This is an optimization exercise on Yosys and OpenROAD, whose aim is a short achievable clock period and few clock cycles, not a production implementation.
Only simulation tests tie the RTL to the original design; equivalence was not proved.
Some runs may be left out. An edit can pass the tests and still lose a function that they never use.
Power figures rest on the tool's default switching activity, not on a simulated workload.

Run 1, PDN straps and rails:
Bar = 100 um. Pins as bars on the die edge.
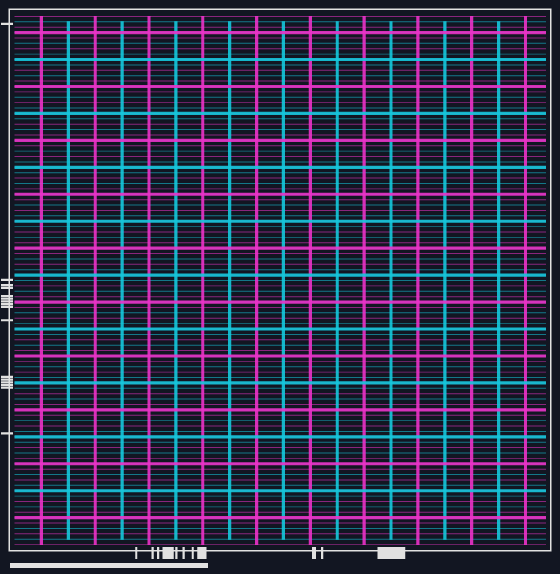
Run 1, cell classes on the final placement:
Bar = 100 um.
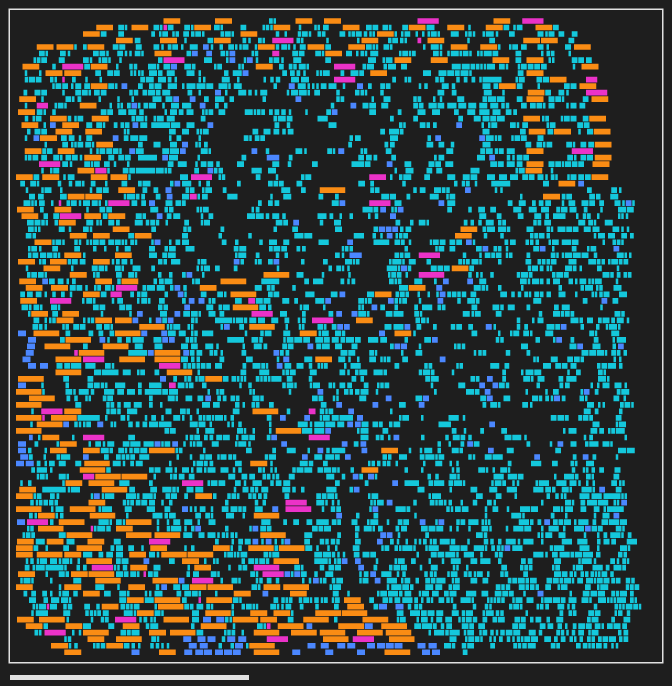
Run 1, clock distribution:
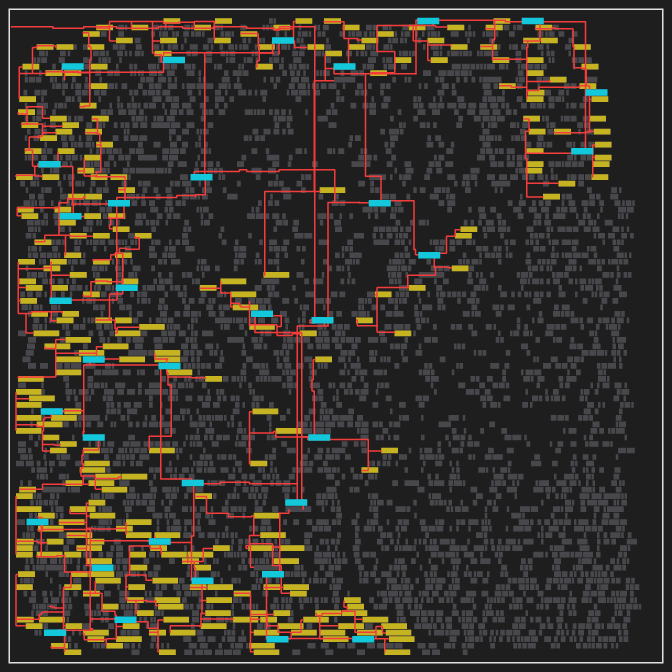
--- flow/constraint.sdc ---
create_clock -name core_clock -period 9.0 [get_ports {clk}]
set_input_delay 1.8000 -clock core_clock [delete_from_list [all_inputs] [get_ports {clk}]]
set_output_delay 1.8000 -clock core_clock [all_outputs]
set_load 0.01 [all_outputs]
--- flow/config.mk ---
export PLATFORM = sky130hd
export DESIGN_NAME = d16_core
export DESIGN_NICKNAME = d16_core
export VERILOG_FILES = /design/flow/design.v
export SDC_FILE = /design/flow/constraint.sdc
export NUM_CORES = 4
export LEC_CHECK = 0
export CAP_MARGIN = 20
export CORE_MARGIN = 2
export CORE_UTILIZATION = 40
export PLACE_DENSITY = 0.6
export SLEW_MARGIN = 20
--- flow/run.sh ---
#!/bin/bash
# synth_recipe.tcl (not shown) runs the flow's synth.tcl, then flattens the netlist and writes it again
# the make line also repeats each setting of config.mk as NAME=value (left out here)
make -C /OpenROAD-flow-scripts/flow DESIGN_CONFIG=/design/flow/config.mk WORK_HOME=/design/flow/orfs CLKGATE_MAP_FILE= SYNTH_SCRIPT=/design/flow/synth_recipe.tcl finish
--- flow/design.v ---
`timescale 1ns/1ps
module d16_core(
    input         clk,
    input         rst_n,
    output [14:0] mem_addr,    
    output [1:0]  mem_wmask,   
    output [15:0] mem_wdata,
    input  [15:0] mem_rdata    
);
    reg [15:0] r0, r1, r2, r3, r4, r5, r6, r7;
    reg [15:0] lr;
    reg        fz, fc, fs, fv;      
    reg        lrflag;              
    reg [14:0] fpc;                 
    reg        fvld;                
    reg [14:0] fa;                  
    reg        dv;                  
    reg [15:0] ir;
    reg [14:0] ipc;                 
    reg        dhave;               
    reg [15:0] imm;
    reg        mreq;
    reg [14:0] maddr;
    reg [1:0]  mwmask;
    reg [15:0] mwdata;
    reg        mld;                 
    reg [2:0]  mrd;
    reg        mbyte, msel;
    reg        wld;
    reg [2:0]  wrd;
    reg        wbyte, wsel;
    wire       immf = ir[15];
    wire [6:0] op   = ir[14:8];
    wire       is_movb = !ir[15] && (ir[14:8] >= 7'h05) && (ir[14:8] <= 7'h0C);
    wire       dneed = immf;
    wire       complete = dv && (!dneed || dhave);
    wire o_add  = !is_movb && op == 7'h01;
    wire o_sub  = !is_movb && op == 7'h02;
    wire o_push = !is_movb && op == 7'h03;
    wire o_pop  = !is_movb && op == 7'h04;
    wire o_mov  = is_movb || op == 7'h0D;
    wire o_and  = !is_movb && op == 7'h0E;
    wire o_or   = !is_movb && op == 7'h0F;
    wire o_xor  = !is_movb && op == 7'h10;
    wire o_not  = !is_movb && op == 7'h11;
    wire o_neg  = !is_movb && op == 7'h12;
    wire o_ld   = !is_movb && op == 7'h13;
    wire o_st   = !is_movb && op == 7'h14;
    wire o_cmp  = !is_movb && op == 7'h15;
    wire o_jmp  = !is_movb && op == 7'h16;
    wire o_call = !is_movb && op == 7'h17;
    wire o_ret  = !is_movb && op == 7'h18;
    wire o_shl  = !is_movb && op == 7'h19;
    wire o_shr  = !is_movb && op == 7'h1A;
    wire o_rol  = !is_movb && op == 7'h1B;
    wire o_adc  = !is_movb && op == 7'h1F;
    wire o_sbb  = !is_movb && op == 7'h20;
    wire o_set  = !is_movb && op == 7'h21;
    wire o_test = !is_movb && op == 7'h22;
    wire o_pushlr = !is_movb && op == 7'h23;
    wire o_sar  = !is_movb && op == 7'h24;
    wire o_stack = o_push | o_pop | o_pushlr;
    wire [2:0] f_rd = is_movb ? (ir[10:8] - 3'd5) : ir[2:0];
    wire [2:0] f_rs = ir[5:3];
    wire [2:0] f_sp = ~ir[5:3];
    wire [3:0] cond = ir[6:3];
    function [15:0] rsel;
        input [2:0] s;
        input [15:0] a0, a1, a2, a3, a4, a5, a6, a7;
        case (s)
            3'd0: rsel = a0; 3'd1: rsel = a1; 3'd2: rsel = a2; 3'd3: rsel = a3;
            3'd4: rsel = a4; 3'd5: rsel = a5; 3'd6: rsel = a6; default: rsel = a7;
        endcase
    endfunction
    function cond_true;
        input [3:0] c;
        input z, cy, s, v;
        case (c)
            4'h0: cond_true = 1'b0;
            4'h1: cond_true = z;
            4'h2: cond_true = ~z;
            4'h3: cond_true = v;
            4'h4: cond_true = ~v;
            4'h5: cond_true = ~cy & ~z;
            4'h6: cond_true = cy | z;
            4'h7: cond_true = ~s;
            4'h8: cond_true = s;
            4'h9: cond_true = cy;
            4'hA: cond_true = ~cy;
            4'hB: cond_true = ~(s ^ v);
            4'hC: cond_true = ~(s ^ v) & ~z;
            4'hD: cond_true = (s ^ v) | z;
            4'hE: cond_true = s ^ v;
            default: cond_true = 1'b1;
        endcase
    endfunction
    wire [15:0] rdv = rsel(f_rd, r0, r1, r2, r3, r4, r5, r6, r7);
    wire [15:0] rsv = rsel(f_rs, r0, r1, r2, r3, r4, r5, r6, r7);
    wire [15:0] spv = rsel(f_sp, r0, r1, r2, r3, r4, r5, r6, r7);
    wire [15:0] data1 = rdv;
    wire [15:0] data2 = is_movb ? {8'h00, ir[7:0]} : (immf ? imm : rsv);
    wire        ctrue = cond_true(cond, fz, fc, fs, fv);
    wire        sub_like = o_sub | o_sbb | o_cmp;
    wire        cin = (o_adc | o_sbb) & fc;
    wire [16:0] addres = o_add ? {1'b0, data1} + {1'b0, data2} :
                         o_adc ? {1'b0, data1} + {1'b0, data2} + {16'b0, cin} :
                         o_sbb ? {1'b0, data1} - {1'b0, data2} - {16'b0, cin} :
                                 {1'b0, data1} - {1'b0, data2};
    wire [16:0] shl17 = (|data2[15:5]) ? 17'b0 : ({1'b0, data1} << data2[4:0]);
    wire [15:0] shr16 = (|data2[15:4]) ? 16'b0 : (data1 >> data2[3:0]);
    wire [15:0] sar16 = $signed(data1) >>> data2[3:0];
    wire [31:0] rol32 = {data1, data1} << data2[3:0];
    wire [15:0] rol16 = rol32[31:16];
    wire [15:0] ldst_addr = (immf && ir[6]) ? rsv + imm : (immf ? imm : rsv);
    wire [15:0] sp_dec = spv - 16'd2;
    wire [15:0] sp_inc = spv + 16'd2;
    wire        pushlr_b = (spv < 16'd2);
    wire [15:0] jtarget = o_ret ? lr : (immf ? imm : data1);
    reg  [16:0] res;        
    reg         keepc;
    always @* begin
        keepc = 1'b0;
        res = 17'b0;
        if (o_add | o_sub | o_adc | o_sbb | o_cmp) res = addres;
        else if (o_mov)  res = {1'b0, data2};
        else if (o_and | o_test) res = {1'b0, data1 & data2};
        else if (o_or)   res = {1'b0, data1 | data2};
        else if (o_xor)  res = {1'b0, data1 ^ data2};
        else if (o_not)  res = {1'b0, ~data1};
        else if (o_neg)  res = {1'b0, -data1};
        else if (o_shl)  res = shl17;
        else if (o_shr)  res = {1'b0, shr16};
        else if (o_sar)  res = {1'b0, sar16};
        else if (o_rol)  res = {1'b0, rol16};
        else if (o_ld | o_st) begin res = {1'b0, ldst_addr}; keepc = 1'b1; end
        else if (o_push) begin res = {1'b0, sp_dec}; keepc = 1'b1; end
        else if (o_pop)  begin res = {1'b0, spv}; keepc = 1'b1; end
        else if (o_pushlr) res = {pushlr_b, sp_dec};
        else if (o_jmp | o_call | o_ret) res = {1'b0, jtarget};
        else if (o_set)  res = {16'b0, ctrue};
    end
    wire ovop = o_add | o_sub | o_adc | o_sbb | o_cmp;
    wire d2s  = sub_like ? ~data2[15] : data2[15];
    wire n_fz = (res[15:0] == 16'b0);
    wire n_fc = keepc ? fc : res[16];
    wire n_fs = res[15];
    wire n_fv = ovop && (data1[15] == d2s) && (data1[15] != res[15]);
    wire wr_rd = o_add | o_sub | o_adc | o_sbb | o_mov | o_and | o_or | o_xor |
                 o_not | o_neg | o_shl | o_shr | o_sar | o_rol | o_set;
    wire use_rd = o_add | o_sub | o_adc | o_sbb | o_and | o_or | o_xor | o_not | o_neg |
                  o_cmp | o_test | o_shl | o_shr | o_sar | o_rol | o_st |
                  (o_push & ~immf) | ((o_jmp | o_call) & ~immf);
    wire use_rs = (~immf & (o_add | o_sub | o_adc | o_sbb | o_and | o_or | o_xor |
                            o_cmp | o_test | o_shl | o_shr | o_sar | o_rol |
                            (o_mov & ~is_movb) | o_ld | o_st)) |
                  ((o_ld | o_st) & immf & ir[6]);
    wire use_sp = o_stack;
    function hit;
        input v;
        input [2:0] a;
        input urd, urs, usp;
        input [2:0] frd, frs, fsp;
        hit = v && ((urd && a == frd) || (urs && a == frs) || (usp && a == fsp));
    endfunction
    wire stall = hit(mld, mrd, use_rd, use_rs, use_sp, f_rd, f_rs, f_sp) ||
                 hit(wld, wrd, use_rd, use_rs, use_sp, f_rd, f_rs, f_sp);
    wire ex_fire = complete && !stall;
    wire jtaken = (o_jmp | o_call) ? ctrue : o_ret;
    wire ex_redirect = ex_fire && jtaken && ((o_jmp | o_call) ? ~immf : o_ret);
    wire fword = fvld;                                   
    wire d_wait_imm = dv && dneed && !dhave;
    wire d_redirect = d_wait_imm && fword && (o_jmp | o_call) && ctrue;
    wire accept = fword && !ex_redirect && (d_wait_imm || !dv || ex_fire);
    wire reject = fword && !ex_redirect && !accept;
    wire [14:0] nfa = ex_redirect ? jtarget[15:1] :
                      d_redirect  ? mem_rdata[15:1] :
                      reject      ? fa : fpc;
    wire [15:0] ldata = !wbyte ? mem_rdata : (wsel ? {8'h00, mem_rdata[15:8]} : {8'h00, mem_rdata[7:0]});
    assign mem_addr  = mreq ? maddr : nfa;
    assign mem_wmask = rst_n ? mwmask : 2'b00;
    assign mem_wdata = mwdata;
    wire [15:0] nextpc_b = {ipc + 15'd1 + {14'b0, immf}, 1'b0};
    wire        wr_sp = ex_fire & o_stack;
    wire [15:0] sp_new = o_pop ? sp_inc : sp_dec;
    wire        wr_d  = ex_fire & wr_rd;
    integer k;
    always @(posedge clk) begin
        if (!rst_n) begin
            r0 <= 0; r1 <= 0; r2 <= 0; r3 <= 0; r4 <= 0; r5 <= 0; r6 <= 0; r7 <= 0;
            lr <= 0;
            fz <= 1'b1; fc <= 1'b0; fs <= 1'b0; fv <= 1'b0;
            lrflag <= 1'b0;
            fpc <= 15'd0; fvld <= 1'b0; fa <= 15'd0;
            dv <= 1'b0; dhave <= 1'b0;
            mreq <= 1'b0; mwmask <= 2'b00; mld <= 1'b0;
            wld <= 1'b0;
        end else begin
            if (wld) begin
                case (wrd)
                    3'd0: r0 <= ldata; 3'd1: r1 <= ldata; 3'd2: r2 <= ldata; 3'd3: r3 <= ldata;
                    3'd4: r4 <= ldata; 3'd5: r5 <= ldata; 3'd6: r6 <= ldata; default: r7 <= ldata;
                endcase
            end
            if (wr_d) begin
                case (f_rd)
                    3'd0: r0 <= res[15:0]; 3'd1: r1 <= res[15:0]; 3'd2: r2 <= res[15:0]; 3'd3: r3 <= res[15:0];
                    3'd4: r4 <= res[15:0]; 3'd5: r5 <= res[15:0]; 3'd6: r6 <= res[15:0]; default: r7 <= res[15:0];
                endcase
            end
            if (wr_sp) begin
                case (f_sp)
                    3'd0: r0 <= sp_new; 3'd1: r1 <= sp_new; 3'd2: r2 <= sp_new; 3'd3: r3 <= sp_new;
                    3'd4: r4 <= sp_new; 3'd5: r5 <= sp_new; 3'd6: r6 <= sp_new; default: r7 <= sp_new;
                endcase
            end
            if (ex_fire) begin
                fz <= n_fz; fc <= n_fc; fs <= n_fs; fv <= n_fv;
                if (o_call) lrflag <= ctrue;
                else if (!(o_jmp | o_ret)) lrflag <= 1'b0;
                if ((o_call && ctrue) || ((o_jmp | o_ret) && lrflag)) lr <= nextpc_b;
            end
            wld   <= mld && !((wr_d && f_rd == mrd) || (wr_sp && f_sp == mrd));
            wrd   <= mrd;
            wbyte <= mbyte;
            wsel  <= msel;
            if (ex_fire && (o_ld | o_st | o_stack)) begin
                mreq   <= 1'b1;
                maddr  <= o_pop ? spv[15:1] : (o_ld | o_st) ? ldst_addr[15:1] : sp_dec[15:1];
                msel   <= ldst_addr[0];
                mbyte  <= (o_ld | o_st) & ir[7];
                mld    <= o_ld | (o_pop && f_rd != f_sp);
                mrd    <= f_rd;
                mwmask <= !(o_st | o_push | o_pushlr) ? 2'b00 :
                          !(o_st & ir[7]) ? 2'b11 :
                          ldst_addr[0] ? 2'b10 : 2'b01;
                mwdata <= o_pushlr ? lr :
                          o_push ? (immf ? imm : data1) :
                          ir[7] ? {data1[7:0], data1[7:0]} : data1;
            end else begin
                mreq   <= 1'b0;
                mld    <= 1'b0;
                mwmask <= 2'b00;
            end
            if (ex_redirect) begin
                dv <= 1'b0;
            end else if (accept) begin
                if (d_wait_imm) begin
                    imm <= mem_rdata;
                    dhave <= 1'b1;
                end else begin
                    ir <= mem_rdata;
                    ipc <= fa;
                    dv <= 1'b1;
                    dhave <= 1'b0;
                end
            end else if (ex_fire) begin
                dv <= 1'b0;
            end
            if (!mreq) begin
                fvld <= 1'b1;
                fa   <= nfa;
                fpc  <= nfa + 15'd1;
            end else begin
                fvld <= 1'b0;
                fpc  <= nfa;
            end
        end
    end
endmodule
==> impl_results.md, run 1 <==
* Syn_area_per_cell at roughly 7.3 um^2
* Number of global-route vias before repair at approximately 31000
* Final layout net count at between 4000 and 5000
* Total iterations of the first detailed-routing run at 8
* Placed instance area at a little over 30000 um^2
* Rel. slew slack at between 15 and 20%
* Syn Inst Count at approximately 3900
* Reg-to-reg critical path endpoint: r6[11]$_SDFF_PN0_
* Endpoint class of the critical path: primary output
* EDFF count, synth at roughly 90
* Met2 Usage GRT at between 60% and 70%
* Area grow syn2layout at 10.8%
* Leakage at 11.1 nW
* Count of final setup violators at 0
* Reg2reg start: ir[11]$_DFFE_PP_
* Area of the core at slightly above 70000 um^2
* Hold Vio Cnt, Final at 0
* Starting density of the core at between 40 and 50%
* Pwr dens at 116 nW/um^2
* Dpl hpwl at between 100000 and 150000 um
* Fmax at between 0.1 and 0.15 GHz
* CTS sink cnt at 274
* Min cycle time layout at just under 9 ns
* TritonCTS clock tree: built
* Hold_buf cts at 0
* Crit-path max cell delay at ~0.9 ns
* Global-route wire length before repair at 245000 um
* Post-cts sizing count at 0
* Cells along the critical path: or4_2 > buf_4 > a311o_1 > buf_4 > nand2_1 > or2_2 > o41ai_1 > nor2_1 > a211oi_4 > o22ai_4 > mux2_2 > o221ai_1 > o21ai_0 > clkdlybuf4s50_1
* Die Span Y at 273 um
* Bufs on Longest Clock Path at 3
* DP Worst Slack at 0.596 ns
* Total power at ~3.7 mW
* CTS clk-pin slew, worst paths at about 0.070 ns
* DRT iter0 DRCs at about 6100
* Met3 global-route usage at between 10% and 20%
* Max Cap Viol at 0
* Placed cell count at 4810
* Worst-Margin Slew at 1.25 ns
* Total Wirelength at between 150000 and 200000 um
* Finished Cell Area at roughly 32000 um^2
* Req. time, crit path at between 7 and 8 ns
* Clk Latency, worst-skew pair at roughly 0.59 ns
* Most instantiated cells after synthesis: nor2_1, nand2_1, o21ai_0
* GPL Wtd Cong at 1.12
* Grt peak-use layer: met2
* Result of the run: timing/DRC/antenna clean
* Via Count at 35300
* Hold Startpoint: mbyte$_DFFE_PP_
* Worst-path fanout max at 24
* Antenna viol nets, final at 0
* Overflow after GRT at 0
* Initial antenna violation count at 12
* Tot GR Track Use at a little under half
* Hold Path End: wbyte$_DFFE_PP_
* Post-synthesis sequential area ratio at between 20% and 30%
* Worst Path Arrival at around 7.0 ns
* Slew Viols, Final at 0
* Synth area leaders: dfxtp_1, edfxtp_1, a211oi_1, nor2_1, nand2_1
* Largest net degree at the start of global routing at 67
* Mapped Nets at about 4000
* Slowest library cell on the worst path: edfxtp_1
* Area fraction of the dominant cell type after synthesis at between 10% and 20%
* Peak supply drop at approximately 140 uV
* Worst Hold Class: reg2reg
* Path depth of the worst reg2reg path at 26
* Met1 global-route usage at a little over three fifths
* Setup Fix Bufs, Post-CTS at 0
* CTS buffer count at 34
* # DRC at 0
* Final Hold Slack at around 0.44 ns
* RSZ-0062 raised after global routing: false
* Yosys reg bits at roughly 270
* Async set-reset flop share out of synthesis at 0%
* Root Driver: clkbuf_16
* Crit Path Category: reg2out
* Setup_tns at 0 ns
* Synth area leader: dfxtp_1
* Yosys warnings at 1
* Top FF cell, synth: dfxtp_1
* Cell row count at 98
* Hold Crit Depth at 0
* Worst setup SP type: flop
* Synth unique cells at ~130
* Drt wl/cell at around 36 um
* Period utilization at between 90% and 100%
* Share of post-route cells with drive strength above 1 at between 10% and 20%
* Htree depth at 2
* Most frequent cell after synthesis: nor2_1
* Final clock skew at 0.0347 ns
* Core Util, Final at roughly 45%
* Vias per Instance at approximately 7.2
* DIE WIDTH at roughly 270 um
* Cell mode on critical path: buf_4
* DIE AREA at 74300 um^2
* Io pins at between 50 and 60
* Worst setup margin at approximately 0.24 ns
* Non-filler instance count after layout at 4877
* FF-to-FF setup slack at slightly above 0.4 ns
Testbench counts for the RTL of run 1, summed over its fixed seeds: cycles 56,601.
Notes on 'PDN straps and rails' above:
Magenta marks VSS. Cyan marks VDD.
99 met1 rails follow the rows. The core has 98 rows.

Notes on 'cell classes on the final placement' above:
Magenta marks clock drivers and dummy loads, cells 60. Blue marks remaining buffers and delay cells, cells 246. Cyan marks combinational and other logic, cells 3343. Orange marks sequential cells, cells 274.

Notes on 'clock distribution' above:
Cyan marks clock drivers, count 34. Red marks clock wires, length 4610 um. Yellow marks flip-flops, count 274.
There are 35 routed clock nets. Position of the flops: spread over the die.

## run 1: final cells by class
cell class                      instances  area, um^2
Antenna cell                            4        10.0
Clock buffer                           47         971
Clock inverter                         13         174
Fill cell                            7374       39500
Inverter                              114         432
Multi-Input combinational cell       3229       20800
Sequential cell                       274        6370
Tap cell                              950        1190
Timing Repair Buffer                  246        1980
## run 1: flip-flops by register name (all words and copies together), names as in the netlist, 16 cells and up
signal,count
imm,16
ir,16
mwdata,16
r0,16
r1,16
r2,16
r3,16
r4,16
r5,16
r6,16
r7,16
## run 1: per-layer routing
metal,vias to the layer above,routed length (um)
met4,18,13000
met2,2846,69200
li1,14900,-
met3,675,22800
met5,-,118
met1,16900,70900
## run 1: worst max path at each step
| stage | start | endpoint | slack (ns) | depth (start not counted) |
|---|---|---|---|---|
| 2_1_floorplan | ir[8]$_DFFE_PP_ | r1[12]$_SDFF_PN0_ | 1.78 | 31 |
| 3_3_place_gp | ir[11]$_DFFE_PP_ | r2[11]$_SDFF_PN0_ | 0.59 | 26 |
| 3_5_place_dp | ir[11]$_DFFE_PP_ | r0[11]$_SDFF_PN0_ | 0.60 | 27 |
| 4_1_cts | ir[11]$_DFFE_PP_ | mem_addr[4] | 0.51 | 14 |
| 5_1_grt | ir[11]$_DFFE_PP_ | r2[11]$_SDFF_PN0_ | 0.14 | 27 |
| 6_report | ir[11]$_DFFE_PP_ | mem_addr[4] | 0.24 | 14 |
## run 1: power by group
| group | switching, mW | total [mW] | internal, mW |
|---|---|---|---|
| registers | 0.0248 | 1.32 | 1.29 |
| logic | 0.681 | 0.948 | 0.267 |
| clock network | 0.627 | 1.45 | 0.827 |
## run 1: layout by cell type (no fill, tap or decap), types with 94 or more instances in the layout
master and n:
nor2_1 432, mux2i_1 115, a21oi_1 268, nor3_1 94
dfxtp_1 186, nand2_1 416, inv_1 99, o21ai_0 268
a211oi_1 236, o211ai_1 154, buf_4 194
## run 1: critical path, delay by kind of cell (launching register included)
family,cells,cell delay (ns)
flops,1,0.89
compound gates,6,2.71
buf+inv,3,1.17
simple gates,4,1.22
mux,1,0.37
## run 1: cells by family after synthesis
kind of cell             share of synthesized area (%)
AO/OA/AOI/OAI                                     37.0
AND/OR/NAND/NOR                                   21.7
buffers and inverters                             6.32
flip-flops                                        22.1
multiplexers                                      5.90
XOR/XNOR                                          3.25
adder cells (fa/ha/maj)                           3.77
--- run 2 (changed files replaced; the others as in run 1) ---
==> flow/design.v <==
`timescale 1ns/1ps
module d16_core(
    input         clk,
    input         rst_n,
    output [14:0] mem_addr,    
    output [1:0]  mem_wmask,   
    output [15:0] mem_wdata,
    input  [15:0] mem_rdata    
);
    reg [15:0] r0, r1, r2, r3, r4, r5, r6, r7;
    reg [15:0] lr;
    reg        fz, fc, fs, fv;      
    reg        lrflag;              
    reg [14:0] fpc;                 
    reg        fvld;                
    reg [14:0] fa;                  
    reg        dv;                  
    reg        dcomp;               
    reg        dwait;               
    reg        stall;               
    reg [15:0] imm;                 
    reg [15:0] npc;                 
    reg [15:0] opa;                 
    reg [15:0] opb;                 
    reg [15:0] opd;                 
    reg [2:0]  ia, ib, widx, rdw;   
    reg [3:0]  cond;
    reg        use_a, use_b, a_lr, d2imm, disp, bytef;
    reg        o_add, o_sub, o_adc, o_sbb, o_cmp, o_mov, o_and, o_or, o_xor,
               o_test, o_not, o_neg, o_shl, o_shr, o_sar, o_rol, o_set,
               o_ldst, o_push, o_pop, o_pushlr, o_jreg, o_jimm, o_jmp, o_call, o_ret,
               o_exw, o_mem, o_ldw, o_st, o_pushd;
    reg        mreq;
    reg [14:0] maddr;
    reg [1:0]  mwmask;
    reg [15:0] mwdata;
    reg        mld;                 
    reg [2:0]  mrd;
    reg        mbyte, msel;
    reg        wld;
    reg [2:0]  wrd;
    reg        wbyte, wsel;
    function [15:0] rsel;
        input [2:0] s;
        input [15:0] a0, a1, a2, a3, a4, a5, a6, a7;
        case (s)
            3'd0: rsel = a0; 3'd1: rsel = a1; 3'd2: rsel = a2; 3'd3: rsel = a3;
            3'd4: rsel = a4; 3'd5: rsel = a5; 3'd6: rsel = a6; default: rsel = a7;
        endcase
    endfunction
    function cond_true;
        input [3:0] c;
        input z, cy, s, v;
        case (c)
            4'h0: cond_true = 1'b0;
            4'h1: cond_true = z;
            4'h2: cond_true = ~z;
            4'h3: cond_true = v;
            4'h4: cond_true = ~v;
            4'h5: cond_true = ~cy & ~z;
            4'h6: cond_true = cy | z;
            4'h7: cond_true = ~s;
            4'h8: cond_true = s;
            4'h9: cond_true = cy;
            4'hA: cond_true = ~cy;
            4'hB: cond_true = ~(s ^ v);
            4'hC: cond_true = ~(s ^ v) & ~z;
            4'hD: cond_true = (s ^ v) | z;
            4'hE: cond_true = s ^ v;
            default: cond_true = 1'b1;
        endcase
    endfunction
    wire [15:0] w = mem_rdata;
    wire [6:0]  wop = w[14:8];
    wire p_movb = !w[15] && (wop >= 7'h05) && (wop <= 7'h0C);
    wire p_add  = wop == 7'h01, p_sub = wop == 7'h02, p_push = wop == 7'h03,
         p_pop  = wop == 7'h04, p_and = wop == 7'h0E, p_or   = wop == 7'h0F,
         p_xor  = wop == 7'h10, p_not = wop == 7'h11, p_neg  = wop == 7'h12,
         p_ld   = wop == 7'h13, p_st  = wop == 7'h14, p_cmp  = wop == 7'h15,
         p_jmp  = wop == 7'h16, p_call = wop == 7'h17, p_ret = wop == 7'h18,
         p_shl  = wop == 7'h19, p_shr = wop == 7'h1A, p_rol  = wop == 7'h1B,
         p_adc  = wop == 7'h1F, p_sbb = wop == 7'h20, p_set  = wop == 7'h21,
         p_test = wop == 7'h22, p_pushlr = wop == 7'h23, p_sar = wop == 7'h24;
    wire p_mov   = p_movb || wop == 7'h0D;
    wire p_stack = p_push | p_pop | p_pushlr;
    wire p_alu2  = p_add | p_sub | p_adc | p_sbb | p_and | p_or | p_xor |
                   p_cmp | p_test | p_shl | p_shr | p_sar | p_rol;
    wire p_wr    = (p_alu2 & ~p_cmp & ~p_test) | p_mov | p_not | p_neg | p_set;
    wire [2:0] p_ia  = w[2:0];
    wire [2:0] p_ib  = w[5:3] ^ {3{p_stack}};
    wire [2:0] p_rdw = p_movb ? (w[10:8] - 3'd5) : w[2:0];
    wire p_alr   = p_ret | p_pushlr;
    wire p_use_a = p_alu2 | p_not | p_neg | p_st | (p_push & ~w[15]) |
                   ((p_jmp | p_call) & ~w[15]);
    wire p_use_b = (~w[15] & (p_alu2 | (p_mov & ~p_movb) | p_ld | p_st)) |
                   ((p_ld | p_st) & w[15] & w[6]) | p_stack;
    wire        fire  = dcomp & ~stall;
    wire        ctrue = cond_true(cond, fz, fc, fs, fv);
    wire [15:0] a = opa;
    wire [15:0] d = opd;
    wire [16:0] sum = {1'b0, a} + {1'b0, d} + {16'b0, o_adc & fc};
    wire [16:0] dif = {1'b0, a} - {1'b0, d} - {16'b0, o_sbb & fc};
    wire [16:0] shl17 = (|d[15:5]) ? 17'b0 : ({1'b0, a} << d[4:0]);
    wire [15:0] shr16 = (|d[15:4]) ? 16'b0 : (a >> d[3:0]);
    wire [15:0] sar16 = $signed(a) >>> d[3:0];
    wire [31:0] rol32 = {a, a} << d[3:0];
    wire [15:0] rol16 = rol32[31:16];
    wire [15:0] ldst_addr = disp ? opb + imm : d;
    wire [15:0] sp_dec = opb - 16'd2;
    wire [15:0] sp_inc = opb + 16'd2;
    wire        pushlr_b = (opb[15:1] == 15'd0);
    wire addf = o_add | o_adc;
    wire subf = o_sub | o_sbb | o_cmp;
    wire [16:0] resc =
        ({17{addf}}           & sum) |
        ({17{subf}}           & dif) |
        ({17{o_mov}}          & {1'b0, d}) |
        ({17{o_and | o_test}} & {1'b0, a & d}) |
        ({17{o_or}}           & {1'b0, a | d}) |
        ({17{o_xor}}          & {1'b0, a ^ d}) |
        ({17{o_not}}          & {1'b0, ~a}) |
        ({17{o_neg}}          & {1'b0, -a}) |
        ({17{o_shl}}          & shl17) |
        ({17{o_shr}}          & {1'b0, shr16}) |
        ({17{o_sar}}          & {1'b0, sar16}) |
        ({17{o_rol}}          & {1'b0, rol16}) |
        ({17{o_ldst}}         & {1'b0, ldst_addr}) |
        ({17{o_push}}         & {1'b0, sp_dec}) |
        ({17{o_pushlr}}       & {pushlr_b, sp_dec}) |
        ({17{o_jreg | o_ret}} & {1'b0, a}) |
        ({17{o_jimm}}         & {1'b0, d}) |
        ({17{o_set}}          & {16'b0, ctrue});
    wire [15:0] res   = resc[15:0] | ({16{o_pop}} & opb);       
    wire [15:0] ex_val = resc[15:0] | ({16{o_pop}} & sp_inc);   
    wire keepc = o_ldst | o_push | o_pop;
    wire ovop = addf | subf;
    wire d2s  = subf ? ~d[15] : d[15];
    wire n_fz = (res == 16'b0);
    wire n_fc = keepc ? fc : resc[16];
    wire n_fs = res[15];
    wire n_fv = ovop && (a[15] == d2s) && (a[15] != res[15]);
    wire ex_redirect = fire && (o_ret || (o_jreg && ctrue));
    wire ex_we   = fire && o_exw;
    wire lr_we   = fire && ((o_call && ctrue) || ((o_jmp || o_ret) && lrflag));
    wire [15:0] ldata = !wbyte ? mem_rdata : (wsel ? {8'h00, mem_rdata[15:8]} : {8'h00, mem_rdata[7:0]});
    wire d_redirect = dwait && fvld && o_jimm && ctrue;
    wire accept     = fvld && !ex_redirect && (dwait || !dv || fire);
    wire reject     = fvld && dcomp && stall;
    wire new_instr  = accept && !dwait;
    wire imm_arrive = accept && dwait;
    wire [14:0] nfa_o = ex_redirect ? opa[15:1] : reject ? fa : fpc;    
    wire [14:0] nfa   = d_redirect ? w[15:1] : nfa_o;
    wire [14:0] nfa1  = d_redirect  ? w[15:1] + 15'd1 :
                        ex_redirect ? opa[15:1] + 15'd1 :
                        reject      ? fpc : fpc + 15'd1;
    wire sel_w = d_redirect && !mreq;
    wire [14:0] addr_o = mreq ? maddr : nfa_o;
    assign mem_addr  = sel_w ? w[15:1] : addr_o;
    assign mem_wmask = mwmask & {2{rst_n}};
    assign mem_wdata = mwdata;
    function [15:0] fwd;
        input [2:0] i;
        input [15:0] cur;
        begin
            if (ex_we && widx == i) fwd = ex_val;
            else if (wld && wrd == i) fwd = ldata;
            else fwd = cur;
        end
    endfunction
    wire [15:0] rf_a = rsel(p_ia, r0, r1, r2, r3, r4, r5, r6, r7);
    wire [15:0] rf_b = rsel(p_ib, r0, r1, r2, r3, r4, r5, r6, r7);
    wire       mld_n = fire && o_ldw;
    wire       wld_n = mld && !(ex_we && widx == mrd);
    wire [2:0] ia_n  = new_instr ? p_ia : ia;
    wire [2:0] ib_n  = new_instr ? p_ib : ib;
    wire       ua_n  = new_instr ? p_use_a : use_a;
    wire       ub_n  = new_instr ? p_use_b : use_b;
    wire stall_n = (mld_n && ((ua_n && rdw == ia_n) || (ub_n && rdw == ib_n))) ||
                   (wld_n && ((ua_n && mrd == ia_n) || (ub_n && mrd == ib_n)));
    always @(posedge clk) begin
        if (!rst_n) begin
            r0 <= 0; r1 <= 0; r2 <= 0; r3 <= 0; r4 <= 0; r5 <= 0; r6 <= 0; r7 <= 0;
            lr <= 0;
            fz <= 1'b1; fc <= 1'b0; fs <= 1'b0; fv <= 1'b0;
            lrflag <= 1'b0;
            fpc <= 15'd0; fvld <= 1'b0; fa <= 15'd0;
            dv <= 1'b0; dcomp <= 1'b0; dwait <= 1'b0; stall <= 1'b0;
            mreq <= 1'b0; mwmask <= 2'b00; mld <= 1'b0;
            wld <= 1'b0;
        end else begin
            r0 <= fwd(3'd0, r0); r1 <= fwd(3'd1, r1); r2 <= fwd(3'd2, r2); r3 <= fwd(3'd3, r3);
            r4 <= fwd(3'd4, r4); r5 <= fwd(3'd5, r5); r6 <= fwd(3'd6, r6); r7 <= fwd(3'd7, r7);
            if (fire) begin
                fz <= n_fz; fc <= n_fc; fs <= n_fs; fv <= n_fv;
                if (o_call) lrflag <= ctrue;
                else if (!(o_jmp || o_ret)) lrflag <= 1'b0;
            end
            if (lr_we) lr <= npc;
            mld   <= mld_n;
            mrd   <= rdw;
            wld   <= wld_n;
            wrd   <= mrd;
            wbyte <= mbyte;
            wsel  <= msel;
            stall <= stall_n;
            if (fire && o_mem) begin
                mreq   <= 1'b1;
                maddr  <= o_pop ? opb[15:1] : o_ldst ? ldst_addr[15:1] : sp_dec[15:1];
                msel   <= ldst_addr[0];
                mbyte  <= o_ldst & bytef;
                mwmask <= !(o_st | o_pushd) ? 2'b00 :
                          !(o_st & bytef) ? 2'b11 :
                          ldst_addr[0] ? 2'b10 : 2'b01;
                mwdata <= o_pushlr ? opa :
                          o_push ? (d2imm ? imm : opa) :
                          bytef ? {opa[7:0], opa[7:0]} : opa;
            end else begin
                mreq   <= 1'b0;
                mwmask <= 2'b00;
            end
            if (ex_redirect) begin
                dv <= 1'b0; dcomp <= 1'b0; dwait <= 1'b0;
            end else if (imm_arrive) begin
                imm <= w;
                dcomp <= 1'b1; dwait <= 1'b0;
            end else if (new_instr) begin
                dv <= 1'b1;
                dcomp <= !w[15];
                dwait <= w[15];
                imm <= {8'h00, w[7:0]};
                npc <= {w[15] ? fpc + 15'd1 : fpc, 1'b0};
                ia <= p_ia; ib <= p_ib; rdw <= p_rdw;
                widx <= p_stack ? p_ib : p_rdw;
                cond <= w[6:3];
                use_a <= p_use_a; use_b <= p_use_b; a_lr <= p_alr;
                d2imm <= w[15] | p_movb;
                disp <= w[15] & w[6];
                bytef <= w[7];
                o_add <= p_add; o_sub <= p_sub; o_adc <= p_adc; o_sbb <= p_sbb;
                o_cmp <= p_cmp; o_mov <= p_mov; o_and <= p_and; o_or <= p_or; o_xor <= p_xor;
                o_test <= p_test; o_not <= p_not; o_neg <= p_neg; o_shl <= p_shl;
                o_shr <= p_shr; o_sar <= p_sar; o_rol <= p_rol; o_set <= p_set;
                o_ldst <= p_ld | p_st; o_st <= p_st;
                o_push <= p_push; o_pop <= p_pop; o_pushlr <= p_pushlr;
                o_pushd <= p_push | p_pushlr;
                o_jreg <= (p_jmp | p_call) & ~w[15];
                o_jimm <= (p_jmp | p_call) & w[15];
                o_jmp <= p_jmp; o_call <= p_call; o_ret <= p_ret;
                o_exw <= p_wr | p_stack;
                o_mem <= p_ld | p_st | p_stack;
                o_ldw <= p_ld | (p_pop && p_rdw != p_ib);
            end else if (fire) begin
                dv <= 1'b0; dcomp <= 1'b0; dwait <= 1'b0;
            end
            if (new_instr) begin
                opa <= p_alr ? (lr_we ? npc : lr) : fwd(p_ia, rf_a);
                opb <= fwd(p_ib, rf_b);
                opd <= p_movb ? {8'h00, w[7:0]} : fwd(p_ib, rf_b);
            end else begin
                if (!a_lr) opa <= fwd(ia, opa);
                opb <= fwd(ib, opb);
                if (!d2imm) opd <= fwd(ib, opd);
                else if (imm_arrive) opd <= w;
            end
            if (!mreq) begin
                fvld <= 1'b1;
                fa   <= nfa;
                fpc  <= nfa1;
            end else begin
                fvld <= 1'b0;
                fpc  <= nfa;
            end
        end
    end
endmodule
==> flow/config.mk <==
export PLATFORM = sky130hd
export DESIGN_NAME = d16_core
export DESIGN_NICKNAME = d16_core
export VERILOG_FILES = /design/flow/design.v
export SDC_FILE = /design/flow/constraint.sdc
export NUM_CORES = 4
export LEC_CHECK = 0
export ABC_CLOCK_PERIOD_IN_PS = 4500
export CAP_MARGIN = 20
export CORE_MARGIN = 2
export CORE_UTILIZATION = 40
export PLACE_DENSITY = 0.6
export SETUP_SLACK_MARGIN = 4
export SLEW_MARGIN = 20
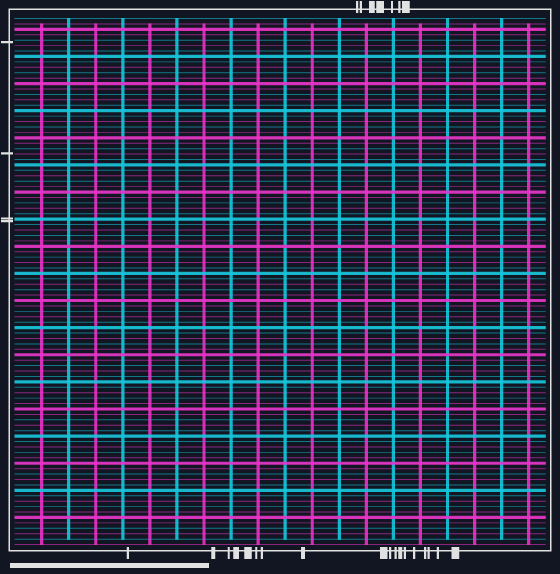
Run 2: PDN straps and rails
Bar = 100 um. Pins as bars on the die edge.
Magenta marks VSS. Cyan marks VDD.
19 straps on met5. 51 signal pins sit on the boundary. The core has 97 rows. 98 met1 rails follow the rows.

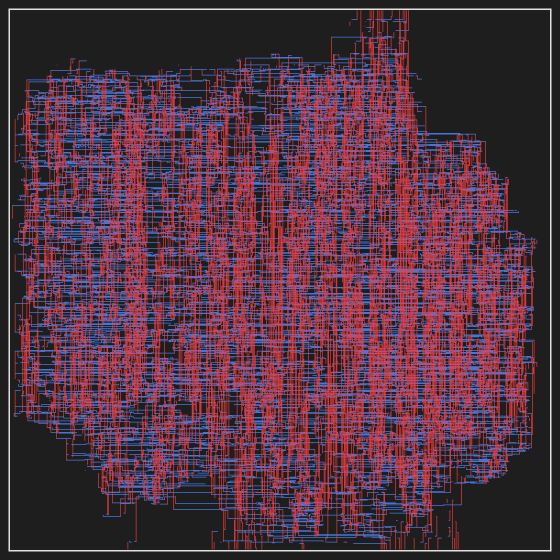
Run 2: metal layers overlaid
Two of the layers only.
Red marks metal 2, wire length 52.1 mm. Blue marks metal 1, wire length 48.7 mm.

==> run 2 against run 1 <==
  * Clock power rose by 18%
  * Setup slack better by 3.5 ns
  * Synthesized cell count shrank 9.8%
  * Global-route usage shrank 14 points
  * Flip-flop and latch count rose by 88
  * Still clean
  * Sequential share of layout area grew 7.8 points
==> impl_results.md, run 2 <==
* TritonCTS clock tree: built (unchanged)
* Endpoint class of the critical path: primary output (unchanged)
* Drt wl/cell at 27.3 um (was 36.1 um)
* Synth area leaders: edfxtp_1, dfxtp_1, nor2_1, o21ai_0, a21oi_1 (was dfxtp_1, edfxtp_1, a211oi_1, nor2_1, nand2_1)
* Starting density of the core at 40.5% (was 40.3%)
* Number of fill cells at 6874 (was 7374)
* Synth area leader: edfxtp_1 (was dfxtp_1)
* Worst Path Arrival at 3.45 ns (was 6.96 ns)
* DIE WIDTH at 271 um (was 273 um)
* Bufs on Longest Clock Path at 3 (unchanged)
* Hold Crit Depth at 0 (unchanged)
* Leakage at 11.8 nW (was 11.1 nW)
* Worst-path fanout max at 6 (was 24)
* Via Count at 29100 (was 35300)
* Reg-to-reg critical path endpoint: opb[5]$_DFFE_PP_ (was r6[11]$_SDFF_PN0_)
* Cell row count at 97 (was 98)
* Final layout net count at 3606 (was 4002)
* Post-synthesis sequential area ratio at 31.5% (was 22.1%)
* DRT iter0 DRCs at 3741 (was 6122)
* Largest net degree at the start of global routing at 81 (was 67)
* EDFF count, synth at 173 (was 88)
* CTS clk-pin slew, worst paths at 0.06 ns (was 0.07 ns)
* Hold Startpoint: msel$_DFFE_PP_ (was mbyte$_DFFE_PP_)
* Met3 wire len at 11700 um (was 22800 um)
* Met1 Wirelength at 48700 um (was 70900 um)
* Root Driver: clkbuf_16 (unchanged)
* Io pins at 51 (unchanged)
* DR WL met2 at 52100 um (was 69200 um)
* Most common cell after layout, fill and taps aside: nor2_1 (unchanged)
* Die Span Y at 271 um (was 273 um)
* Worst Hold Class: reg2reg (unchanged)
* Non-filler instance count after layout at 4464 (was 4877)
* Count of final setup violators at 0 (unchanged)
* Max Cap Viol at 0 (unchanged)
* Fmax at 0.190 GHz (was 0.114 GHz)
* Htree depth at 2 (unchanged)
* Peak supply drop at 127 uV (was 136 uV)
* Mapped Nets at 3657 (was 4033)
* Grt peak-use layer: met2 (unchanged)
* Path depth of the worst reg2reg path at 13 (was 26)
* CTS sink cnt at 362 (was 274)
* # DRC at 0 (unchanged)
* Yosys warnings at 1 (unchanged)
* Most frequent cell after synthesis: nor2_1 (unchanged)
* CTS buffer count at 41 (was 34)
* Total iterations of the first detailed-routing run at 9 (was 8)
* Max layer used: met4 (was met5)
* Share of post-route cells with drive strength above 1 at 13.2% (was 10.9%)
* Rel. slew slack at 13.9% (was 16.5%)
* Vias per Instance at 6.53 (was 7.25)
* Total Wirelength at 122000 um (was 176000 um)
* Top FF cell, synth: dfxtp_1 (unchanged)
* Met1 global-route usage at 42.4% (was 62.9%)
* Slew Viols, Final at 0 (unchanged)
* GPL Wtd Cong at 1.03 (was 1.12)
* Area grow syn2layout at 13.6% (was 10.8%)
* Most frequent cells in the layout: nor2_1, nand2_1, o21ai_0, a21oi_1, dfxtp_1 (was nor2_1, nand2_1, a21oi_1, o21ai_0, a211oi_1)
* Period utilization at 58.4% (was 97.4%)
* Synth unique cells at 102 (was 126)
* Crit Path Category: reg2out (unchanged)
* Antenna viol nets, final at 0 (unchanged)
* Met2 Usage GRT at 47.6% (was 63.6%)
* Placed cell count at 4299 (was 4810)
* Hold Vio Cnt, Final at 0 (unchanged)
* Min cycle time layout at 5.25 ns (was 8.76 ns)
* Area fraction of the dominant cell type after synthesis at 18.2% (was 12.9%)
* Yosys reg bits at 362 (was 274)
* Pwr dens at 156 nW/um^2 (was 116 nW/um^2)
* Overflow after GRT at 0 (unchanged)
* Met3 global-route usage at 5.49% (was 12.0%)
* Worst-Margin Slew at 1.26 ns (was 1.25 ns)
* Total power at 5.03 mW (was 3.72 mW)
* Setup_tns at 0 ns (unchanged)
* Syn Inst Count at 3543 (was 3930)
* Dpl hpwl at 86200 um (was 135000 um)
* Most instantiated cells after synthesis: nor2_1, nand2_1, o21ai_0 (unchanged)
* Async set-reset flop share out of synthesis at 0% (unchanged)
* Core Util, Final at 46.0% (was 44.7%)
* Hold Path End: wsel$_DFFE_PP_ (was wbyte$_DFFE_PP_)
* Worst setup SP type: flop (unchanged)
* Reg2reg start: opa[1]$_DFFE_PP_ (was ir[11]$_DFFE_PP_)
* Req. time, crit path at 7.20 ns (about the same)
* Number of global-route vias before repair at 26600 (was 31400)
* Global-route wire length before repair at 179000 um (was 245000 um)
* Result of the run: timing/DRC/antenna clean (unchanged)
* RSZ-0062 raised after global routing: true (was false)
* Syn_area_per_cell at 8.04 um^2 (was 7.34 um^2)
* FF-to-FF setup slack at 4.13 ns (was 0.41 ns)
* DIE AREA at 73300 um^2 (was 74300 um^2)
* Tot GR Track Use at 32.0% (was 45.7%)
* Area of the core at 70300 um^2 (was 71500 um^2)
Testbench counts for the RTL of run 2, summed over its fixed seeds: cycles 56,601.
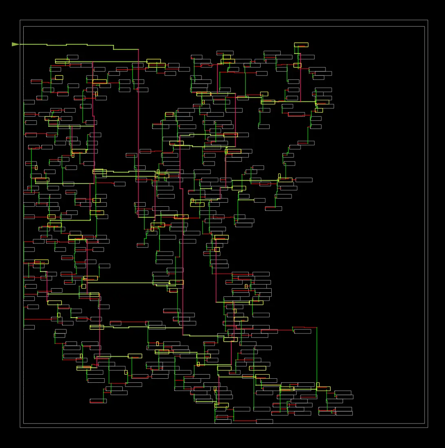
Run 2: clock wiring as the flow saved it
final clock skew: 0.0235 ns
clock buf count: 61
clk pwr: 1.71 mW
FFs & Latches: 362
Clk Latency, worst-skew pair: 0.58 ns

## run 2: changes by cell type in the layout (fill, tap and decap cells not counted), sizes merged, moves of 43 or more
| cell | change |
|---|---|
| edfxtp | +85 |
| a211oi | -127 |
| nand2 | -92 |
| nor3 | -43 |
| o22ai | -43 |
| o211ai | -76 |
## run 2: layout make-up
class / instances / area (um^2) / area share (%)
Antenna cell: 1 / 2.50 / 0.00774
Clock buffer: 61 / 1210 / 3.75
Clock inverter: 13 / 128 / 0.395
Inverter: 132 / 498 / 1.54
Multi-Input combinational cell: 2726 / 18200 / 56.4
Sequential cell: 362 / 8980 / 27.8
Tap cell: 940 / 1180 / 3.64
Timing Repair Buffer: 229 / 2120 / 6.54
## run 2: per-stage QoR
stage	hold WS (ns)	setup slack, ns	instance area [um^2]
floorplan	0.400	4.21	28500
global placement	0.405	2.91	29600
detailed placement	0.425	2.82	29600
CTS	0.423	3.78	31900
global route	0.439	3.64	32300
finish	0.423	3.75	32300
## run 2: report_power, final
part           internal, mW  switching, mW
combinational         0.515          0.865
clock                 0.989          0.723
sequential             1.82          0.122
total                  3.32           1.71
## run 2: logic make-up after synthesis
| logic type | synth area share [%] |
|---|---|
| compound gates | 26.7 |
| xor+xnor | 4.28 |
| fa+ha+maj | 4.35 |
| buf+inv | 6.37 |
| flops | 31.5 |
| mux | 7.27 |
| simple gates | 19.5 |
## run 2: critical path, stage by stage (launching register included)
cell	delay, ns
edfxtp_1	0.46
or3b_4	0.42
o21ai_2	0.13
and3_1	0.15
a211o_1	0.13
o21a_4	0.15
o21ai_4	0.07
buf_6	0.14
buf_12	0.13
buf_16	0.13
buf_8	0.12
buf_6	0.11
a311oi_2	0.24
a21oi_2	0.10
a21oi_2	0.22
buf_2	0.17
## run 2: worst max path at each step
stage	to	slack [ns]	cells after the start	startpoint
after floorplan	mem_addr[9]	4.21	5	mem_rdata[10]
after global placement	opd[15]$_DFFE_PP_	2.91	12	mem_rdata[9]
after detailed placement	opb[2]$_DFFE_PP_	2.82	13	mem_rdata[9]
after CTS	mem_addr[11]	3.78	11	cond[1]$_DFFE_PP_
after global routing	mem_addr[7]	3.64	15	cond[0]$_DFFE_PP_
final	mem_addr[7]	3.75	15	cond[0]$_DFFE_PP_
## run 2: what timing repair did
item	4_1_cts	5_1_grt
cloned	5	1
pin swaps	29	24
setup buffers	63	20
endpoints found under the setup margin	89	71
hold buffers	0	0
resized for setup	146	66
--- run 3 (diff from run 2) ---
--- a/flow/design.v
+++ b/flow/design.v
@@ -19,4 +19,9 @@
     reg        dwait;               
     reg        stall;               
+    reg        arm_xret;            
+    reg        arm_xj;              
+    reg        arm_d;               
+    reg        arm_w;               
+    reg        arm_rej;             
     reg [15:0] imm;                 
     reg [15:0] npc;                 
@@ -25,5 +30,5 @@
     reg [15:0] opd;                 
     reg [2:0]  ia, ib, widx, rdw;   
-    reg [3:0]  cond;
+    reg        ctrue;               
     reg        use_a, use_b, a_lr, d2imm, disp, bytef;
     reg        o_add, o_sub, o_adc, o_sbb, o_cmp, o_mov, o_and, o_or, o_xor,
@@ -71,4 +76,33 @@
         endcase
     endfunction
+    function [16:0] ksadd;
+        input [15:0] x, y;
+        input ci;
+        reg [15:0] g, p, gg, pp;
+        integer i, k;
+        begin
+            g = x & y; p = x ^ y;
+            gg = g; pp = p;
+            gg[0] = g[0] | (p[0] & ci);
+            for (k = 1; k < 16; k = k * 2)
+                for (i = 15; i >= k; i = i - 1) begin
+                    gg[i] = gg[i] | (pp[i] & gg[i-k]);
+                    pp[i] = pp[i] & pp[i-k];
+                end
+            ksadd = {gg[15], p ^ {gg[14:0], ci}};
+        end
+    endfunction
+    function [14:0] inc15;
+        input [14:0] x;
+        reg [14:0] c;
+        integer i, k;
+        begin
+            c = {x[13:0], 1'b1};
+            for (k = 1; k < 15; k = k * 2)
+                for (i = 14; i >= k; i = i - 1)
+                    c[i] = c[i] & c[i-k];
+            inc15 = x ^ c;
+        end
+    endfunction
     wire [15:0] w = mem_rdata;
     wire [6:0]  wop = w[14:8];
@@ -96,9 +130,10 @@
                    ((p_ld | p_st) & w[15] & w[6]) | p_stack;
     wire        fire  = dcomp & ~stall;
-    wire        ctrue = cond_true(cond, fz, fc, fs, fv);
     wire [15:0] a = opa;
     wire [15:0] d = opd;
-    wire [16:0] sum = {1'b0, a} + {1'b0, d} + {16'b0, o_adc & fc};
-    wire [16:0] dif = {1'b0, a} - {1'b0, d} - {16'b0, o_sbb & fc};
+    wire [16:0] sum = ksadd(a, d, o_adc & fc);
+    wire [16:0] difc = ksadd(a, ~d, ~(o_sbb & fc));
+    wire [16:0] dif = {~difc[16], difc[15:0]};
+    wire [16:0] negc = ksadd(~a, 16'h0000, 1'b1);
     wire [16:0] shl17 = (|d[15:5]) ? 17'b0 : ({1'b0, a} << d[4:0]);
     wire [15:0] shr16 = (|d[15:4]) ? 16'b0 : (a >> d[3:0]);
@@ -106,7 +141,9 @@
     wire [31:0] rol32 = {a, a} << d[3:0];
     wire [15:0] rol16 = rol32[31:16];
-    wire [15:0] ldst_addr = disp ? opb + imm : d;
-    wire [15:0] sp_dec = opb - 16'd2;
-    wire [15:0] sp_inc = opb + 16'd2;
+    wire [16:0] bsum = ksadd(opb, imm, 1'b0);
+    wire [15:0] ldst_addr = disp ? bsum[15:0] : d;
+    wire [16:0] spd = ksadd(opb, 16'hfffe, 1'b0);
+    wire [15:0] sp_dec = spd[15:0];
+    wire [15:0] sp_inc = {inc15(opb[15:1]), opb[0]};
     wire        pushlr_b = (opb[15:1] == 15'd0);
     wire addf = o_add | o_adc;
@@ -120,5 +157,5 @@
         ({17{o_xor}}          & {1'b0, a ^ d}) |
         ({17{o_not}}          & {1'b0, ~a}) |
-        ({17{o_neg}}          & {1'b0, -a}) |
+        ({17{o_neg}}          & {1'b0, negc[15:0]}) |
         ({17{o_shl}}          & shl17) |
         ({17{o_shr}}          & {1'b0, shr16}) |
@@ -140,19 +177,19 @@
     wire n_fs = res[15];
     wire n_fv = ovop && (a[15] == d2s) && (a[15] != res[15]);
-    wire ex_redirect = fire && (o_ret || (o_jreg && ctrue));
+    wire ex_redirect = arm_xret | (arm_xj & ctrue);
     wire ex_we   = fire && o_exw;
     wire lr_we   = fire && ((o_call && ctrue) || ((o_jmp || o_ret) && lrflag));
     wire [15:0] ldata = !wbyte ? mem_rdata : (wsel ? {8'h00, mem_rdata[15:8]} : {8'h00, mem_rdata[7:0]});
-    wire d_redirect = dwait && fvld && o_jimm && ctrue;
+    wire d_redirect = arm_d & ctrue;
     wire accept     = fvld && !ex_redirect && (dwait || !dv || fire);
-    wire reject     = fvld && dcomp && stall;
+    wire reject     = arm_rej;
     wire new_instr  = accept && !dwait;
     wire imm_arrive = accept && dwait;
     wire [14:0] nfa_o = ex_redirect ? opa[15:1] : reject ? fa : fpc;    
     wire [14:0] nfa   = d_redirect ? w[15:1] : nfa_o;
-    wire [14:0] nfa1  = d_redirect  ? w[15:1] + 15'd1 :
-                        ex_redirect ? opa[15:1] + 15'd1 :
-                        reject      ? fpc : fpc + 15'd1;
-    wire sel_w = d_redirect && !mreq;
+    wire [14:0] nfa1  = d_redirect  ? inc15(w[15:1]) :
+                        ex_redirect ? inc15(opa[15:1]) :
+                        reject      ? fpc : inc15(fpc);
+    wire sel_w = arm_w & ctrue;
     wire [14:0] addr_o = mreq ? maddr : nfa_o;
     assign mem_addr  = sel_w ? w[15:1] : addr_o;
@@ -178,4 +215,17 @@
     wire stall_n = (mld_n && ((ua_n && rdw == ia_n) || (ub_n && rdw == ib_n))) ||
                    (wld_n && ((ua_n && mrd == ia_n) || (ub_n && mrd == ib_n)));
+    wire fz_a = fire ? n_fz : fz;
+    wire fc_a = fire ? n_fc : fc;
+    wire fs_a = fire ? n_fs : fs;
+    wire fv_a = fire ? n_fv : fv;
+    wire ctrue_n = new_instr ? cond_true(w[6:3], fz_a, fc_a, fs_a, fv_a) : ctrue;
+    wire dcomp_n = ex_redirect ? 1'b0 : imm_arrive ? 1'b1 : new_instr ? !w[15] : fire ? 1'b0 : dcomp;
+    wire dwait_n = ex_redirect ? 1'b0 : imm_arrive ? 1'b0 : new_instr ? w[15] : fire ? 1'b0 : dwait;
+    wire jimm_n  = new_instr ? ((p_jmp | p_call) & w[15]) : o_jimm;
+    wire jreg_n  = new_instr ? ((p_jmp | p_call) & ~w[15]) : o_jreg;
+    wire ret_n   = new_instr ? p_ret : o_ret;
+    wire mreq_n  = fire & o_mem;
+    wire fvld_n  = !mreq;
+    wire issue_n = dcomp_n & ~stall_n;
     always @(posedge clk) begin
         if (!rst_n) begin
@@ -186,4 +236,6 @@
             fpc <= 15'd0; fvld <= 1'b0; fa <= 15'd0;
             dv <= 1'b0; dcomp <= 1'b0; dwait <= 1'b0; stall <= 1'b0;
+            ctrue <= 1'b0;
+            arm_xret <= 1'b0; arm_xj <= 1'b0; arm_d <= 1'b0; arm_w <= 1'b0; arm_rej <= 1'b0;
             mreq <= 1'b0; mwmask <= 2'b00; mld <= 1'b0;
             wld <= 1'b0;
@@ -204,4 +256,10 @@
             wsel  <= msel;
             stall <= stall_n;
+            ctrue <= ctrue_n;
+            arm_xret <= issue_n & ret_n;
+            arm_xj   <= issue_n & jreg_n;
+            arm_d    <= dwait_n & jimm_n & fvld_n;
+            arm_w    <= dwait_n & jimm_n & fvld_n & !mreq_n;
+            arm_rej  <= fvld_n & dcomp_n & stall_n;
             if (fire && o_mem) begin
                 mreq   <= 1'b1;
@@ -229,8 +287,7 @@
                 dwait <= w[15];
                 imm <= {8'h00, w[7:0]};
-                npc <= {w[15] ? fpc + 15'd1 : fpc, 1'b0};
+                npc <= {w[15] ? inc15(fpc) : fpc, 1'b0};
                 ia <= p_ia; ib <= p_ib; rdw <= p_rdw;
                 widx <= p_stack ? p_ib : p_rdw;
-                cond <= w[6:3];
                 use_a <= p_use_a; use_b <= p_use_b; a_lr <= p_alr;
                 d2imm <= w[15] | p_movb;
==> flow/flow/run.sh (new file) <==
#!/bin/bash
set -euo pipefail
export BUFFER_PORTS_ARGS="-buffer_cell sky130_fd_sc_hd__buf_4"
bash standard.sh > flow_standard.log 2>&1
==> flow/standard.sh (new file) <==
#!/bin/bash
# synth_recipe.tcl (not shown) runs the flow's synth.tcl, then flattens the netlist and writes it again
# the make line also repeats each setting of config.mk as NAME=value (left out here)
make -C /OpenROAD-flow-scripts/flow DESIGN_CONFIG=/design/flow/config.mk WORK_HOME=/design/flow/orfs CLKGATE_MAP_FILE= SYNTH_SCRIPT=/design/flow/synth_recipe.tcl "${@:-finish}"
--- a/flow/config.mk
+++ b/flow/config.mk
@@ -6,9 +6,9 @@
 export NUM_CORES = 4
 export LEC_CHECK = 0
-export ABC_CLOCK_PERIOD_IN_PS = 4500
+export ABC_CLOCK_PERIOD_IN_PS = 4000
 export CAP_MARGIN = 20
 export CORE_MARGIN = 2
 export CORE_UTILIZATION = 40
 export PLACE_DENSITY = 0.6
-export SETUP_SLACK_MARGIN = 4
+export SETUP_SLACK_MARGIN = 4.5
 export SLEW_MARGIN = 20
removed: flow/run.sh
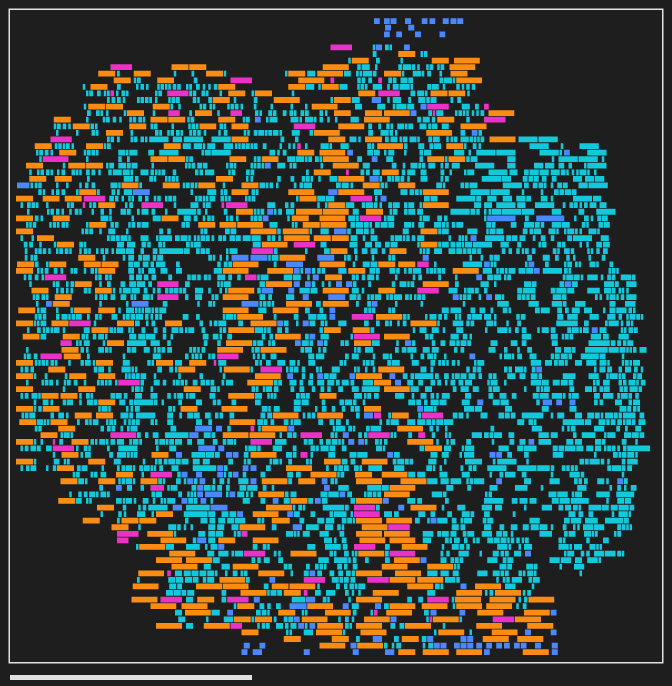
Run 3: cell classes on the final placement
Bar = 100 um.
Orange marks sequential cells, cells 364. Magenta marks clock drivers and dummy loads, cells 76. Cyan marks combinational and other logic, cells 2940. Blue marks remaining buffers and delay cells, cells 183.

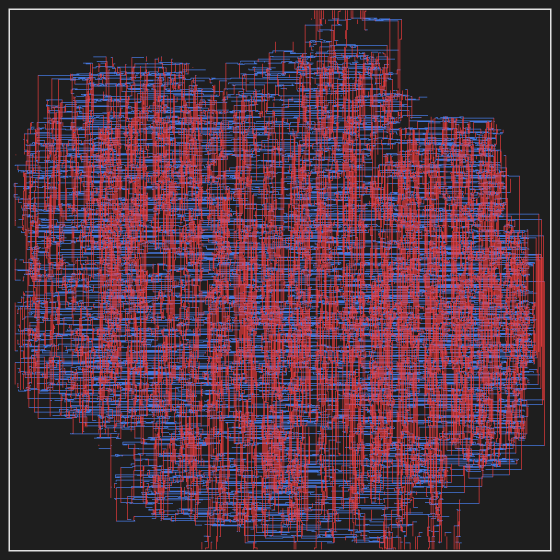
Run 3: metal layers overlaid
Two of the layers only.
Blue marks metal 1, wire length 48.7 mm. Red marks metal 2, wire length 53.8 mm.

==> run 3 against run 2 <==
  * Still clean on timing, DRC and antenna
  * Global-route usage is 1.3 points higher
  * Utilization fell by 0.46 points
  * Clock power is 8% higher
  * Total power fell by 1.6%
  * Critical path depth fell by 11
  * Setup slack better by 0.71 ns
  * Area after synthesis shrank 0.76%
  * Via count down 0.64%
  * Design area decreased by 1.4%
  * Critical path type is now in2out
  * Largest cell class unchanged
==> impl_results.md, run 3 <==
* Vias per Instance at 6.43 (was 6.53)
* Setup_tns at 0 ns (unchanged)
* Area grow syn2layout at 12.9% (was 13.6%)
* Period utilization at 50.5% (was 58.4%)
* Post-synthesis sequential area ratio at 31.8% (was 31.5%)
* Setup crit start: mem_rdata[9] (was cond[0]$_DFFE_PP_)
* Synth unique cells at 93 (was 102)
* Antenna viol nets, final at 0 (unchanged)
* Path depth of the worst reg2reg path at 15 (was 13)
* DIE WIDTH at 270 um (was 271 um)
* Clock network area share at 4.53% (was 4.14%)
* Cell row count at 97 (unchanged)
* FF-to-FF setup slack at 4.50 ns (was 4.13 ns)
* Worst setup SP type: primary input (was flop)
* Count of final setup violators at 0 (unchanged)
* Clock buf count at 56 (was 61)
* Top FF cell, synth: dfxtp_1 (unchanged)
* Root Driver: clkbuf_16 (unchanged)
* TAP cells at 940 (unchanged)
* Result of the run: timing/DRC/antenna clean (unchanged)
* Proportion of cell area occupied by registers at 28.2% (was 27.8%)
* Rel. slew slack at 27.8% (was 13.9%)
* Grt peak-use layer: met2 (unchanged)
* FFs & Latches at 364 (was 362)
* Met2 Usage GRT at 50.4% (was 47.6%)
* Post-cts sizing count at 52 (was 146)
* Inverters at 92 (was 132)
* Global-route wire length before repair at 184000 um (was 179000 um)
* Number of global-route vias before repair at 26400 (was 26600)
* Clk Latency, worst-skew pair at 0.59 ns (was 0.58 ns)
* Syn_area_per_cell at 7.76 um^2 (was 8.04 um^2)
* Fmax at 0.220 GHz (was 0.190 GHz)
* Leakage at 11.5 nW (was 11.8 nW)
* Fraction of power consumed by sequential logic at 38.3% (was 38.6%)
* Max Cap Viol at 0 (unchanged)
* Multi-input logic area at 18300 um^2 (was 18200 um^2)
* Crit Path Category: in2out (was reg2out)
* Via Count at 29000 (was 29100)
* Min cycle time layout at 4.55 ns (was 5.25 ns)
* Most frequent cells in the layout: nor2_1, nand2_1, o21ai_0, a21oi_1, dfxtp_1 (unchanged)
* Sequential cell area at 8980 um^2 (unchanged)
* Hold_buf cts at 0 (unchanged)
* Reg2reg start: opb[2]$_DFFE_PP_ (was opa[1]$_DFFE_PP_)
* # DRC at 0 (unchanged)
* Drt wl/cell at 27.9 um (was 27.3 um)
* Htree depth at 2 (unchanged)
* Overflow after GRT at 0 (unchanged)
* Int Power at 3.31 mW (was 3.32 mW)
* Peak supply drop at 126 uV (was 127 uV)
* Total iterations of the first detailed-routing run at 9 (unchanged)
* Bufs w/o clock at 183 (was 229)
* Reg-to-reg critical path endpoint: ctrue$_SDFFE_PN0P_ (was opb[5]$_DFFE_PP_)
* Most instantiated cells after synthesis: nor2_1, nand2_1, o21ai_0 (unchanged)
* Tot GR Track Use at 33.4% (was 32.0%)
* Final Hold Slack at 0.432 ns (was 0.423 ns)
* Number of fill cells at 6948 (was 6874)
* Share of post-route cells with drive strength above 1 at 13.0% (was 13.2%)
* DR WL met2 at 53800 um (was 52100 um)
* Starting density of the core at 40.4% (was 40.5%)
* Area fraction of the dominant cell type after synthesis at 18.0% (was 18.2%)
* Synth area leader: edfxtp_1 (unchanged)
* GPL Wtd Cong at 1.14 (was 1.03)
* Met3 global-route usage at 6.78% (was 5.49%)
* Most common cell after layout, fill and taps aside: nor2_1 (unchanged)
* CP Capture Point: mem_addr[8] (was mem_addr[7])
* Switch share at 33.2% (was 34.0%)
* Setup Fix Bufs, Post-CTS at 15 (was 63)
* Syn Inst Count at 3640 (was 3543)
* Area of the core at 70000 um^2 (was 70300 um^2)
* Slew Viols, Final at 0 (unchanged)
* Worst Hold Class: reg2reg (unchanged)
* DIE AREA at 72800 um^2 (was 73300 um^2)
* Met1 Wirelength at 48700 um (about the same)
Testbench counts for the RTL of run 3, summed over its fixed seeds: cycles 56,601.
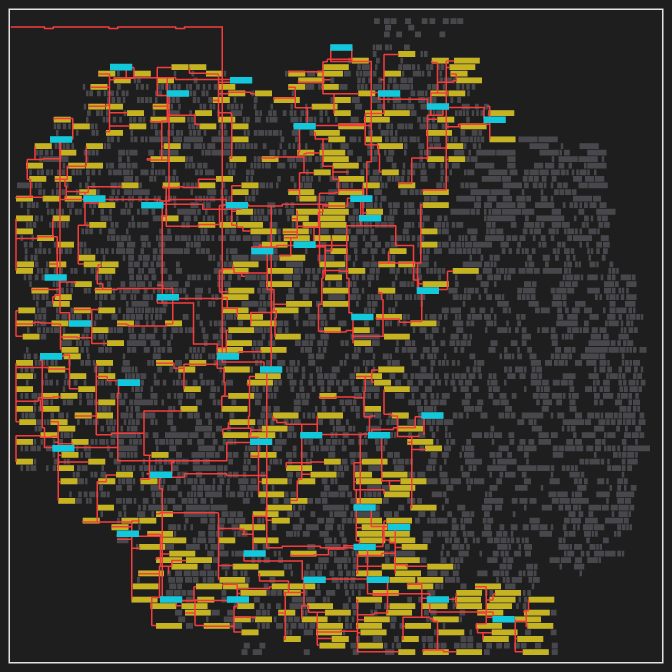
Run 3: clock distribution
Red marks clock wires, length 5490 um. Cyan marks clock drivers, count 42. Yellow marks flip-flops, count 364.
There are 43 routed clock nets.

==> run 3: changes by cell type in the layout (fill, tap and decap cells not counted), moves of 18 or more <==
| cell | delta |
|---|---|
| nand2_1 | +98 |
| inv_1 | -47 |
| a21oi_1 | +62 |
| buf_6 | -22 |
| clkdlybuf4s50_1 | -29 |
| a211oi_1 | -72 |
| xor2_1 | +18 |
| mux2i_1 | +32 |
| nand4_1 | -20 |
| buf_4 | +19 |
| nor2_1 | +46 |
| ha_1 | -26 |
| a22o_1 | -19 |
| o21ai_0 | +77 |
==> run 3: power by group through the flow <==
stage               Combinational, mW  Sequential, mW  Clock [mW]
floorplan                       0.734            1.88           0
global placement                 1.08            1.93           0
detailed placement               1.07            1.93           0
CTS                              1.11            1.90        1.85
global route                     1.28            1.90        1.91
finish                           1.22            1.90        1.84
==> run 3: worst min-delay path by stage <==
stage / to / from / cells after the start / slack, ns
after floorplan: wbyte$_DFFE_PP_ / mbyte$_DFFE_PP_ / 0 / 0.40
after global placement: wsel$_DFFE_PP_ / msel$_DFFE_PP_ / 0 / 0.40
after detailed placement: wbyte$_DFFE_PP_ / mbyte$_DFFE_PP_ / 0 / 0.42
after CTS: wsel$_DFFE_PP_ / msel$_DFFE_PP_ / 0 / 0.44
after global routing: wsel$_DFFE_PP_ / msel$_DFFE_PP_ / 0 / 0.46
final: wsel$_DFFE_PP_ / msel$_DFFE_PP_ / 0 / 0.43
==> run 3: logic make-up after synthesis <==
kind of cell | share of synthesized area [%]
adders and majority gates | 3.72
muxes | 8.84
AOI/OAI and AO/OA | 24.3
and+or+nand+nor | 20.7
buffers and inverters | 5.89
DFF | 31.8
xor gates and xnor gates | 4.74
==> run 3: critical path, stage by stage <==
cell and delay [ns]:
buf_4 0.20, inv_4 0.08, a21oi_2 0.43, buf_4 0.21
==> run 3: through the flow <==
step | setup slack, ns | utilization (%) | power, mW | instance area, um^2 | instances
after floorplan | 4.48 | - | 2.62 | 28400 | 3640
after global routing | 4.45 | 45.5 | 5.09 | 31900 | 4503
after CTS | 4.36 | 44.7 | 4.86 | 31300 | 4488
after detailed placement | 3.32 | 42.0 | 3.01 | 29400 | 4394
final | 4.45 | 45.6 | 4.95 | 31900 | 4505
after global placement | 3.48 | 42.0 | 3.01 | 29400 | 4394
--- run 4 (diff from run 3) ---
--- a/flow/design.v
+++ b/flow/design.v
@@ -29,4 +29,5 @@
     reg [15:0] opb;                 
     reg [15:0] opd;                 
+    reg [15:0] opdn;                
     reg [2:0]  ia, ib, widx, rdw;   
     reg        ctrue;               
@@ -93,4 +94,9 @@
         end
     endfunction
+    function zsum;
+        input [15:0] x, y;
+        input ci;
+        zsum = ~|((x ^ y) ^ {x[14:0] | y[14:0], ci});
+    endfunction
     function [14:0] inc15;
         input [14:0] x;
@@ -133,5 +139,5 @@
     wire [15:0] d = opd;
     wire [16:0] sum = ksadd(a, d, o_adc & fc);
-    wire [16:0] difc = ksadd(a, ~d, ~(o_sbb & fc));
+    wire [16:0] difc = ksadd(a, opdn, ~(o_sbb & fc));
     wire [16:0] dif = {~difc[16], difc[15:0]};
     wire [16:0] negc = ksadd(~a, 16'h0000, 1'b1);
@@ -173,5 +179,10 @@
     wire ovop = addf | subf;
     wire d2s  = subf ? ~d[15] : d[15];
-    wire n_fz = (res == 16'b0);
+    wire zo_sel = ~(addf | subf | (o_ldst & disp) | o_push | o_pushlr);
+    wire n_fz = (addf & zsum(a, d, o_adc & fc)) |
+                (subf & zsum(a, opdn, ~(o_sbb & fc))) |
+                (o_ldst & disp & zsum(opb, imm, 1'b0)) |
+                ((o_push | o_pushlr) & zsum(opb, 16'hfffe, 1'b0)) |
+                (zo_sel & (res == 16'b0));
     wire n_fc = keepc ? fc : resc[16];
     wire n_fs = res[15];
@@ -314,9 +325,10 @@
                 opb <= fwd(p_ib, rf_b);
                 opd <= p_movb ? {8'h00, w[7:0]} : fwd(p_ib, rf_b);
+                opdn <= ~(p_movb ? {8'h00, w[7:0]} : fwd(p_ib, rf_b));
             end else begin
                 if (!a_lr) opa <= fwd(ia, opa);
                 opb <= fwd(ib, opb);
-                if (!d2imm) opd <= fwd(ib, opd);
-                else if (imm_arrive) opd <= w;
+                if (!d2imm) begin opd <= fwd(ib, opd); opdn <= ~fwd(ib, opd); end
+                else if (imm_arrive) begin opd <= w; opdn <= ~w; end
             end
             if (!mreq) begin
--- a/flow/config.mk
+++ b/flow/config.mk
@@ -6,9 +6,9 @@
 export NUM_CORES = 4
 export LEC_CHECK = 0
-export ABC_CLOCK_PERIOD_IN_PS = 4000
+export ABC_CLOCK_PERIOD_IN_PS = 3800
 export CAP_MARGIN = 20
 export CORE_MARGIN = 2
 export CORE_UTILIZATION = 40
 export PLACE_DENSITY = 0.6
-export SETUP_SLACK_MARGIN = 4.5
+export SETUP_SLACK_MARGIN = 5
 export SLEW_MARGIN = 20
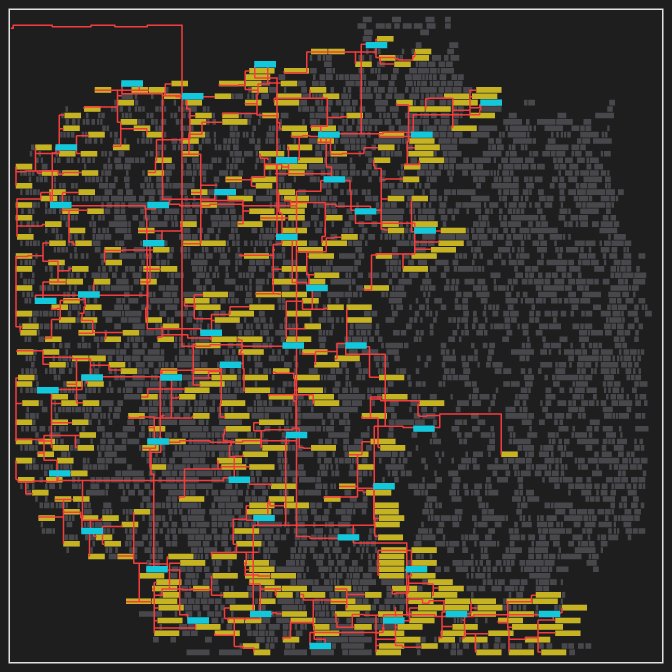
Run 4: clock distribution
Red marks clock wires, length 5690 um. Yellow marks flip-flops, count 380. Cyan marks clock drivers, count 44.
There are 45 routed clock nets.

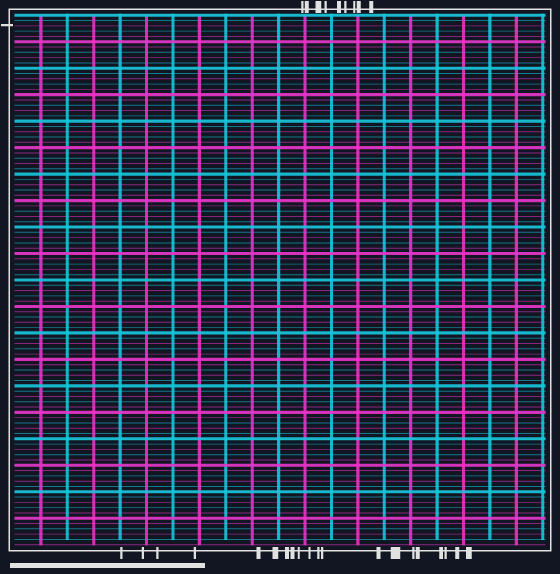
Run 4: PDN straps and rails
Bar = 100 um. Pins as bars on the die edge.
Magenta marks VSS. Cyan marks VDD.
51 signal pins sit on the boundary. 101 met1 rails follow the rows. 20 straps on met5. The core has 100 rows. 20 straps on met4.

==> run 4 against run 3 <==
  * Total power grew 16%
  * Clock skew is 0.0095 ns higher
  * Sequential share of layout area down 3.2 points
  * Cell count is 8.8% higher
  * Die area increased by 5.7%
  * Synthesized cell count rose by 4.5%
  * Utilization grew 5.5 points
  * Still clean on timing, DRC and antenna
  * Via count grew 12%
  * Design area is 19% higher
  * Worst hold slack got worse by 0.0096 ns
  * Flip-flop and latch count grew 16
  * Combinational power grew 52%
  * Largest power group unchanged
  * Critical path type is now reg2reg
==> impl_results.md, run 4 <==
* Total power at 5.73 mW (was 4.95 mW)
* CTS sink cnt at 380 (was 364)
* DIE WIDTH at 277 um (was 270 um)
* Largest net degree at the start of global routing at 71 (was 94)
* Pwr dens at 151 nW/um^2 (was 155 nW/um^2)
* Top FF cell, synth: dfxtp_1 (unchanged)
* Crit Path Category: reg2reg (was in2out)
* Slowest library cell on the worst path: ha_1 (was a21oi_2)
* Cells along the critical path: buf_4 > inv_1 > ha_1 > inv_1 > o21ai_0 > a211oi_2 > a21oi_2 > mux2i_2 > and4_4 > and2_2 > mux2i_4 > and3_1 > mux2_2 > a41oi_2 (was buf_4 > inv_4 > a21oi_2 > buf_4)
* Number of fill cells at 6896 (was 6948)
* Placed cell count at 4564 (was 4394)
* Die Span Y at 277 um (was 270 um)
* Final Hold Slack at 0.422 ns (was 0.432 ns)
* Finished Cell Area at 37900 um^2 (was 31900 um^2)
* EDFF count, synth at 185 (was 169)
* CTS clk-pin slew, worst paths at 0.06 ns (about the same)
* Int Power at 3.68 mW (was 3.31 mW)
* Peak supply drop at 123 uV (was 126 uV)
* Hold Vio Cnt, Final at 0 (unchanged)
* Worst setup SP type: flop (was primary input)
* GPL Wtd Cong at 1.12 (was 1.14)
* Number of global-route vias before repair at 28900 (was 26400)
* Syn Inst Count at 3805 (was 3640)
* Post-synthesis sequential area ratio at 31.6% (was 31.8%)
* Most frequent cell after synthesis: nor2_1 (unchanged)
* Worst setup margin at 4.76 ns (was 4.45 ns)
* Clk Latency, worst-skew pair at 0.61 ns (was 0.59 ns)
* Tot GR Track Use at 36.7% (was 33.4%)
* Yosys reg bits at 380 (was 364)
* # DRC at 0 (unchanged)
* Area fraction of the dominant cell type after synthesis at 18.6% (was 18.0%)
* Max Cap Viol at 0 (unchanged)
* Synth area leaders: edfxtp_1, dfxtp_1, nor2_1, o21ai_0, a21oi_1 (was edfxtp_1, dfxtp_1, nor2_1, o21ai_0, nand2_1)
* Cell mode on critical path: inv_1 (was buf_4)
* Most frequent cells in the layout: nor2_1, nand2_1, o21ai_0, buf_4, a21oi_1 (was nor2_1, nand2_1, o21ai_0, a21oi_1, dfxtp_1)
* DIE AREA at 77000 um^2 (was 72800 um^2)
* Cell row count at 100 (was 97)
* Result of the run: timing/DRC/antenna clean (unchanged)
* Synth area leader: edfxtp_1 (unchanged)
* Final layout net count at 4026 (was 3630)
* Worst Path Arrival at 4.77 ns (was 2.75 ns)
* Min cycle time layout at 4.24 ns (was 4.55 ns)
* Multi-input logic area at 20600 um^2 (was 18300 um^2)
* Endpoint class of the critical path: flop (was primary output)
* Count of final setup violators at 0 (unchanged)
* Worst-Margin Slew at 1.17 ns (was 1.08 ns)
* Setup_tns at 0 ns (unchanged)
* CP bufs+invs at 3 (unchanged)
* Period utilization at 47.1% (was 50.5%)
* Via Count at 32400 (was 29000)
* Async set-reset flop share out of synthesis at 0% (unchanged)
* Most common cell after layout, fill and taps aside: nor2_1 (unchanged)
* Fraction of power consumed by sequential logic at 35.7% (was 38.3%)
* Psw at 2.05 mW (was 1.64 mW)
* Req. time, crit path at 9.53 ns (was 7.20 ns)
* DP Worst Slack at 3.38 ns (was 3.32 ns)
* Total iterations of the first detailed-routing run at 9 (unchanged)
* Vias per Instance at 6.60 (was 6.43)
* Antenna viol nets, final at 0 (unchanged)
* Crit-path max cell delay at 0.56 ns (was 0.43 ns)
* Starting density of the core at 40.3% (was 40.4%)
* Global-route wire length before repair at 208000 um (was 184000 um)
* Htree depth at 2 (unchanged)
* Overflow after GRT at 0 (unchanged)
* Rel. slew slack at 22.0% (was 27.8%)
* Non-filler instance count after layout at 4903 (was 4505)
* Worst-path fanout max at 16 (was 11)
* Synth unique cells at 88 (was 93)
* Initial antenna violation count at 8 (was 4)
* Core Util, Final at 51.1% (was 45.6%)
* Sequential cell area at 9460 um^2 (was 8980 um^2)
* RSZ-0062 raised after global routing: true (unchanged)
* Mapped Nets at 3934 (was 3739)
* Yosys warnings at 1 (unchanged)
* Leakage at 14.3 nW (was 11.5 nW)
* Most instantiated cells after synthesis: nor2_1, nand2_1, clkbuf_1 (was nor2_1, nand2_1, o21ai_0)
* Slew Viols, Final at 0 (unchanged)
* Share of post-route cells with drive strength above 1 at 22.5% (was 13.0%)
* TritonCTS clock tree: built (unchanged)
* Worst Hold Class: reg2reg (unchanged)
* Total Wirelength at 150000 um (was 126000 um)
* Syn_area_per_cell at 7.86 um^2 (was 7.76 um^2)
* Area of the core at 74200 um^2 (was 70000 um^2)
* DRT iter0 DRCs at 5043 (was 4007)
* Combinational power share at 32.5% (was 24.6%)
* Placed instance area at 31300 um^2 (was 29400 um^2)
* CTS buffer count at 44 (was 42)
* Switch share at 35.8% (was 33.2%)
* Area grow syn2layout at 26.8% (was 12.9%)
* Root Driver: clkbuf_16 (unchanged)
* Bufs on Longest Clock Path at 3 (unchanged)
Testbench counts for the RTL of run 4, summed over its fixed seeds: cycles 56,601.
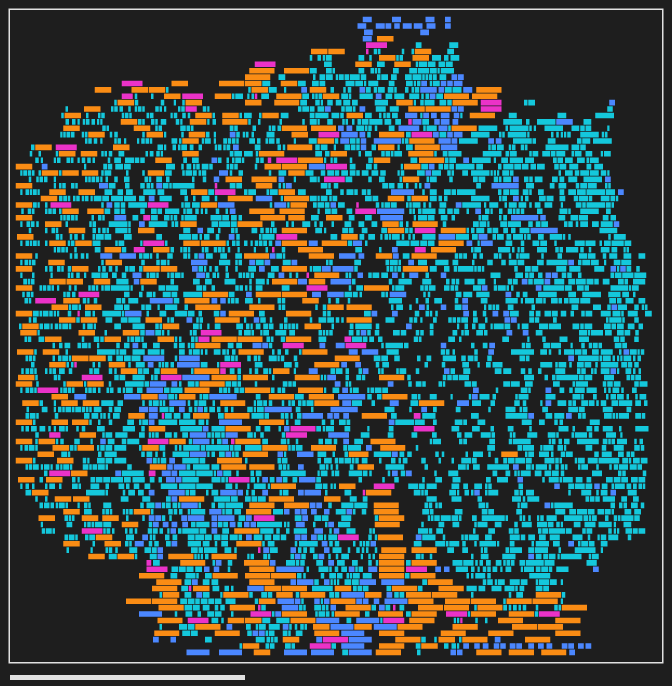
Run 4: cell classes on the final placement
Bar = 100 um.
Cyan marks combinational and other logic, cells 3069. Orange marks sequential cells, cells 380. Magenta marks clock drivers and dummy loads, cells 78. Blue marks remaining buffers and delay cells, cells 402.

==> run 4: cell count changes in the layout (fill, tap and decap cells not counted), moves of 26 or more <==
cell     previous run  this run
buf_4             152       269
nand2_1           422       351
o21ai_0           339       270
inv_1              76       128
a21oi_1           297       252
buf_6              13        48
nand3_1            85        55
nand4_1            25        55
a21oi_2             8        35
a22o_1              4        30
o21ai_2             0        26
==> run 4: final cells by class <==
type                       instances  share of cell area [%]
timing repair inverter             1                  0.0132
sequential                       380                    25.0
antenna                            5                  0.0330
timing repair buffer             402                    12.0
tap                              969                    3.20
inverter                         152                    1.89
clock inverter                    14                   0.347
clock buffer                      64                    3.38
multi-input combinational       2916                    54.2
==> run 4: repair_timing <==
action	in CTS	in global routing
gates resized for setup	359	203
pin swaps	60	54
setup buffers	154	77
cloned	16	8
hold buffers	0	0
setup endpoints to repair	195	109
==> run 4: kinds of logic (layout without fill, tap and decap cells) <==
family	after synthesis	count (layout)	share of synthesized area, %
simple gates	1268	1268	19.3
other cells	0	5	0
flops	380	380	31.6
xor+xnor	190	190	5.56
mux	177	177	7.35
fa+ha+maj	111	111	4.77
compound gates	1169	1170	25.0
buf+inv	510	633	6.47
==> run 4: path summary, 6_finish.rpt <==
path                                         from            endpoint  slack (ns)  cells after the start
worst max-delay path            opa[13]$_DFFE_PP_  ctrue$_SDFFE_PN0P_        4.76                     14
worst min-delay path              mbyte$_DFFE_PP_     wbyte$_DFFE_PP_        0.42                      0
worst max register to register  opa[13]$_DFFE_PP_  ctrue$_SDFFE_PN0P_        4.76                     14
worst min register to register    mbyte$_DFFE_PP_     wbyte$_DFFE_PP_        0.42                      0
==> run 4: per-layer routing <==
metal  share of wire, %  track usage (%)  routed length [um]  up-vias
li1                   -                -                   -    14000
met1                 37             46.1               55800    15400
met2                 42             55.1               63400     2348
met3                 11             7.65               16100      634
met4                9.7             28.3               14600        4
met5              0.020                0                  30        -
==> run 4: power by group through the flow <==
stage / combinational, mW / sequential [mW] / clock, mW
CTS: 1.68 / 2.04 / 1.83
detailed placement: 1.42 / 2.08 / 0
global route: 1.94 / 2.05 / 1.89
floorplan: 0.969 / 2.01 / 0
global placement: 1.42 / 2.08 / 0
finish: 1.86 / 2.05 / 1.82
--- run 5 (diff from run 4) ---
--- a/flow/design.v
+++ b/flow/design.v
@@ -24,4 +24,7 @@
     reg        arm_w;               
     reg        arm_rej;             
+    reg        arm_xret_f;          
+    reg        arm_xj_f;            
+    reg [14:0] abase;               
     reg [15:0] imm;                 
     reg [15:0] npc;                 
@@ -37,4 +40,17 @@
                o_ldst, o_push, o_pop, o_pushlr, o_jreg, o_jimm, o_jmp, o_call, o_ret,
                o_exw, o_mem, o_ldw, o_st, o_pushd;
+    reg [15:0] ir;                  
+    reg [14:0] ipc;                 
+    reg        o_jc;                
+    reg [31:0] cv;
+    reg [9:0]  ctg [0:31];
+    reg [15:0] cw0 [0:31];
+    reg [15:0] cw1 [0:31];
+    reg [31:0] c2w;                 
+    reg        hvld;                
+    reg        fl_v;                
+    reg [14:0] fl_pc;
+    reg [15:0] fl_w0, fl_w1;
+    reg [15:0] hw0, hw1;
     reg        mreq;
     reg [14:0] maddr;
@@ -85,5 +101,4 @@
             g = x & y; p = x ^ y;
             gg = g; pp = p;
-            gg[0] = g[0] | (p[0] & ci);
             for (k = 1; k < 16; k = k * 2)
                 for (i = 15; i >= k; i = i - 1) begin
@@ -91,4 +106,5 @@
                     pp[i] = pp[i] & pp[i-k];
                 end
+            gg = gg | (pp & {16{ci}});    
             ksadd = {gg[15], p ^ {gg[14:0], ci}};
         end
@@ -111,5 +127,5 @@
         end
     endfunction
-    wire [15:0] w = mem_rdata;
+    wire [15:0] w = hvld ? hw0 : mem_rdata;       
     wire [6:0]  wop = w[14:8];
     wire p_movb = !w[15] && (wop >= 7'h05) && (wop <= 7'h0C);
@@ -179,10 +195,24 @@
     wire ovop = addf | subf;
     wire d2s  = subf ? ~d[15] : d[15];
-    wire zo_sel = ~(addf | subf | (o_ldst & disp) | o_push | o_pushlr);
+    wire zo_sel = ~(addf | subf | (o_ldst & disp) | o_push | o_pushlr | o_neg);
+    wire [15:0] res_z =                   
+        ({16{o_mov | o_jimm | (o_ldst & ~disp)}} & d) |
+        ({16{o_and | o_test}} & (a & d)) |
+        ({16{o_or}}           & (a | d)) |
+        ({16{o_xor}}          & (a ^ d)) |
+        ({16{o_not}}          & ~a) |
+        ({16{o_shl}}          & shl17[15:0]) |
+        ({16{o_shr}}          & shr16) |
+        ({16{o_sar}}          & sar16) |
+        ({16{o_rol}}          & rol16) |
+        ({16{o_pop}}          & opb) |
+        ({16{o_jreg | o_ret}} & a) |
+        ({16{o_set}}          & {15'b0, ctrue});
     wire n_fz = (addf & zsum(a, d, o_adc & fc)) |
                 (subf & zsum(a, opdn, ~(o_sbb & fc))) |
                 (o_ldst & disp & zsum(opb, imm, 1'b0)) |
                 ((o_push | o_pushlr) & zsum(opb, 16'hfffe, 1'b0)) |
-                (zo_sel & (res == 16'b0));
+                (o_neg & (a == 16'b0)) |
+                (zo_sel & (res_z == 16'b0));
     wire n_fc = keepc ? fc : resc[16];
     wire n_fs = res[15];
@@ -193,16 +223,40 @@
     wire [15:0] ldata = !wbyte ? mem_rdata : (wsel ? {8'h00, mem_rdata[15:8]} : {8'h00, mem_rdata[7:0]});
     wire d_redirect = arm_d & ctrue;
-    wire accept     = fvld && !ex_redirect && (dwait || !dv || fire);
+    wire accept     = (fvld || hvld) && !ex_redirect && (dwait || !dv || fire);
     wire reject     = arm_rej;
     wire new_instr  = accept && !dwait;
     wire imm_arrive = accept && dwait;
     wire [14:0] nfa_o = ex_redirect ? opa[15:1] : reject ? fa : fpc;    
-    wire [14:0] nfa   = d_redirect ? w[15:1] : nfa_o;
-    wire [14:0] nfa1  = d_redirect  ? inc15(w[15:1]) :
+    wire [14:0] nfa   = d_redirect ? mem_rdata[15:1] : nfa_o;
+    wire [14:0] nfa1  = d_redirect  ? inc15(mem_rdata[15:1]) :
                         ex_redirect ? inc15(opa[15:1]) :
                         reject      ? fpc : inc15(fpc);
     wire sel_w = arm_w & ctrue;
     wire [14:0] addr_o = mreq ? maddr : nfa_o;
-    assign mem_addr  = sel_w ? w[15:1] : addr_o;
+    wire exr_f = arm_xret_f | (arm_xj_f & ctrue);
+    assign mem_addr  = sel_w ? mem_rdata[15:1] : exr_f ? opa[15:1] : abase;
+    wire nfa_start = !d_redirect & (ex_redirect | reject |
+                     (hvld ? 1'b1 : fvld ? (dwait | !mem_rdata[15]) : !dwait));
+    wire [4:0] cix = nfa_o[4:0];
+    wire [14:0] xo = opa[15:1];
+    wire hit_o = cv[xo[4:0]] & (ctg[xo[4:0]] == xo[14:5]);
+    wire hit_a = cv[fa[4:0]] & (ctg[fa[4:0]] == fa[14:5]);
+    wire hit_p = cv[fpc[4:0]] & (ctg[fpc[4:0]] == fpc[14:5]);
+    wire hit = nfa_start & (ex_redirect ? hit_o : reject ? hit_a : hit_p);
+    function [14:0] after;          
+        input [14:0] x;
+        input two;
+        reg [14:0] t;
+        begin
+            t = inc15({1'b0, x[14:1]});
+            after = two ? {t[13:0], x[0]} : inc15(x);
+        end
+    endfunction
+    wire [14:0] cnx_sel = ex_redirect ? after(xo, c2w[xo[4:0]]) :
+                          reject ? after(fa, c2w[fa[4:0]]) : after(fpc, c2w[fpc[4:0]]);
+    wire [14:0] fa_n  = hit ? nfa_o : !mreq ? nfa : fa;
+    wire [14:0] fpc_n = hit ? cnx_sel : !mreq ? nfa1 : nfa;
+    wire [14:0] maddr_n = (fire && o_mem) ?
+                          (o_pop ? opb[15:1] : o_ldst ? ldst_addr[15:1] : sp_dec[15:1]) : maddr;
     assign mem_wmask = mwmask & {2{rst_n}};
     assign mem_wdata = mwdata;
@@ -217,5 +271,7 @@
     endfunction
     wire [15:0] rf_a = rsel(p_ia, r0, r1, r2, r3, r4, r5, r6, r7);
-    wire [15:0] rf_b = rsel(p_ib, r0, r1, r2, r3, r4, r5, r6, r7);
+    wire [15:0] rf_bp = fwd(w[5:3], rsel(w[5:3], r0, r1, r2, r3, r4, r5, r6, r7));
+    wire [15:0] rf_bi = fwd(~w[5:3], rsel(~w[5:3], r0, r1, r2, r3, r4, r5, r6, r7));
+    wire [15:0] rf_b = p_stack ? rf_bi : rf_bp;
     wire       mld_n = fire && o_ldw;
     wire       wld_n = mld && !(ex_we && widx == mrd);
@@ -230,12 +286,15 @@
     wire fs_a = fire ? n_fs : fs;
     wire fv_a = fire ? n_fv : fv;
-    wire ctrue_n = new_instr ? cond_true(w[6:3], fz_a, fc_a, fs_a, fv_a) : ctrue;
-    wire dcomp_n = ex_redirect ? 1'b0 : imm_arrive ? 1'b1 : new_instr ? !w[15] : fire ? 1'b0 : dcomp;
-    wire dwait_n = ex_redirect ? 1'b0 : imm_arrive ? 1'b0 : new_instr ? w[15] : fire ? 1'b0 : dwait;
+    wire ct_z1 = cond_true(w[6:3], 1'b1, fc_a, fs_a, fv_a);
+    wire ct_z0 = cond_true(w[6:3], 1'b0, fc_a, fs_a, fv_a);
+    wire ctrue_n = new_instr ? (fz_a ? ct_z1 : ct_z0) : ctrue;
+    wire dcomp_n = ex_redirect ? 1'b0 : imm_arrive ? 1'b1 : new_instr ? (hvld | !w[15]) : fire ? 1'b0 : dcomp;
+    wire dwait_n = ex_redirect ? 1'b0 : imm_arrive ? 1'b0 : new_instr ? (!hvld & w[15]) : fire ? 1'b0 : dwait;
     wire jimm_n  = new_instr ? ((p_jmp | p_call) & w[15]) : o_jimm;
     wire jreg_n  = new_instr ? ((p_jmp | p_call) & ~w[15]) : o_jreg;
     wire ret_n   = new_instr ? p_ret : o_ret;
     wire mreq_n  = fire & o_mem;
-    wire fvld_n  = !mreq;
+    wire fvld_n  = !mreq & !hit;
+    wire jc_n    = new_instr ? (hvld & (p_jmp | p_call) & w[15]) : o_jc;
     wire issue_n = dcomp_n & ~stall_n;
     always @(posedge clk) begin
@@ -246,7 +305,9 @@
             lrflag <= 1'b0;
             fpc <= 15'd0; fvld <= 1'b0; fa <= 15'd0;
+            cv <= 32'd0; hvld <= 1'b0; fl_v <= 1'b0;
             dv <= 1'b0; dcomp <= 1'b0; dwait <= 1'b0; stall <= 1'b0;
             ctrue <= 1'b0;
             arm_xret <= 1'b0; arm_xj <= 1'b0; arm_d <= 1'b0; arm_w <= 1'b0; arm_rej <= 1'b0;
+            arm_xret_f <= 1'b0; arm_xj_f <= 1'b0; abase <= 15'd0;
             mreq <= 1'b0; mwmask <= 2'b00; mld <= 1'b0;
             wld <= 1'b0;
@@ -269,11 +330,14 @@
             ctrue <= ctrue_n;
             arm_xret <= issue_n & ret_n;
-            arm_xj   <= issue_n & jreg_n;
+            arm_xj   <= issue_n & (jreg_n | jc_n);
             arm_d    <= dwait_n & jimm_n & fvld_n;
             arm_w    <= dwait_n & jimm_n & fvld_n & !mreq_n;
-            arm_rej  <= fvld_n & dcomp_n & stall_n;
+            arm_rej  <= (fvld_n | hit) & dcomp_n & stall_n;
+            arm_xret_f <= issue_n & ret_n & !mreq_n;
+            arm_xj_f   <= issue_n & (jreg_n | jc_n) & !mreq_n;
+            abase    <= mreq_n ? maddr_n : ((fvld_n | hit) & dcomp_n & stall_n) ? fa_n : fpc_n;
             if (fire && o_mem) begin
                 mreq   <= 1'b1;
-                maddr  <= o_pop ? opb[15:1] : o_ldst ? ldst_addr[15:1] : sp_dec[15:1];
+                maddr  <= maddr_n;
                 msel   <= ldst_addr[0];
                 mbyte  <= o_ldst & bytef;
@@ -295,8 +359,10 @@
             end else if (new_instr) begin
                 dv <= 1'b1;
-                dcomp <= !w[15];
-                dwait <= w[15];
-                imm <= {8'h00, w[7:0]};
-                npc <= {w[15] ? inc15(fpc) : fpc, 1'b0};
+                dcomp <= hvld | !w[15];
+                dwait <= !hvld & w[15];
+                imm <= (hvld & w[15]) ? hw1 : {8'h00, w[7:0]};
+                npc <= {(!hvld & w[15]) ? inc15(fpc) : fpc, 1'b0};
+                ir <= w; ipc <= fa;
+                o_jc <= hvld & (p_jmp | p_call) & w[15];
                 ia <= p_ia; ib <= p_ib; rdw <= p_rdw;
                 widx <= p_stack ? p_ib : p_rdw;
@@ -322,8 +388,9 @@
             end
             if (new_instr) begin
-                opa <= p_alr ? (lr_we ? npc : lr) : fwd(p_ia, rf_a);
-                opb <= fwd(p_ib, rf_b);
-                opd <= p_movb ? {8'h00, w[7:0]} : fwd(p_ib, rf_b);
-                opdn <= ~(p_movb ? {8'h00, w[7:0]} : fwd(p_ib, rf_b));
+                opa <= p_alr ? (lr_we ? npc : lr) :
+                       (hvld & w[15] & (p_jmp | p_call)) ? hw1 : fwd(p_ia, rf_a);
+                opb <= rf_b;
+                opd <= p_movb ? {8'h00, w[7:0]} : (hvld & w[15]) ? hw1 : rf_b;
+                opdn <= ~(p_movb ? {8'h00, w[7:0]} : (hvld & w[15]) ? hw1 : rf_b);
             end else begin
                 if (!a_lr) opa <= fwd(ia, opa);
@@ -332,13 +399,25 @@
                 else if (imm_arrive) begin opd <= w; opdn <= ~w; end
             end
-            if (!mreq) begin
-                fvld <= 1'b1;
-                fa   <= nfa;
-                fpc  <= nfa1;
-            end else begin
-                fvld <= 1'b0;
-                fpc  <= nfa;
+            fl_v <= fire;
+            fl_pc <= ipc;
+            fl_w0 <= ir;
+            fl_w1 <= imm;
+            if (fl_v) begin
+                cv[fl_pc[4:0]] <= 1'b1;
+                c2w[fl_pc[4:0]] <= fl_w0[15];
             end
+            hvld <= hit;
+            hw0 <= cw0[cix];
+            hw1 <= cw1[cix];
+            fa  <= fa_n;
+            fpc <= fpc_n;
+            fvld <= fvld_n;
         end
     end
+    always @(posedge clk)
+        if (fl_v) begin
+            ctg[fl_pc[4:0]] <= fl_pc[14:5];
+            cw0[fl_pc[4:0]] <= fl_w0;
+            cw1[fl_pc[4:0]] <= fl_w1;
+        end
 endmodule
--- a/flow/config.mk
+++ b/flow/config.mk
@@ -10,4 +10,6 @@
 export CORE_MARGIN = 2
 export CORE_UTILIZATION = 40
+export CTS_CLUSTER_DIAMETER = 100
+export CTS_CLUSTER_SIZE = 20
 export PLACE_DENSITY = 0.6
 export SETUP_SLACK_MARGIN = 5
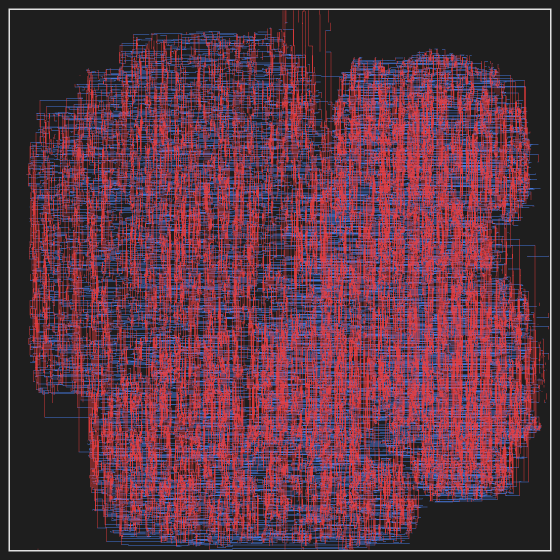
Run 5: metal layers overlaid
Two of the layers only.
Blue marks metal 1, wire length 157 mm. Red marks metal 2, wire length 185 mm.

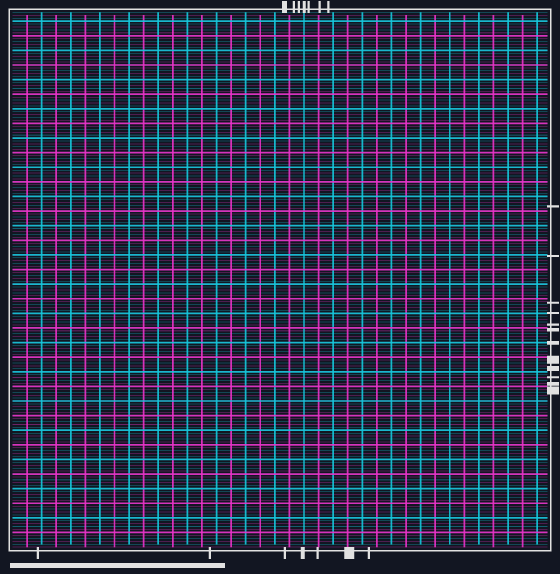
Run 5: PDN straps and rails
Bar = 200 um. Pins as bars on the die edge.
Magenta marks VSS. Cyan marks VDD.
36 straps on met4. The core has 183 rows. 184 met1 rails follow the rows.

==> run 5 against run 4 <==
  * Count of clock-buffer cells in the layout is 83 higher
  * Routed wire length grew to 2.8 times the previous value
  * Die area grew to 3.3 times the previous value
  * Maximum frequency is 0.98% lower
  * Setup slack worse by 0.042 ns
  * Synthesized cell count is 110% higher
  * Still clean on timing, DRC and antenna
  * Worst hold slack better by 0.0017 ns
  * Largest power group unchanged
  * Largest cell class is now registers
  * Cell count is 140% higher
  * Utilization is 4.8 points lower
==> impl_results.md, run 5 <==
* Number of global-route vias before repair at 71300 (was 28900)
* Overflow after GRT at 0 (unchanged)
* Root Driver: clkbuf_16 (unchanged)
* Clk Latency, worst-skew pair at 0.85 ns (was 0.61 ns)
* Htree depth at 3 (was 2)
* Async set-reset flop share out of synthesis at 0% (unchanged)
* Yosys reg bits at 1907 (was 380)
* Period utilization at 47.5% (was 47.1%)
* Global-route wire length before repair at 567000 um (was 208000 um)
* Slowest library cell on the worst path: or3_4 (was ha_1)
* Synth area leader: edfxtp_1 (unchanged)
* Final clock skew at 0.0659 ns (was 0.0364 ns)
* DRT iter0 DRCs at 11100 (was 5043)
* Final Hold Slack at 0.424 ns (was 0.422 ns)
* Crit Path Category: in2reg (was reg2reg)
* Setup_tns at 0 ns (unchanged)
* Worst setup SP type: primary input (was flop)
* Dpl hpwl at 253000 um (was 96000 um)
* Post-synthesis sequential area ratio at 55.0% (was 31.6%)
* Largest net degree at the start of global routing at 95 (was 71)
* Pwr dens at 186 nW/um^2 (was 151 nW/um^2)
* Req. time, crit path at 9.75 ns (was 9.53 ns)
* Starting density of the core at 40.1% (was 40.3%)
* Cells along the critical path: buf_8 > mux2i_4 > inv_2 > ha_4 > or2_4 > buf_4 > a21o_1 > a2bb2o_2 > o2bb2ai_2 > o32a_1 > a21boi_4 > or3_4 > nand3_4 > nor2_4 > o21a_1 > o32ai_2 (was buf_4 > inv_1 > ha_1 > inv_1 > o21ai_0 > a211oi_2 > a21oi_2 > mux2i_2 > and4_4 > and2_2 > mux2i_4 > and3_1 > mux2_2 > a41oi_2)
* Synth area leaders: edfxtp_1, mux4_2, dfxtp_1, mux2i_1, nand2_1 (was edfxtp_1, dfxtp_1, nor2_1, o21ai_0, a21oi_1)
* Worst-path fanout max at 9 (was 16)
* Max Cap Viol at 0 (unchanged)
* Io pins at 51 (unchanged)
* Synth unique cells at 107 (was 88)
* Most frequent cells in the layout: edfxtp_1, nand2_1, nor2_1, mux4_2, buf_4 (was nor2_1, nand2_1, o21ai_0, buf_4, a21oi_1)
* Reg2reg start: opb[2]$_DFFE_PP_ (was opa[13]$_DFFE_PP_)
* Total Wirelength at 414000 um (was 150000 um)
* Area of the core at 248000 um^2 (was 74200 um^2)
* Worst Hold Class: reg2reg (unchanged)
* Hold Vio Cnt, Final at 0 (unchanged)
* Result of the run: timing/DRC/antenna clean (unchanged)
* Leakage at 38.5 nW (was 14.3 nW)
* Share of post-route cells with drive strength above 1 at 23.4% (was 22.5%)
* Endpoint class of the critical path: flop (unchanged)
* RSZ-0062 raised after global routing: true (unchanged)
* Setup crit start: mem_rdata[9] (was opa[13]$_DFFE_PP_)
* Count of final setup violators at 0 (unchanged)
* # DRC at 0 (unchanged)
* Cell row count at 183 (was 100)
* Worst-Margin Slew at 1.33 ns (was 1.17 ns)
* Antenna viol nets, final at 0 (unchanged)
* Met3 global-route usage at 6.44% (was 7.65%)
* Fmax at 0.234 GHz (was 0.236 GHz)
Testbench counts for the RTL of run 5, summed over its fixed seeds: cycles 51,829.
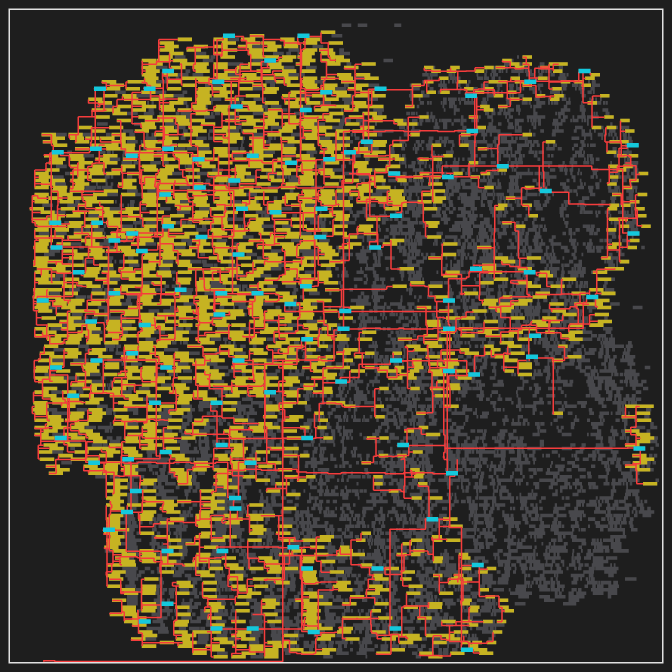
Run 5: clock distribution
Red marks clock wires, length 22.3 mm. Yellow marks flip-flops, count 1907. Cyan marks clock drivers, count 112.
There are 113 routed clock nets.

## run 5: changes by cell type in the layout (fill, tap and decap cells not counted), moves of 168 or more
cell / before / now
buf_4: 269 / 452
edfxtp_1: 185 / 1656
mux2i_1: 103 / 402
mux4_2: 31 / 495
nand2_1: 351 / 768
o21ai_0: 270 / 438
## run 5: worst paths after layout
kind,cells past startpoint,slack (ns),end
max,16,4.72,abase[10]$_SDFF_PN0_
min,0,0.42,fl_w0[15]$_DFFE_PP_
max reg2reg,15,4.74,opd[13]$_DFFE_PP_
min reg2reg,0,0.42,fl_w0[15]$_DFFE_PP_
## run 5: cell type report
cell class | instances | area (um^2) | share of cell area [%]
flip-flops and latches | 1907 | 54800 | 47.7
multi-input cells | 5291 | 44400 | 38.7
repair buffers | 655 | 7390 | 6.43
well taps | 3330 | 4170 | 3.63
clock buffers | 147 | 2980 | 2.59
inverters | 170 | 746 | 0.649
clock inverters | 25 | 394 | 0.343
diodes | 4 | 10.0 | 0.00871
## run 5: stage by stage
stage               utilization, %  power, mW  std cells  setup WS [ns]  area [um^2]
CTS                           45.4       21.1      11400           4.73       113000
floorplan                        -       13.4       8010           4.09        99800
finish                        46.3       21.3      11500           4.72       115000
global placement              41.8       15.0      11000           2.67       104000
global route                  46.3       21.9      11500           4.67       115000
detailed placement            41.9       15.0      11000           2.75       104000
## run 5: kinds of logic after synthesis
| kind of cell | count (synthesis) | share of synthesized area, % |
|---|---|---|
| AO/OA/AOI/OAI | 1750 | 11.3 |
| XOR/XNOR | 267 | 2.35 |
| adder cells (fa/ha/maj) | 119 | 1.52 |
| buffers and inverters | 819 | 3.49 |
| flip-flops | 1907 | 55.0 |
| multiplexers | 1027 | 16.7 |
| AND/OR/NAND/NOR | 2121 | 9.52 |
## run 5: critical path: cells and delay by family
kind | cells | cell delay (ns)
adder cells (fa/ha/maj) | 1 | 0.19
AO/OA/AOI/OAI | 7 | 1.49
multiplexers | 1 | 0.16
AND/OR/NAND/NOR | 4 | 0.98
buffers and inverters | 3 | 0.38
## run 5: what timing repair did
action	4_1_cts	5_1_grt
setup buffers	233	94
cloned	34	10
resized for setup	572	265
pin swaps	102	92
setup endpoints to repair	363	209
## run 5: report_power, final
part / switching [mW] / internal, mW
clock: 3.09 / 2.43
sequential: 0.404 / 9.84
combinational: 3.27 / 2.29
--- run 6 (diff from run 5) ---
--- a/flow/config.mk
+++ b/flow/config.mk
@@ -7,10 +7,10 @@
 export LEC_CHECK = 0
 export ABC_CLOCK_PERIOD_IN_PS = 3800
-export CAP_MARGIN = 20
+export CAP_MARGIN = 25
 export CORE_MARGIN = 2
-export CORE_UTILIZATION = 40
+export CORE_UTILIZATION = 50
 export CTS_CLUSTER_DIAMETER = 100
 export CTS_CLUSTER_SIZE = 20
-export PLACE_DENSITY = 0.6
+export PLACE_DENSITY = 0.7
 export SETUP_SLACK_MARGIN = 5
 export SLEW_MARGIN = 20
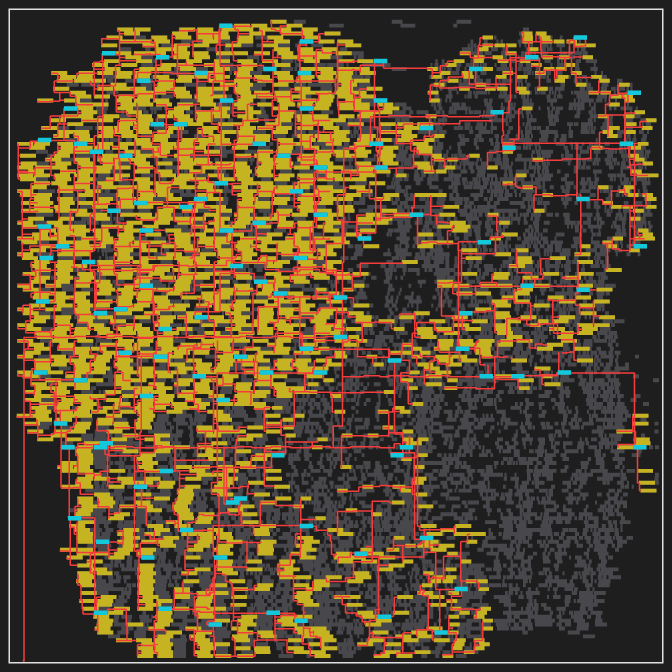
Run 6: clock distribution
Red marks clock wires, length 21.1 mm. Cyan marks clock drivers, count 110. Yellow marks flip-flops, count 1907.
There are 111 routed clock nets.

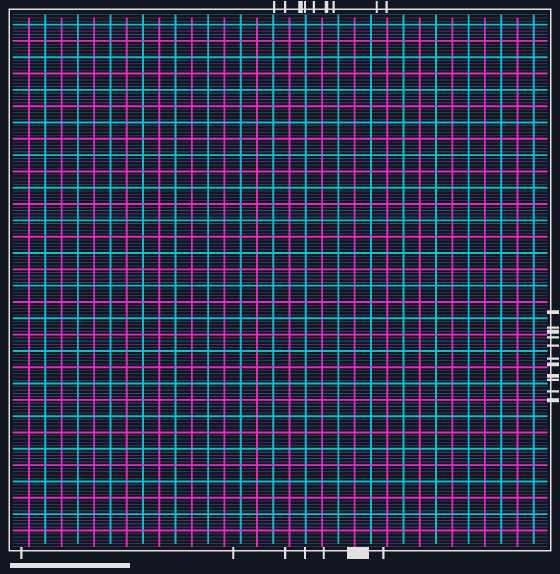
Run 6: PDN straps and rails
Bar = 100 um. Pins as bars on the die edge.
Magenta marks VSS. Cyan marks VDD.
51 signal pins sit on the boundary. 32 straps on met5. The core has 163 rows. 32 straps on met4. 164 met1 rails follow the rows.

==> run 6 against run 5 <==
  * Clock skew increased by 0.025 ns
  * Worst hold slack improved by 0.0047 ns
  * Highest routed layer unchanged
  * Critical path type is now reg2reg
  * Routed wire length decreased by 6.9%
  * Via count increased by 0.28%
  * Non-clock buffer count decreased by 31
==> impl_results.md, run 6 <==
* Met1 Wirelength at 136000 um (was 157000 um)
* DIE AREA at 203000 um^2 (was 253000 um^2)
* Worst Hold Class: reg2reg (unchanged)
* Global-route wire length before repair at 535000 um (was 567000 um)
* Most frequent cells in the layout: edfxtp_1, nand2_1, nor2_1, mux4_2, o21ai_0 (was edfxtp_1, nand2_1, nor2_1, mux4_2, buf_4)
* CTS buffer count at 110 (was 112)
* Synth area leader: edfxtp_1 (unchanged)
* RSZ-0062 raised after global routing: true (unchanged)
* Total Wirelength at 386000 um (was 414000 um)
* CTS sink cnt at 1907 (unchanged)
* Mapped Nets at 8147 (unchanged)
* Drt wl/cell at 35.7 um (was 35.9 um)
* DRT iter0 DRCs at 12300 (was 11100)
* Fmax at 0.229 GHz (was 0.234 GHz)
* Reg2reg start: opa[6]$_DFFE_PP_ (was opb[2]$_DFFE_PP_)
* Cells along the critical path: buf_4 > mux4_2 > mux2_2 > inv_1 > nor2_1 > o31ai_2 > and3_1 > nand2_1 > a221oi_4 > o21ai_1 > buf_4 > o221ai_4 > nor2_2 > or4_1 (was buf_8 > mux2i_4 > inv_2 > ha_4 > or2_4 > buf_4 > a21o_1 > a2bb2o_2 > o2bb2ai_2 > o32a_1 > a21boi_4 > or3_4 > nand3_4 > nor2_4 > o21a_1 > o32ai_2)
* CP bufs+invs at 3 (unchanged)
* Yosys warnings at 1 (unchanged)
* Hold Startpoint: mbyte$_DFFE_PP_ (was ir[15]$_DFFE_PP_)
* Min cycle time layout at 4.37 ns (was 4.28 ns)
* Crit Path Category: reg2reg (was in2reg)
* Area of the core at 198000 um^2 (was 248000 um^2)
* Synth unique cells at 107 (unchanged)
* Cell row count at 163 (was 183)
* Core Util, Final at 57.1% (was 46.3%)
* Clk Latency, worst-skew pair at 0.87 ns (was 0.85 ns)
* Endpoint class of the critical path: flop (unchanged)
* Cell mode on critical path: buf_4
* Tot GR Track Use at 36.9% (was 31.7%)
* Bufs on Longest Clock Path at 3 (unchanged)
* Total iterations of the first detailed-routing run at 9 (unchanged)
* Req. time, crit path at 9.54 ns (was 9.75 ns)
* Pwr dens at 186 nW/um^2 (about the same)
* Number of fill cells at 15700 (was 22000)
* Die Span Y at 450 um (was 503 um)
* Multi-input logic area at 43800 um^2 (was 44400 um^2)
* Sequential cell area at 54800 um^2 (about the same)
* Hold Crit Depth at 0 (unchanged)
* Largest net degree at the start of global routing at 115 (was 95)
* Result of the run: timing/DRC/antenna clean (unchanged)
* Yosys reg bits at 1907 (unchanged)
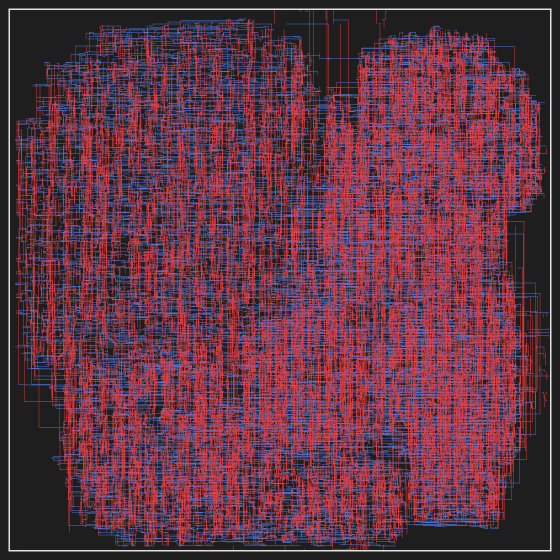
Run 6: metal layers overlaid
Two of the layers only.
Red marks metal 2, wire length 169 mm. Blue marks metal 1, wire length 136 mm.

-- run 6: cell count changes in the layout (fill, tap and decap cells not counted), moves of 7 or more --
cell / change
a21oi_1: +10
a21oi_4: -10
buf_12: -11
buf_16: +8
buf_4: -37
buf_6: +20
bufbuf_16: -12
ha_1: +10
ha_2: -8
mux2i_1: +7
nor2_2: +10
nor2_4: -14
-- run 6: cells by family after synthesis --
logic type	count (synthesis)	synth area share [%]
compound gates	1750	11.3
xor+xnor	267	2.35
fa+ha+maj	119	1.52
buf+inv	819	3.49
flops	1907	55.0
mux	1027	16.7
simple gates	2121	9.52
-- run 6: layout make-up --
cell class	instances	area share [%]
antenna	8	0.0177
clock buffer	145	2.57
clock inverter	19	0.298
inverter	170	0.663
multi-input combinational	5288	38.8
sequential	1907	48.5
tap	2640	2.93
timing repair buffer	624	6.17
-- run 6: worst max path at each step --
stage	from	end	slack, ns
floorplan	mem_rdata[9]	abase[4]$_SDFF_PN0_	4.09
global placement	mem_rdata[8]	abase[5]$_SDFF_PN0_	2.86
detailed placement	mem_rdata[8]	abase[9]$_SDFF_PN0_	2.93
CTS	mem_rdata[8]	abase[4]$_SDFF_PN0_	4.68
global route	mem_rdata[8]	abase[8]$_SDFF_PN0_	4.58
finish	opa[6]$_DFFE_PP_	opd[13]$_DFFE_PP_	4.63
-- run 6: report_power, final --
part	leakage (nW)	switching, mW	internal (mW)
clock	1.55	3.02	2.34
combinational	19.5	3.13	2.22
sequential	17.1	0.407	9.84
-- run 6: repair_timing --
action / in CTS / in global routing
resized for setup: 523 / 257
pin swaps: 59 / 97
endpoints found under the setup margin: 249 / 164
endpoints found under the hold margin: 0 / 0
buffers inserted: 228 / 82
cloned: 18 / 10
-- run 6: through the flow --
stage / setup WS (ns) / area, um^2
after floorplan: 4.09 / 99800
after global placement: 2.86 / 103000
after detailed placement: 2.93 / 103000
after CTS: 4.68 / 111000
after global routing: 4.58 / 113000
final: 4.63 / 113000
-- run 6: per-layer routing --
layer / global-route usage [%] / vias to the layer above
met5: 0 / -
met4: 22.8 / 10
met3: 9.35 / 1421
met2: 55.7 / 5963
met1: 47.9 / 37900
li1: - / 30900
--- run 7 (diff from run 6) ---
--- a/flow/config.mk
+++ b/flow/config.mk
@@ -6,11 +6,11 @@
 export NUM_CORES = 4
 export LEC_CHECK = 0
-export ABC_CLOCK_PERIOD_IN_PS = 3800
+export ABC_CLOCK_PERIOD_IN_PS = 3500
 export CAP_MARGIN = 25
 export CORE_MARGIN = 2
-export CORE_UTILIZATION = 50
+export CORE_UTILIZATION = 40
 export CTS_CLUSTER_DIAMETER = 100
 export CTS_CLUSTER_SIZE = 20
-export PLACE_DENSITY = 0.7
+export PLACE_DENSITY = 0.6
 export SETUP_SLACK_MARGIN = 5
 export SLEW_MARGIN = 20
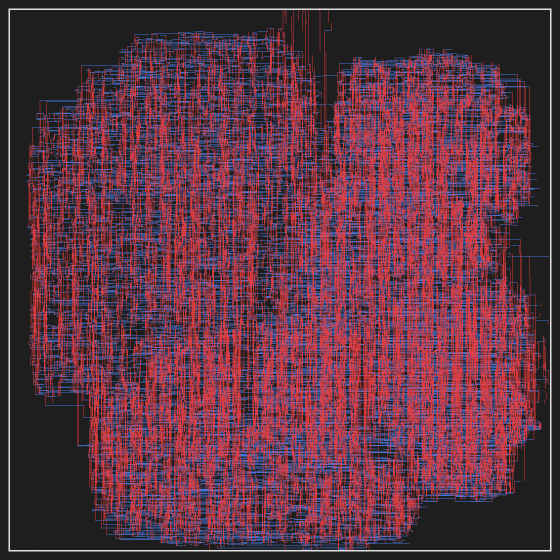
Run 7: metal layers overlaid
Two of the layers only.
Blue marks metal 1, wire length 155 mm. Red marks metal 2, wire length 185 mm.

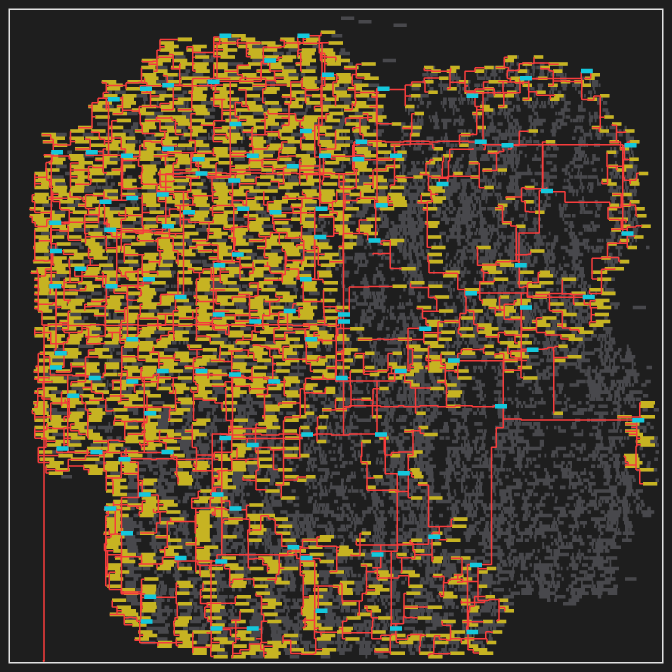
Run 7: clock distribution
Cyan marks clock drivers, count 111. Yellow marks flip-flops, count 1907. Red marks clock wires, length 22.3 mm.
There are 112 routed clock nets.

==> run 7 against run 6 <==
  * Still clean on timing, DRC and antenna
  * Design area is 2.8% higher
  * Synthesized cell count stayed put
  * Setup slack better by 0.039 ns
  * Worst hold slack worse by 0.014 ns
  * Largest cell class unchanged
  * Largest power group unchanged
  * Highest routed layer unchanged
==> impl_results.md, run 7 <==
* Result of the run: timing/DRC/antenna clean (unchanged)
* Rel. slew slack at 21.3% (was 23.1%)
* Async set-reset flop share out of synthesis at 0% (unchanged)
* Synth area leader: edfxtp_1 (unchanged)
* Total power at 21.4 mW (was 21.0 mW)
* Initial antenna violation count at 17 (was 14)
* Antenna viol nets, final at 0 (unchanged)
* Most common cell after layout, fill and taps aside: edfxtp_1 (unchanged)
* Pwr dens at 184 nW/um^2 (was 186 nW/um^2)
* Root Driver: clkbuf_16 (unchanged)
* Total iterations of the first detailed-routing run at 14 (was 9)
* Yosys reg bits at 1907 (unchanged)
* Combinational power share at 26.4% (was 25.6%)
* Via Count at 76600 (was 76200)
* Htree depth at 3 (unchanged)
* Worst setup SP type: primary input (was flop)
* Top FF cell, synth: edfxtp_1 (unchanged)
* Dpl hpwl at 253000 um (was 237000 um)
* RSZ-0062 raised after global routing: true (unchanged)
* Leakage at 39.1 nW (was 38.1 nW)
* Path depth of the worst reg2reg path at 15 (was 14)
* Yosys warnings at 1 (unchanged)
* Mapped Nets at 8147 (unchanged)
* Syn_area_per_cell at 12.4 um^2 (unchanged)
* Worst Path Arrival at 5.02 ns (was 4.91 ns)
* Largest net degree at the start of global routing at 95 (was 115)
* Global-route wire length before repair at 567000 um (was 535000 um)
* Synth unique cells at 107 (unchanged)
* # DRC at 0 (unchanged)
* Hold Startpoint: ir[0]$_DFFE_PP_ (was mbyte$_DFFE_PP_)
* Fraction of power consumed by sequential logic at 47.8% (was 48.9%)
* Syn Inst Count at 8010 (unchanged)
* Area grow syn2layout at 16.6% (was 13.5%)
* Int Power at 14.6 mW (was 14.4 mW)
* Drt wl/cell at 35.8 um (was 35.7 um)
* Post-synthesis sequential area ratio at 55.0% (unchanged)
* Switch share at 31.7% (was 31.3%)
* Slowest library cell on the worst path: or3_4 (was mux4_2)
* Worst-Margin Slew at 1.15 ns (about the same)
* Core Util, Final at 46.8% (was 57.1%)
* Io pins at 51 (unchanged)
* Final Hold Slack at 0.415 ns (was 0.429 ns)
* Fmax at 0.231 GHz (was 0.229 GHz)
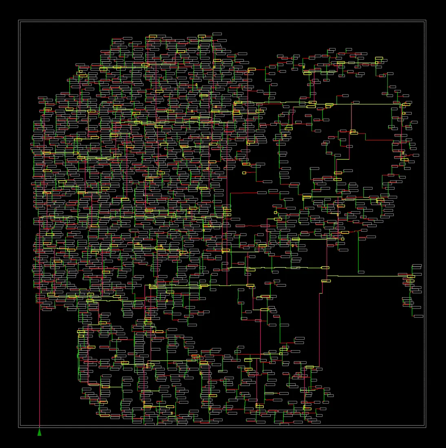
Run 7: clock wiring as the flow saved it
FFs & Latches: 1907
final clock skew: 0.0469 ns
CTS sink cnt: 1907

## run 7: area by class of cell
class | instances | area [um^2]
fill | 21900 | 132000
multi-input combinational | 5291 | 44500
clock inverter | 21 | 358
timing repair buffer | 731 | 8410
sequential | 1907 | 54800
clock buffer | 150 | 2990
antenna | 4 | 10.0
inverter | 170 | 738
tap | 3330 | 4170
## run 7: kinds of logic after synthesis
family | count (synthesis) | share of synthesized area [%]
xor+xnor | 267 | 2.35
buf+inv | 819 | 3.49
compound gates | 1750 | 11.3
flops | 1907 | 55.0
fa+ha+maj | 119 | 1.52
mux | 1027 | 16.7
simple gates | 2121 | 9.52
## run 7: layer usage
metal	track usage [%]	routed length, um	up-vias	part of all wire, %
met1	41.7	155000	39100	37
li1	-	-	31200	-
met2	48.9	185000	5082	45
met5	0	97	-	0.023
met4	17.5	28500	16	6.9
met3	6.98	46000	1184	11
## run 7: critical path, delay by kind of cell
family,cells,cell delay [ns]
compound gates,5,1.05
buf+inv,2,0.22
simple gates,6,1.50
fa+ha+maj,1,0.18
mux,1,0.24
## run 7: what timing repair did
action	CTS	global route
setup buffers	261	124
gates cloned	35	11
gates resized for setup	555	329
hold buffers	0	0
pin swaps	94	99
setup endpoints to repair	361	173
## run 7: worst paths after layout
kind / to
setup / recovery: abase[9]$_SDFF_PN0_
hold / removal: fl_w0[0]$_DFFE_PP_
setup reg to reg: opd[13]$_DFFE_PP_
hold reg to reg: fl_w0[0]$_DFFE_PP_
## run 7: metrics by stage
stage               area (um^2)  std cells
CTS                      113000      11500
finish                   116000      11600
global placement         104000      11000
detailed placement       104000      11000
global route             116000      11600
floorplan                 99800       8010
## run 7: power by group through the flow
stage	logic [mW]	registers, mW	clock network, mW
6_report	5.64	10.2	5.51
4_1_cts	5.25	10.2	5.58
2_1_floorplan	3.19	10.2	0
3_3_place_gp	4.51	10.5	0
3_5_place_dp	4.53	10.5	0
5_1_grt	5.84	10.2	5.85

==> layout pictures side by side <==
Clock wiring as the flow saved it.
image #1
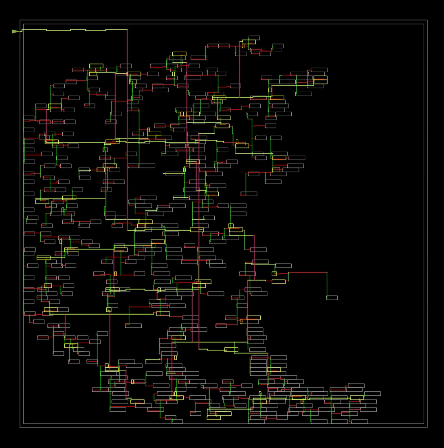
image #2
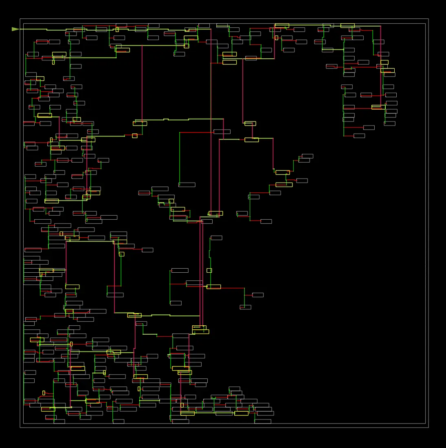
image #3
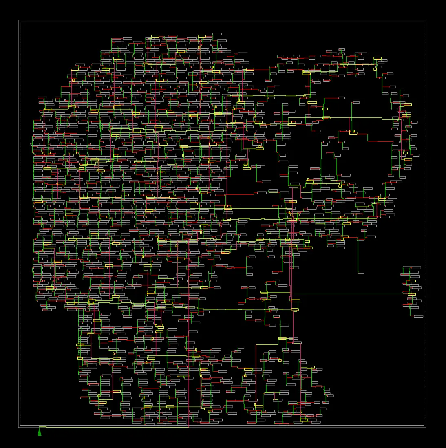
Of these, most sequential cells: image #3
Run 4 is image #1.
Run 5 is image #3.
Run 1 is image #2.


==> screenshots <==
Cell classes on the final placement.
Bar = 100 um.
picture 1
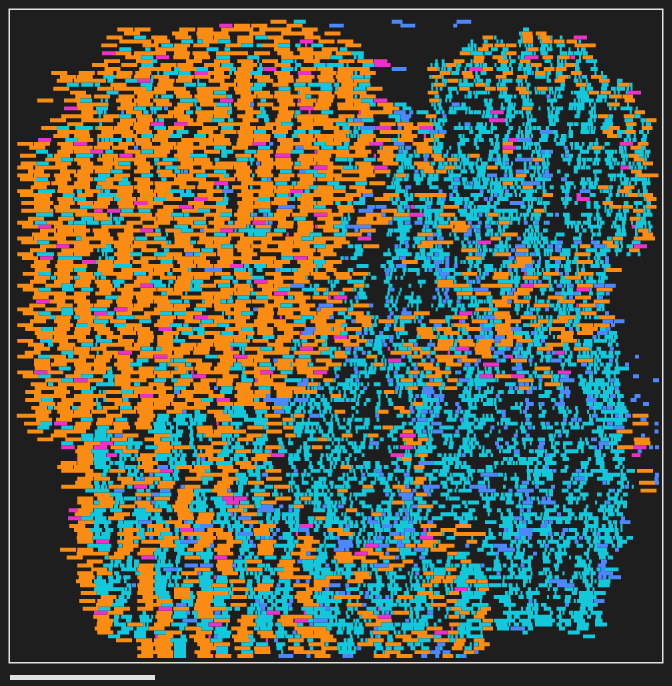
picture 2
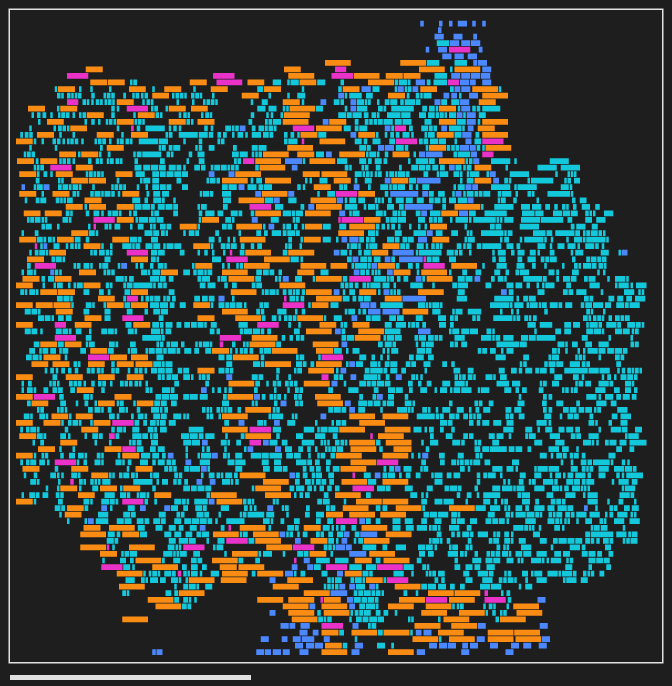
| from | picture |
|---|---|
| run 2 | picture 2 |
| run 6 | picture 1 |

Key to picture 2:
Cyan marks combinational and other logic, cells 2858. Magenta marks clock drivers and dummy loads, cells 74. Blue marks remaining buffers and delay cells, cells 229. Orange marks sequential cells, cells 362.

[what the ideal ports hide]
Ports are ideal in the flow. The routed layouts listed here were re-timed in OpenROAD. Step 1 assumes that a clkbuf_16 drives the clock port and a buf_2 every other input. Step 2 moves the port delays by t, midway between the first and last clock arrival at a register: inputs arrive t later, outputs are due t later. That takes back most of the time a late clock gives input paths. Three values: ideal, step 1, step 2; two values: the first two.
run	shift t [ns]	setup WS [ns]	hold slack, ns	worst slew at a driven data input, ns	cell pins on the clock port's net
run 1	0.640	0.236 / 0.166 / 0.408	0.443 / 0.443 / 0.443	0.04	1
run 2	0.631	3.746 / 3.688 / 3.549	0.423 / 0.423 / 0.423	0.05	1
run 3	0.646	4.453 / 4.427 / 3.981	0.432 / 0.432 / 0.432	0.05	1
run 4	0.661	4.765 / 4.692 / 4.083	0.422 / 0.422 / 0.422	0.29	1
run 5	0.929	4.723 / 4.649 / 3.749	0.424 / 0.424 / 0.424	0.23	1
run 6	0.913	4.633 / 4.633 / 3.726	0.429 / 0.429 / 0.429	0.19	1
run 7	0.926	4.672 / 4.634 / 3.708	0.415 / 0.415 / 0.415	0.24	1
After both steps setup and hold are still met in every run listed. The setup slack of run 5, which loses most, moves by -0.074 ns with the drivers and by -0.974 ns with both steps.
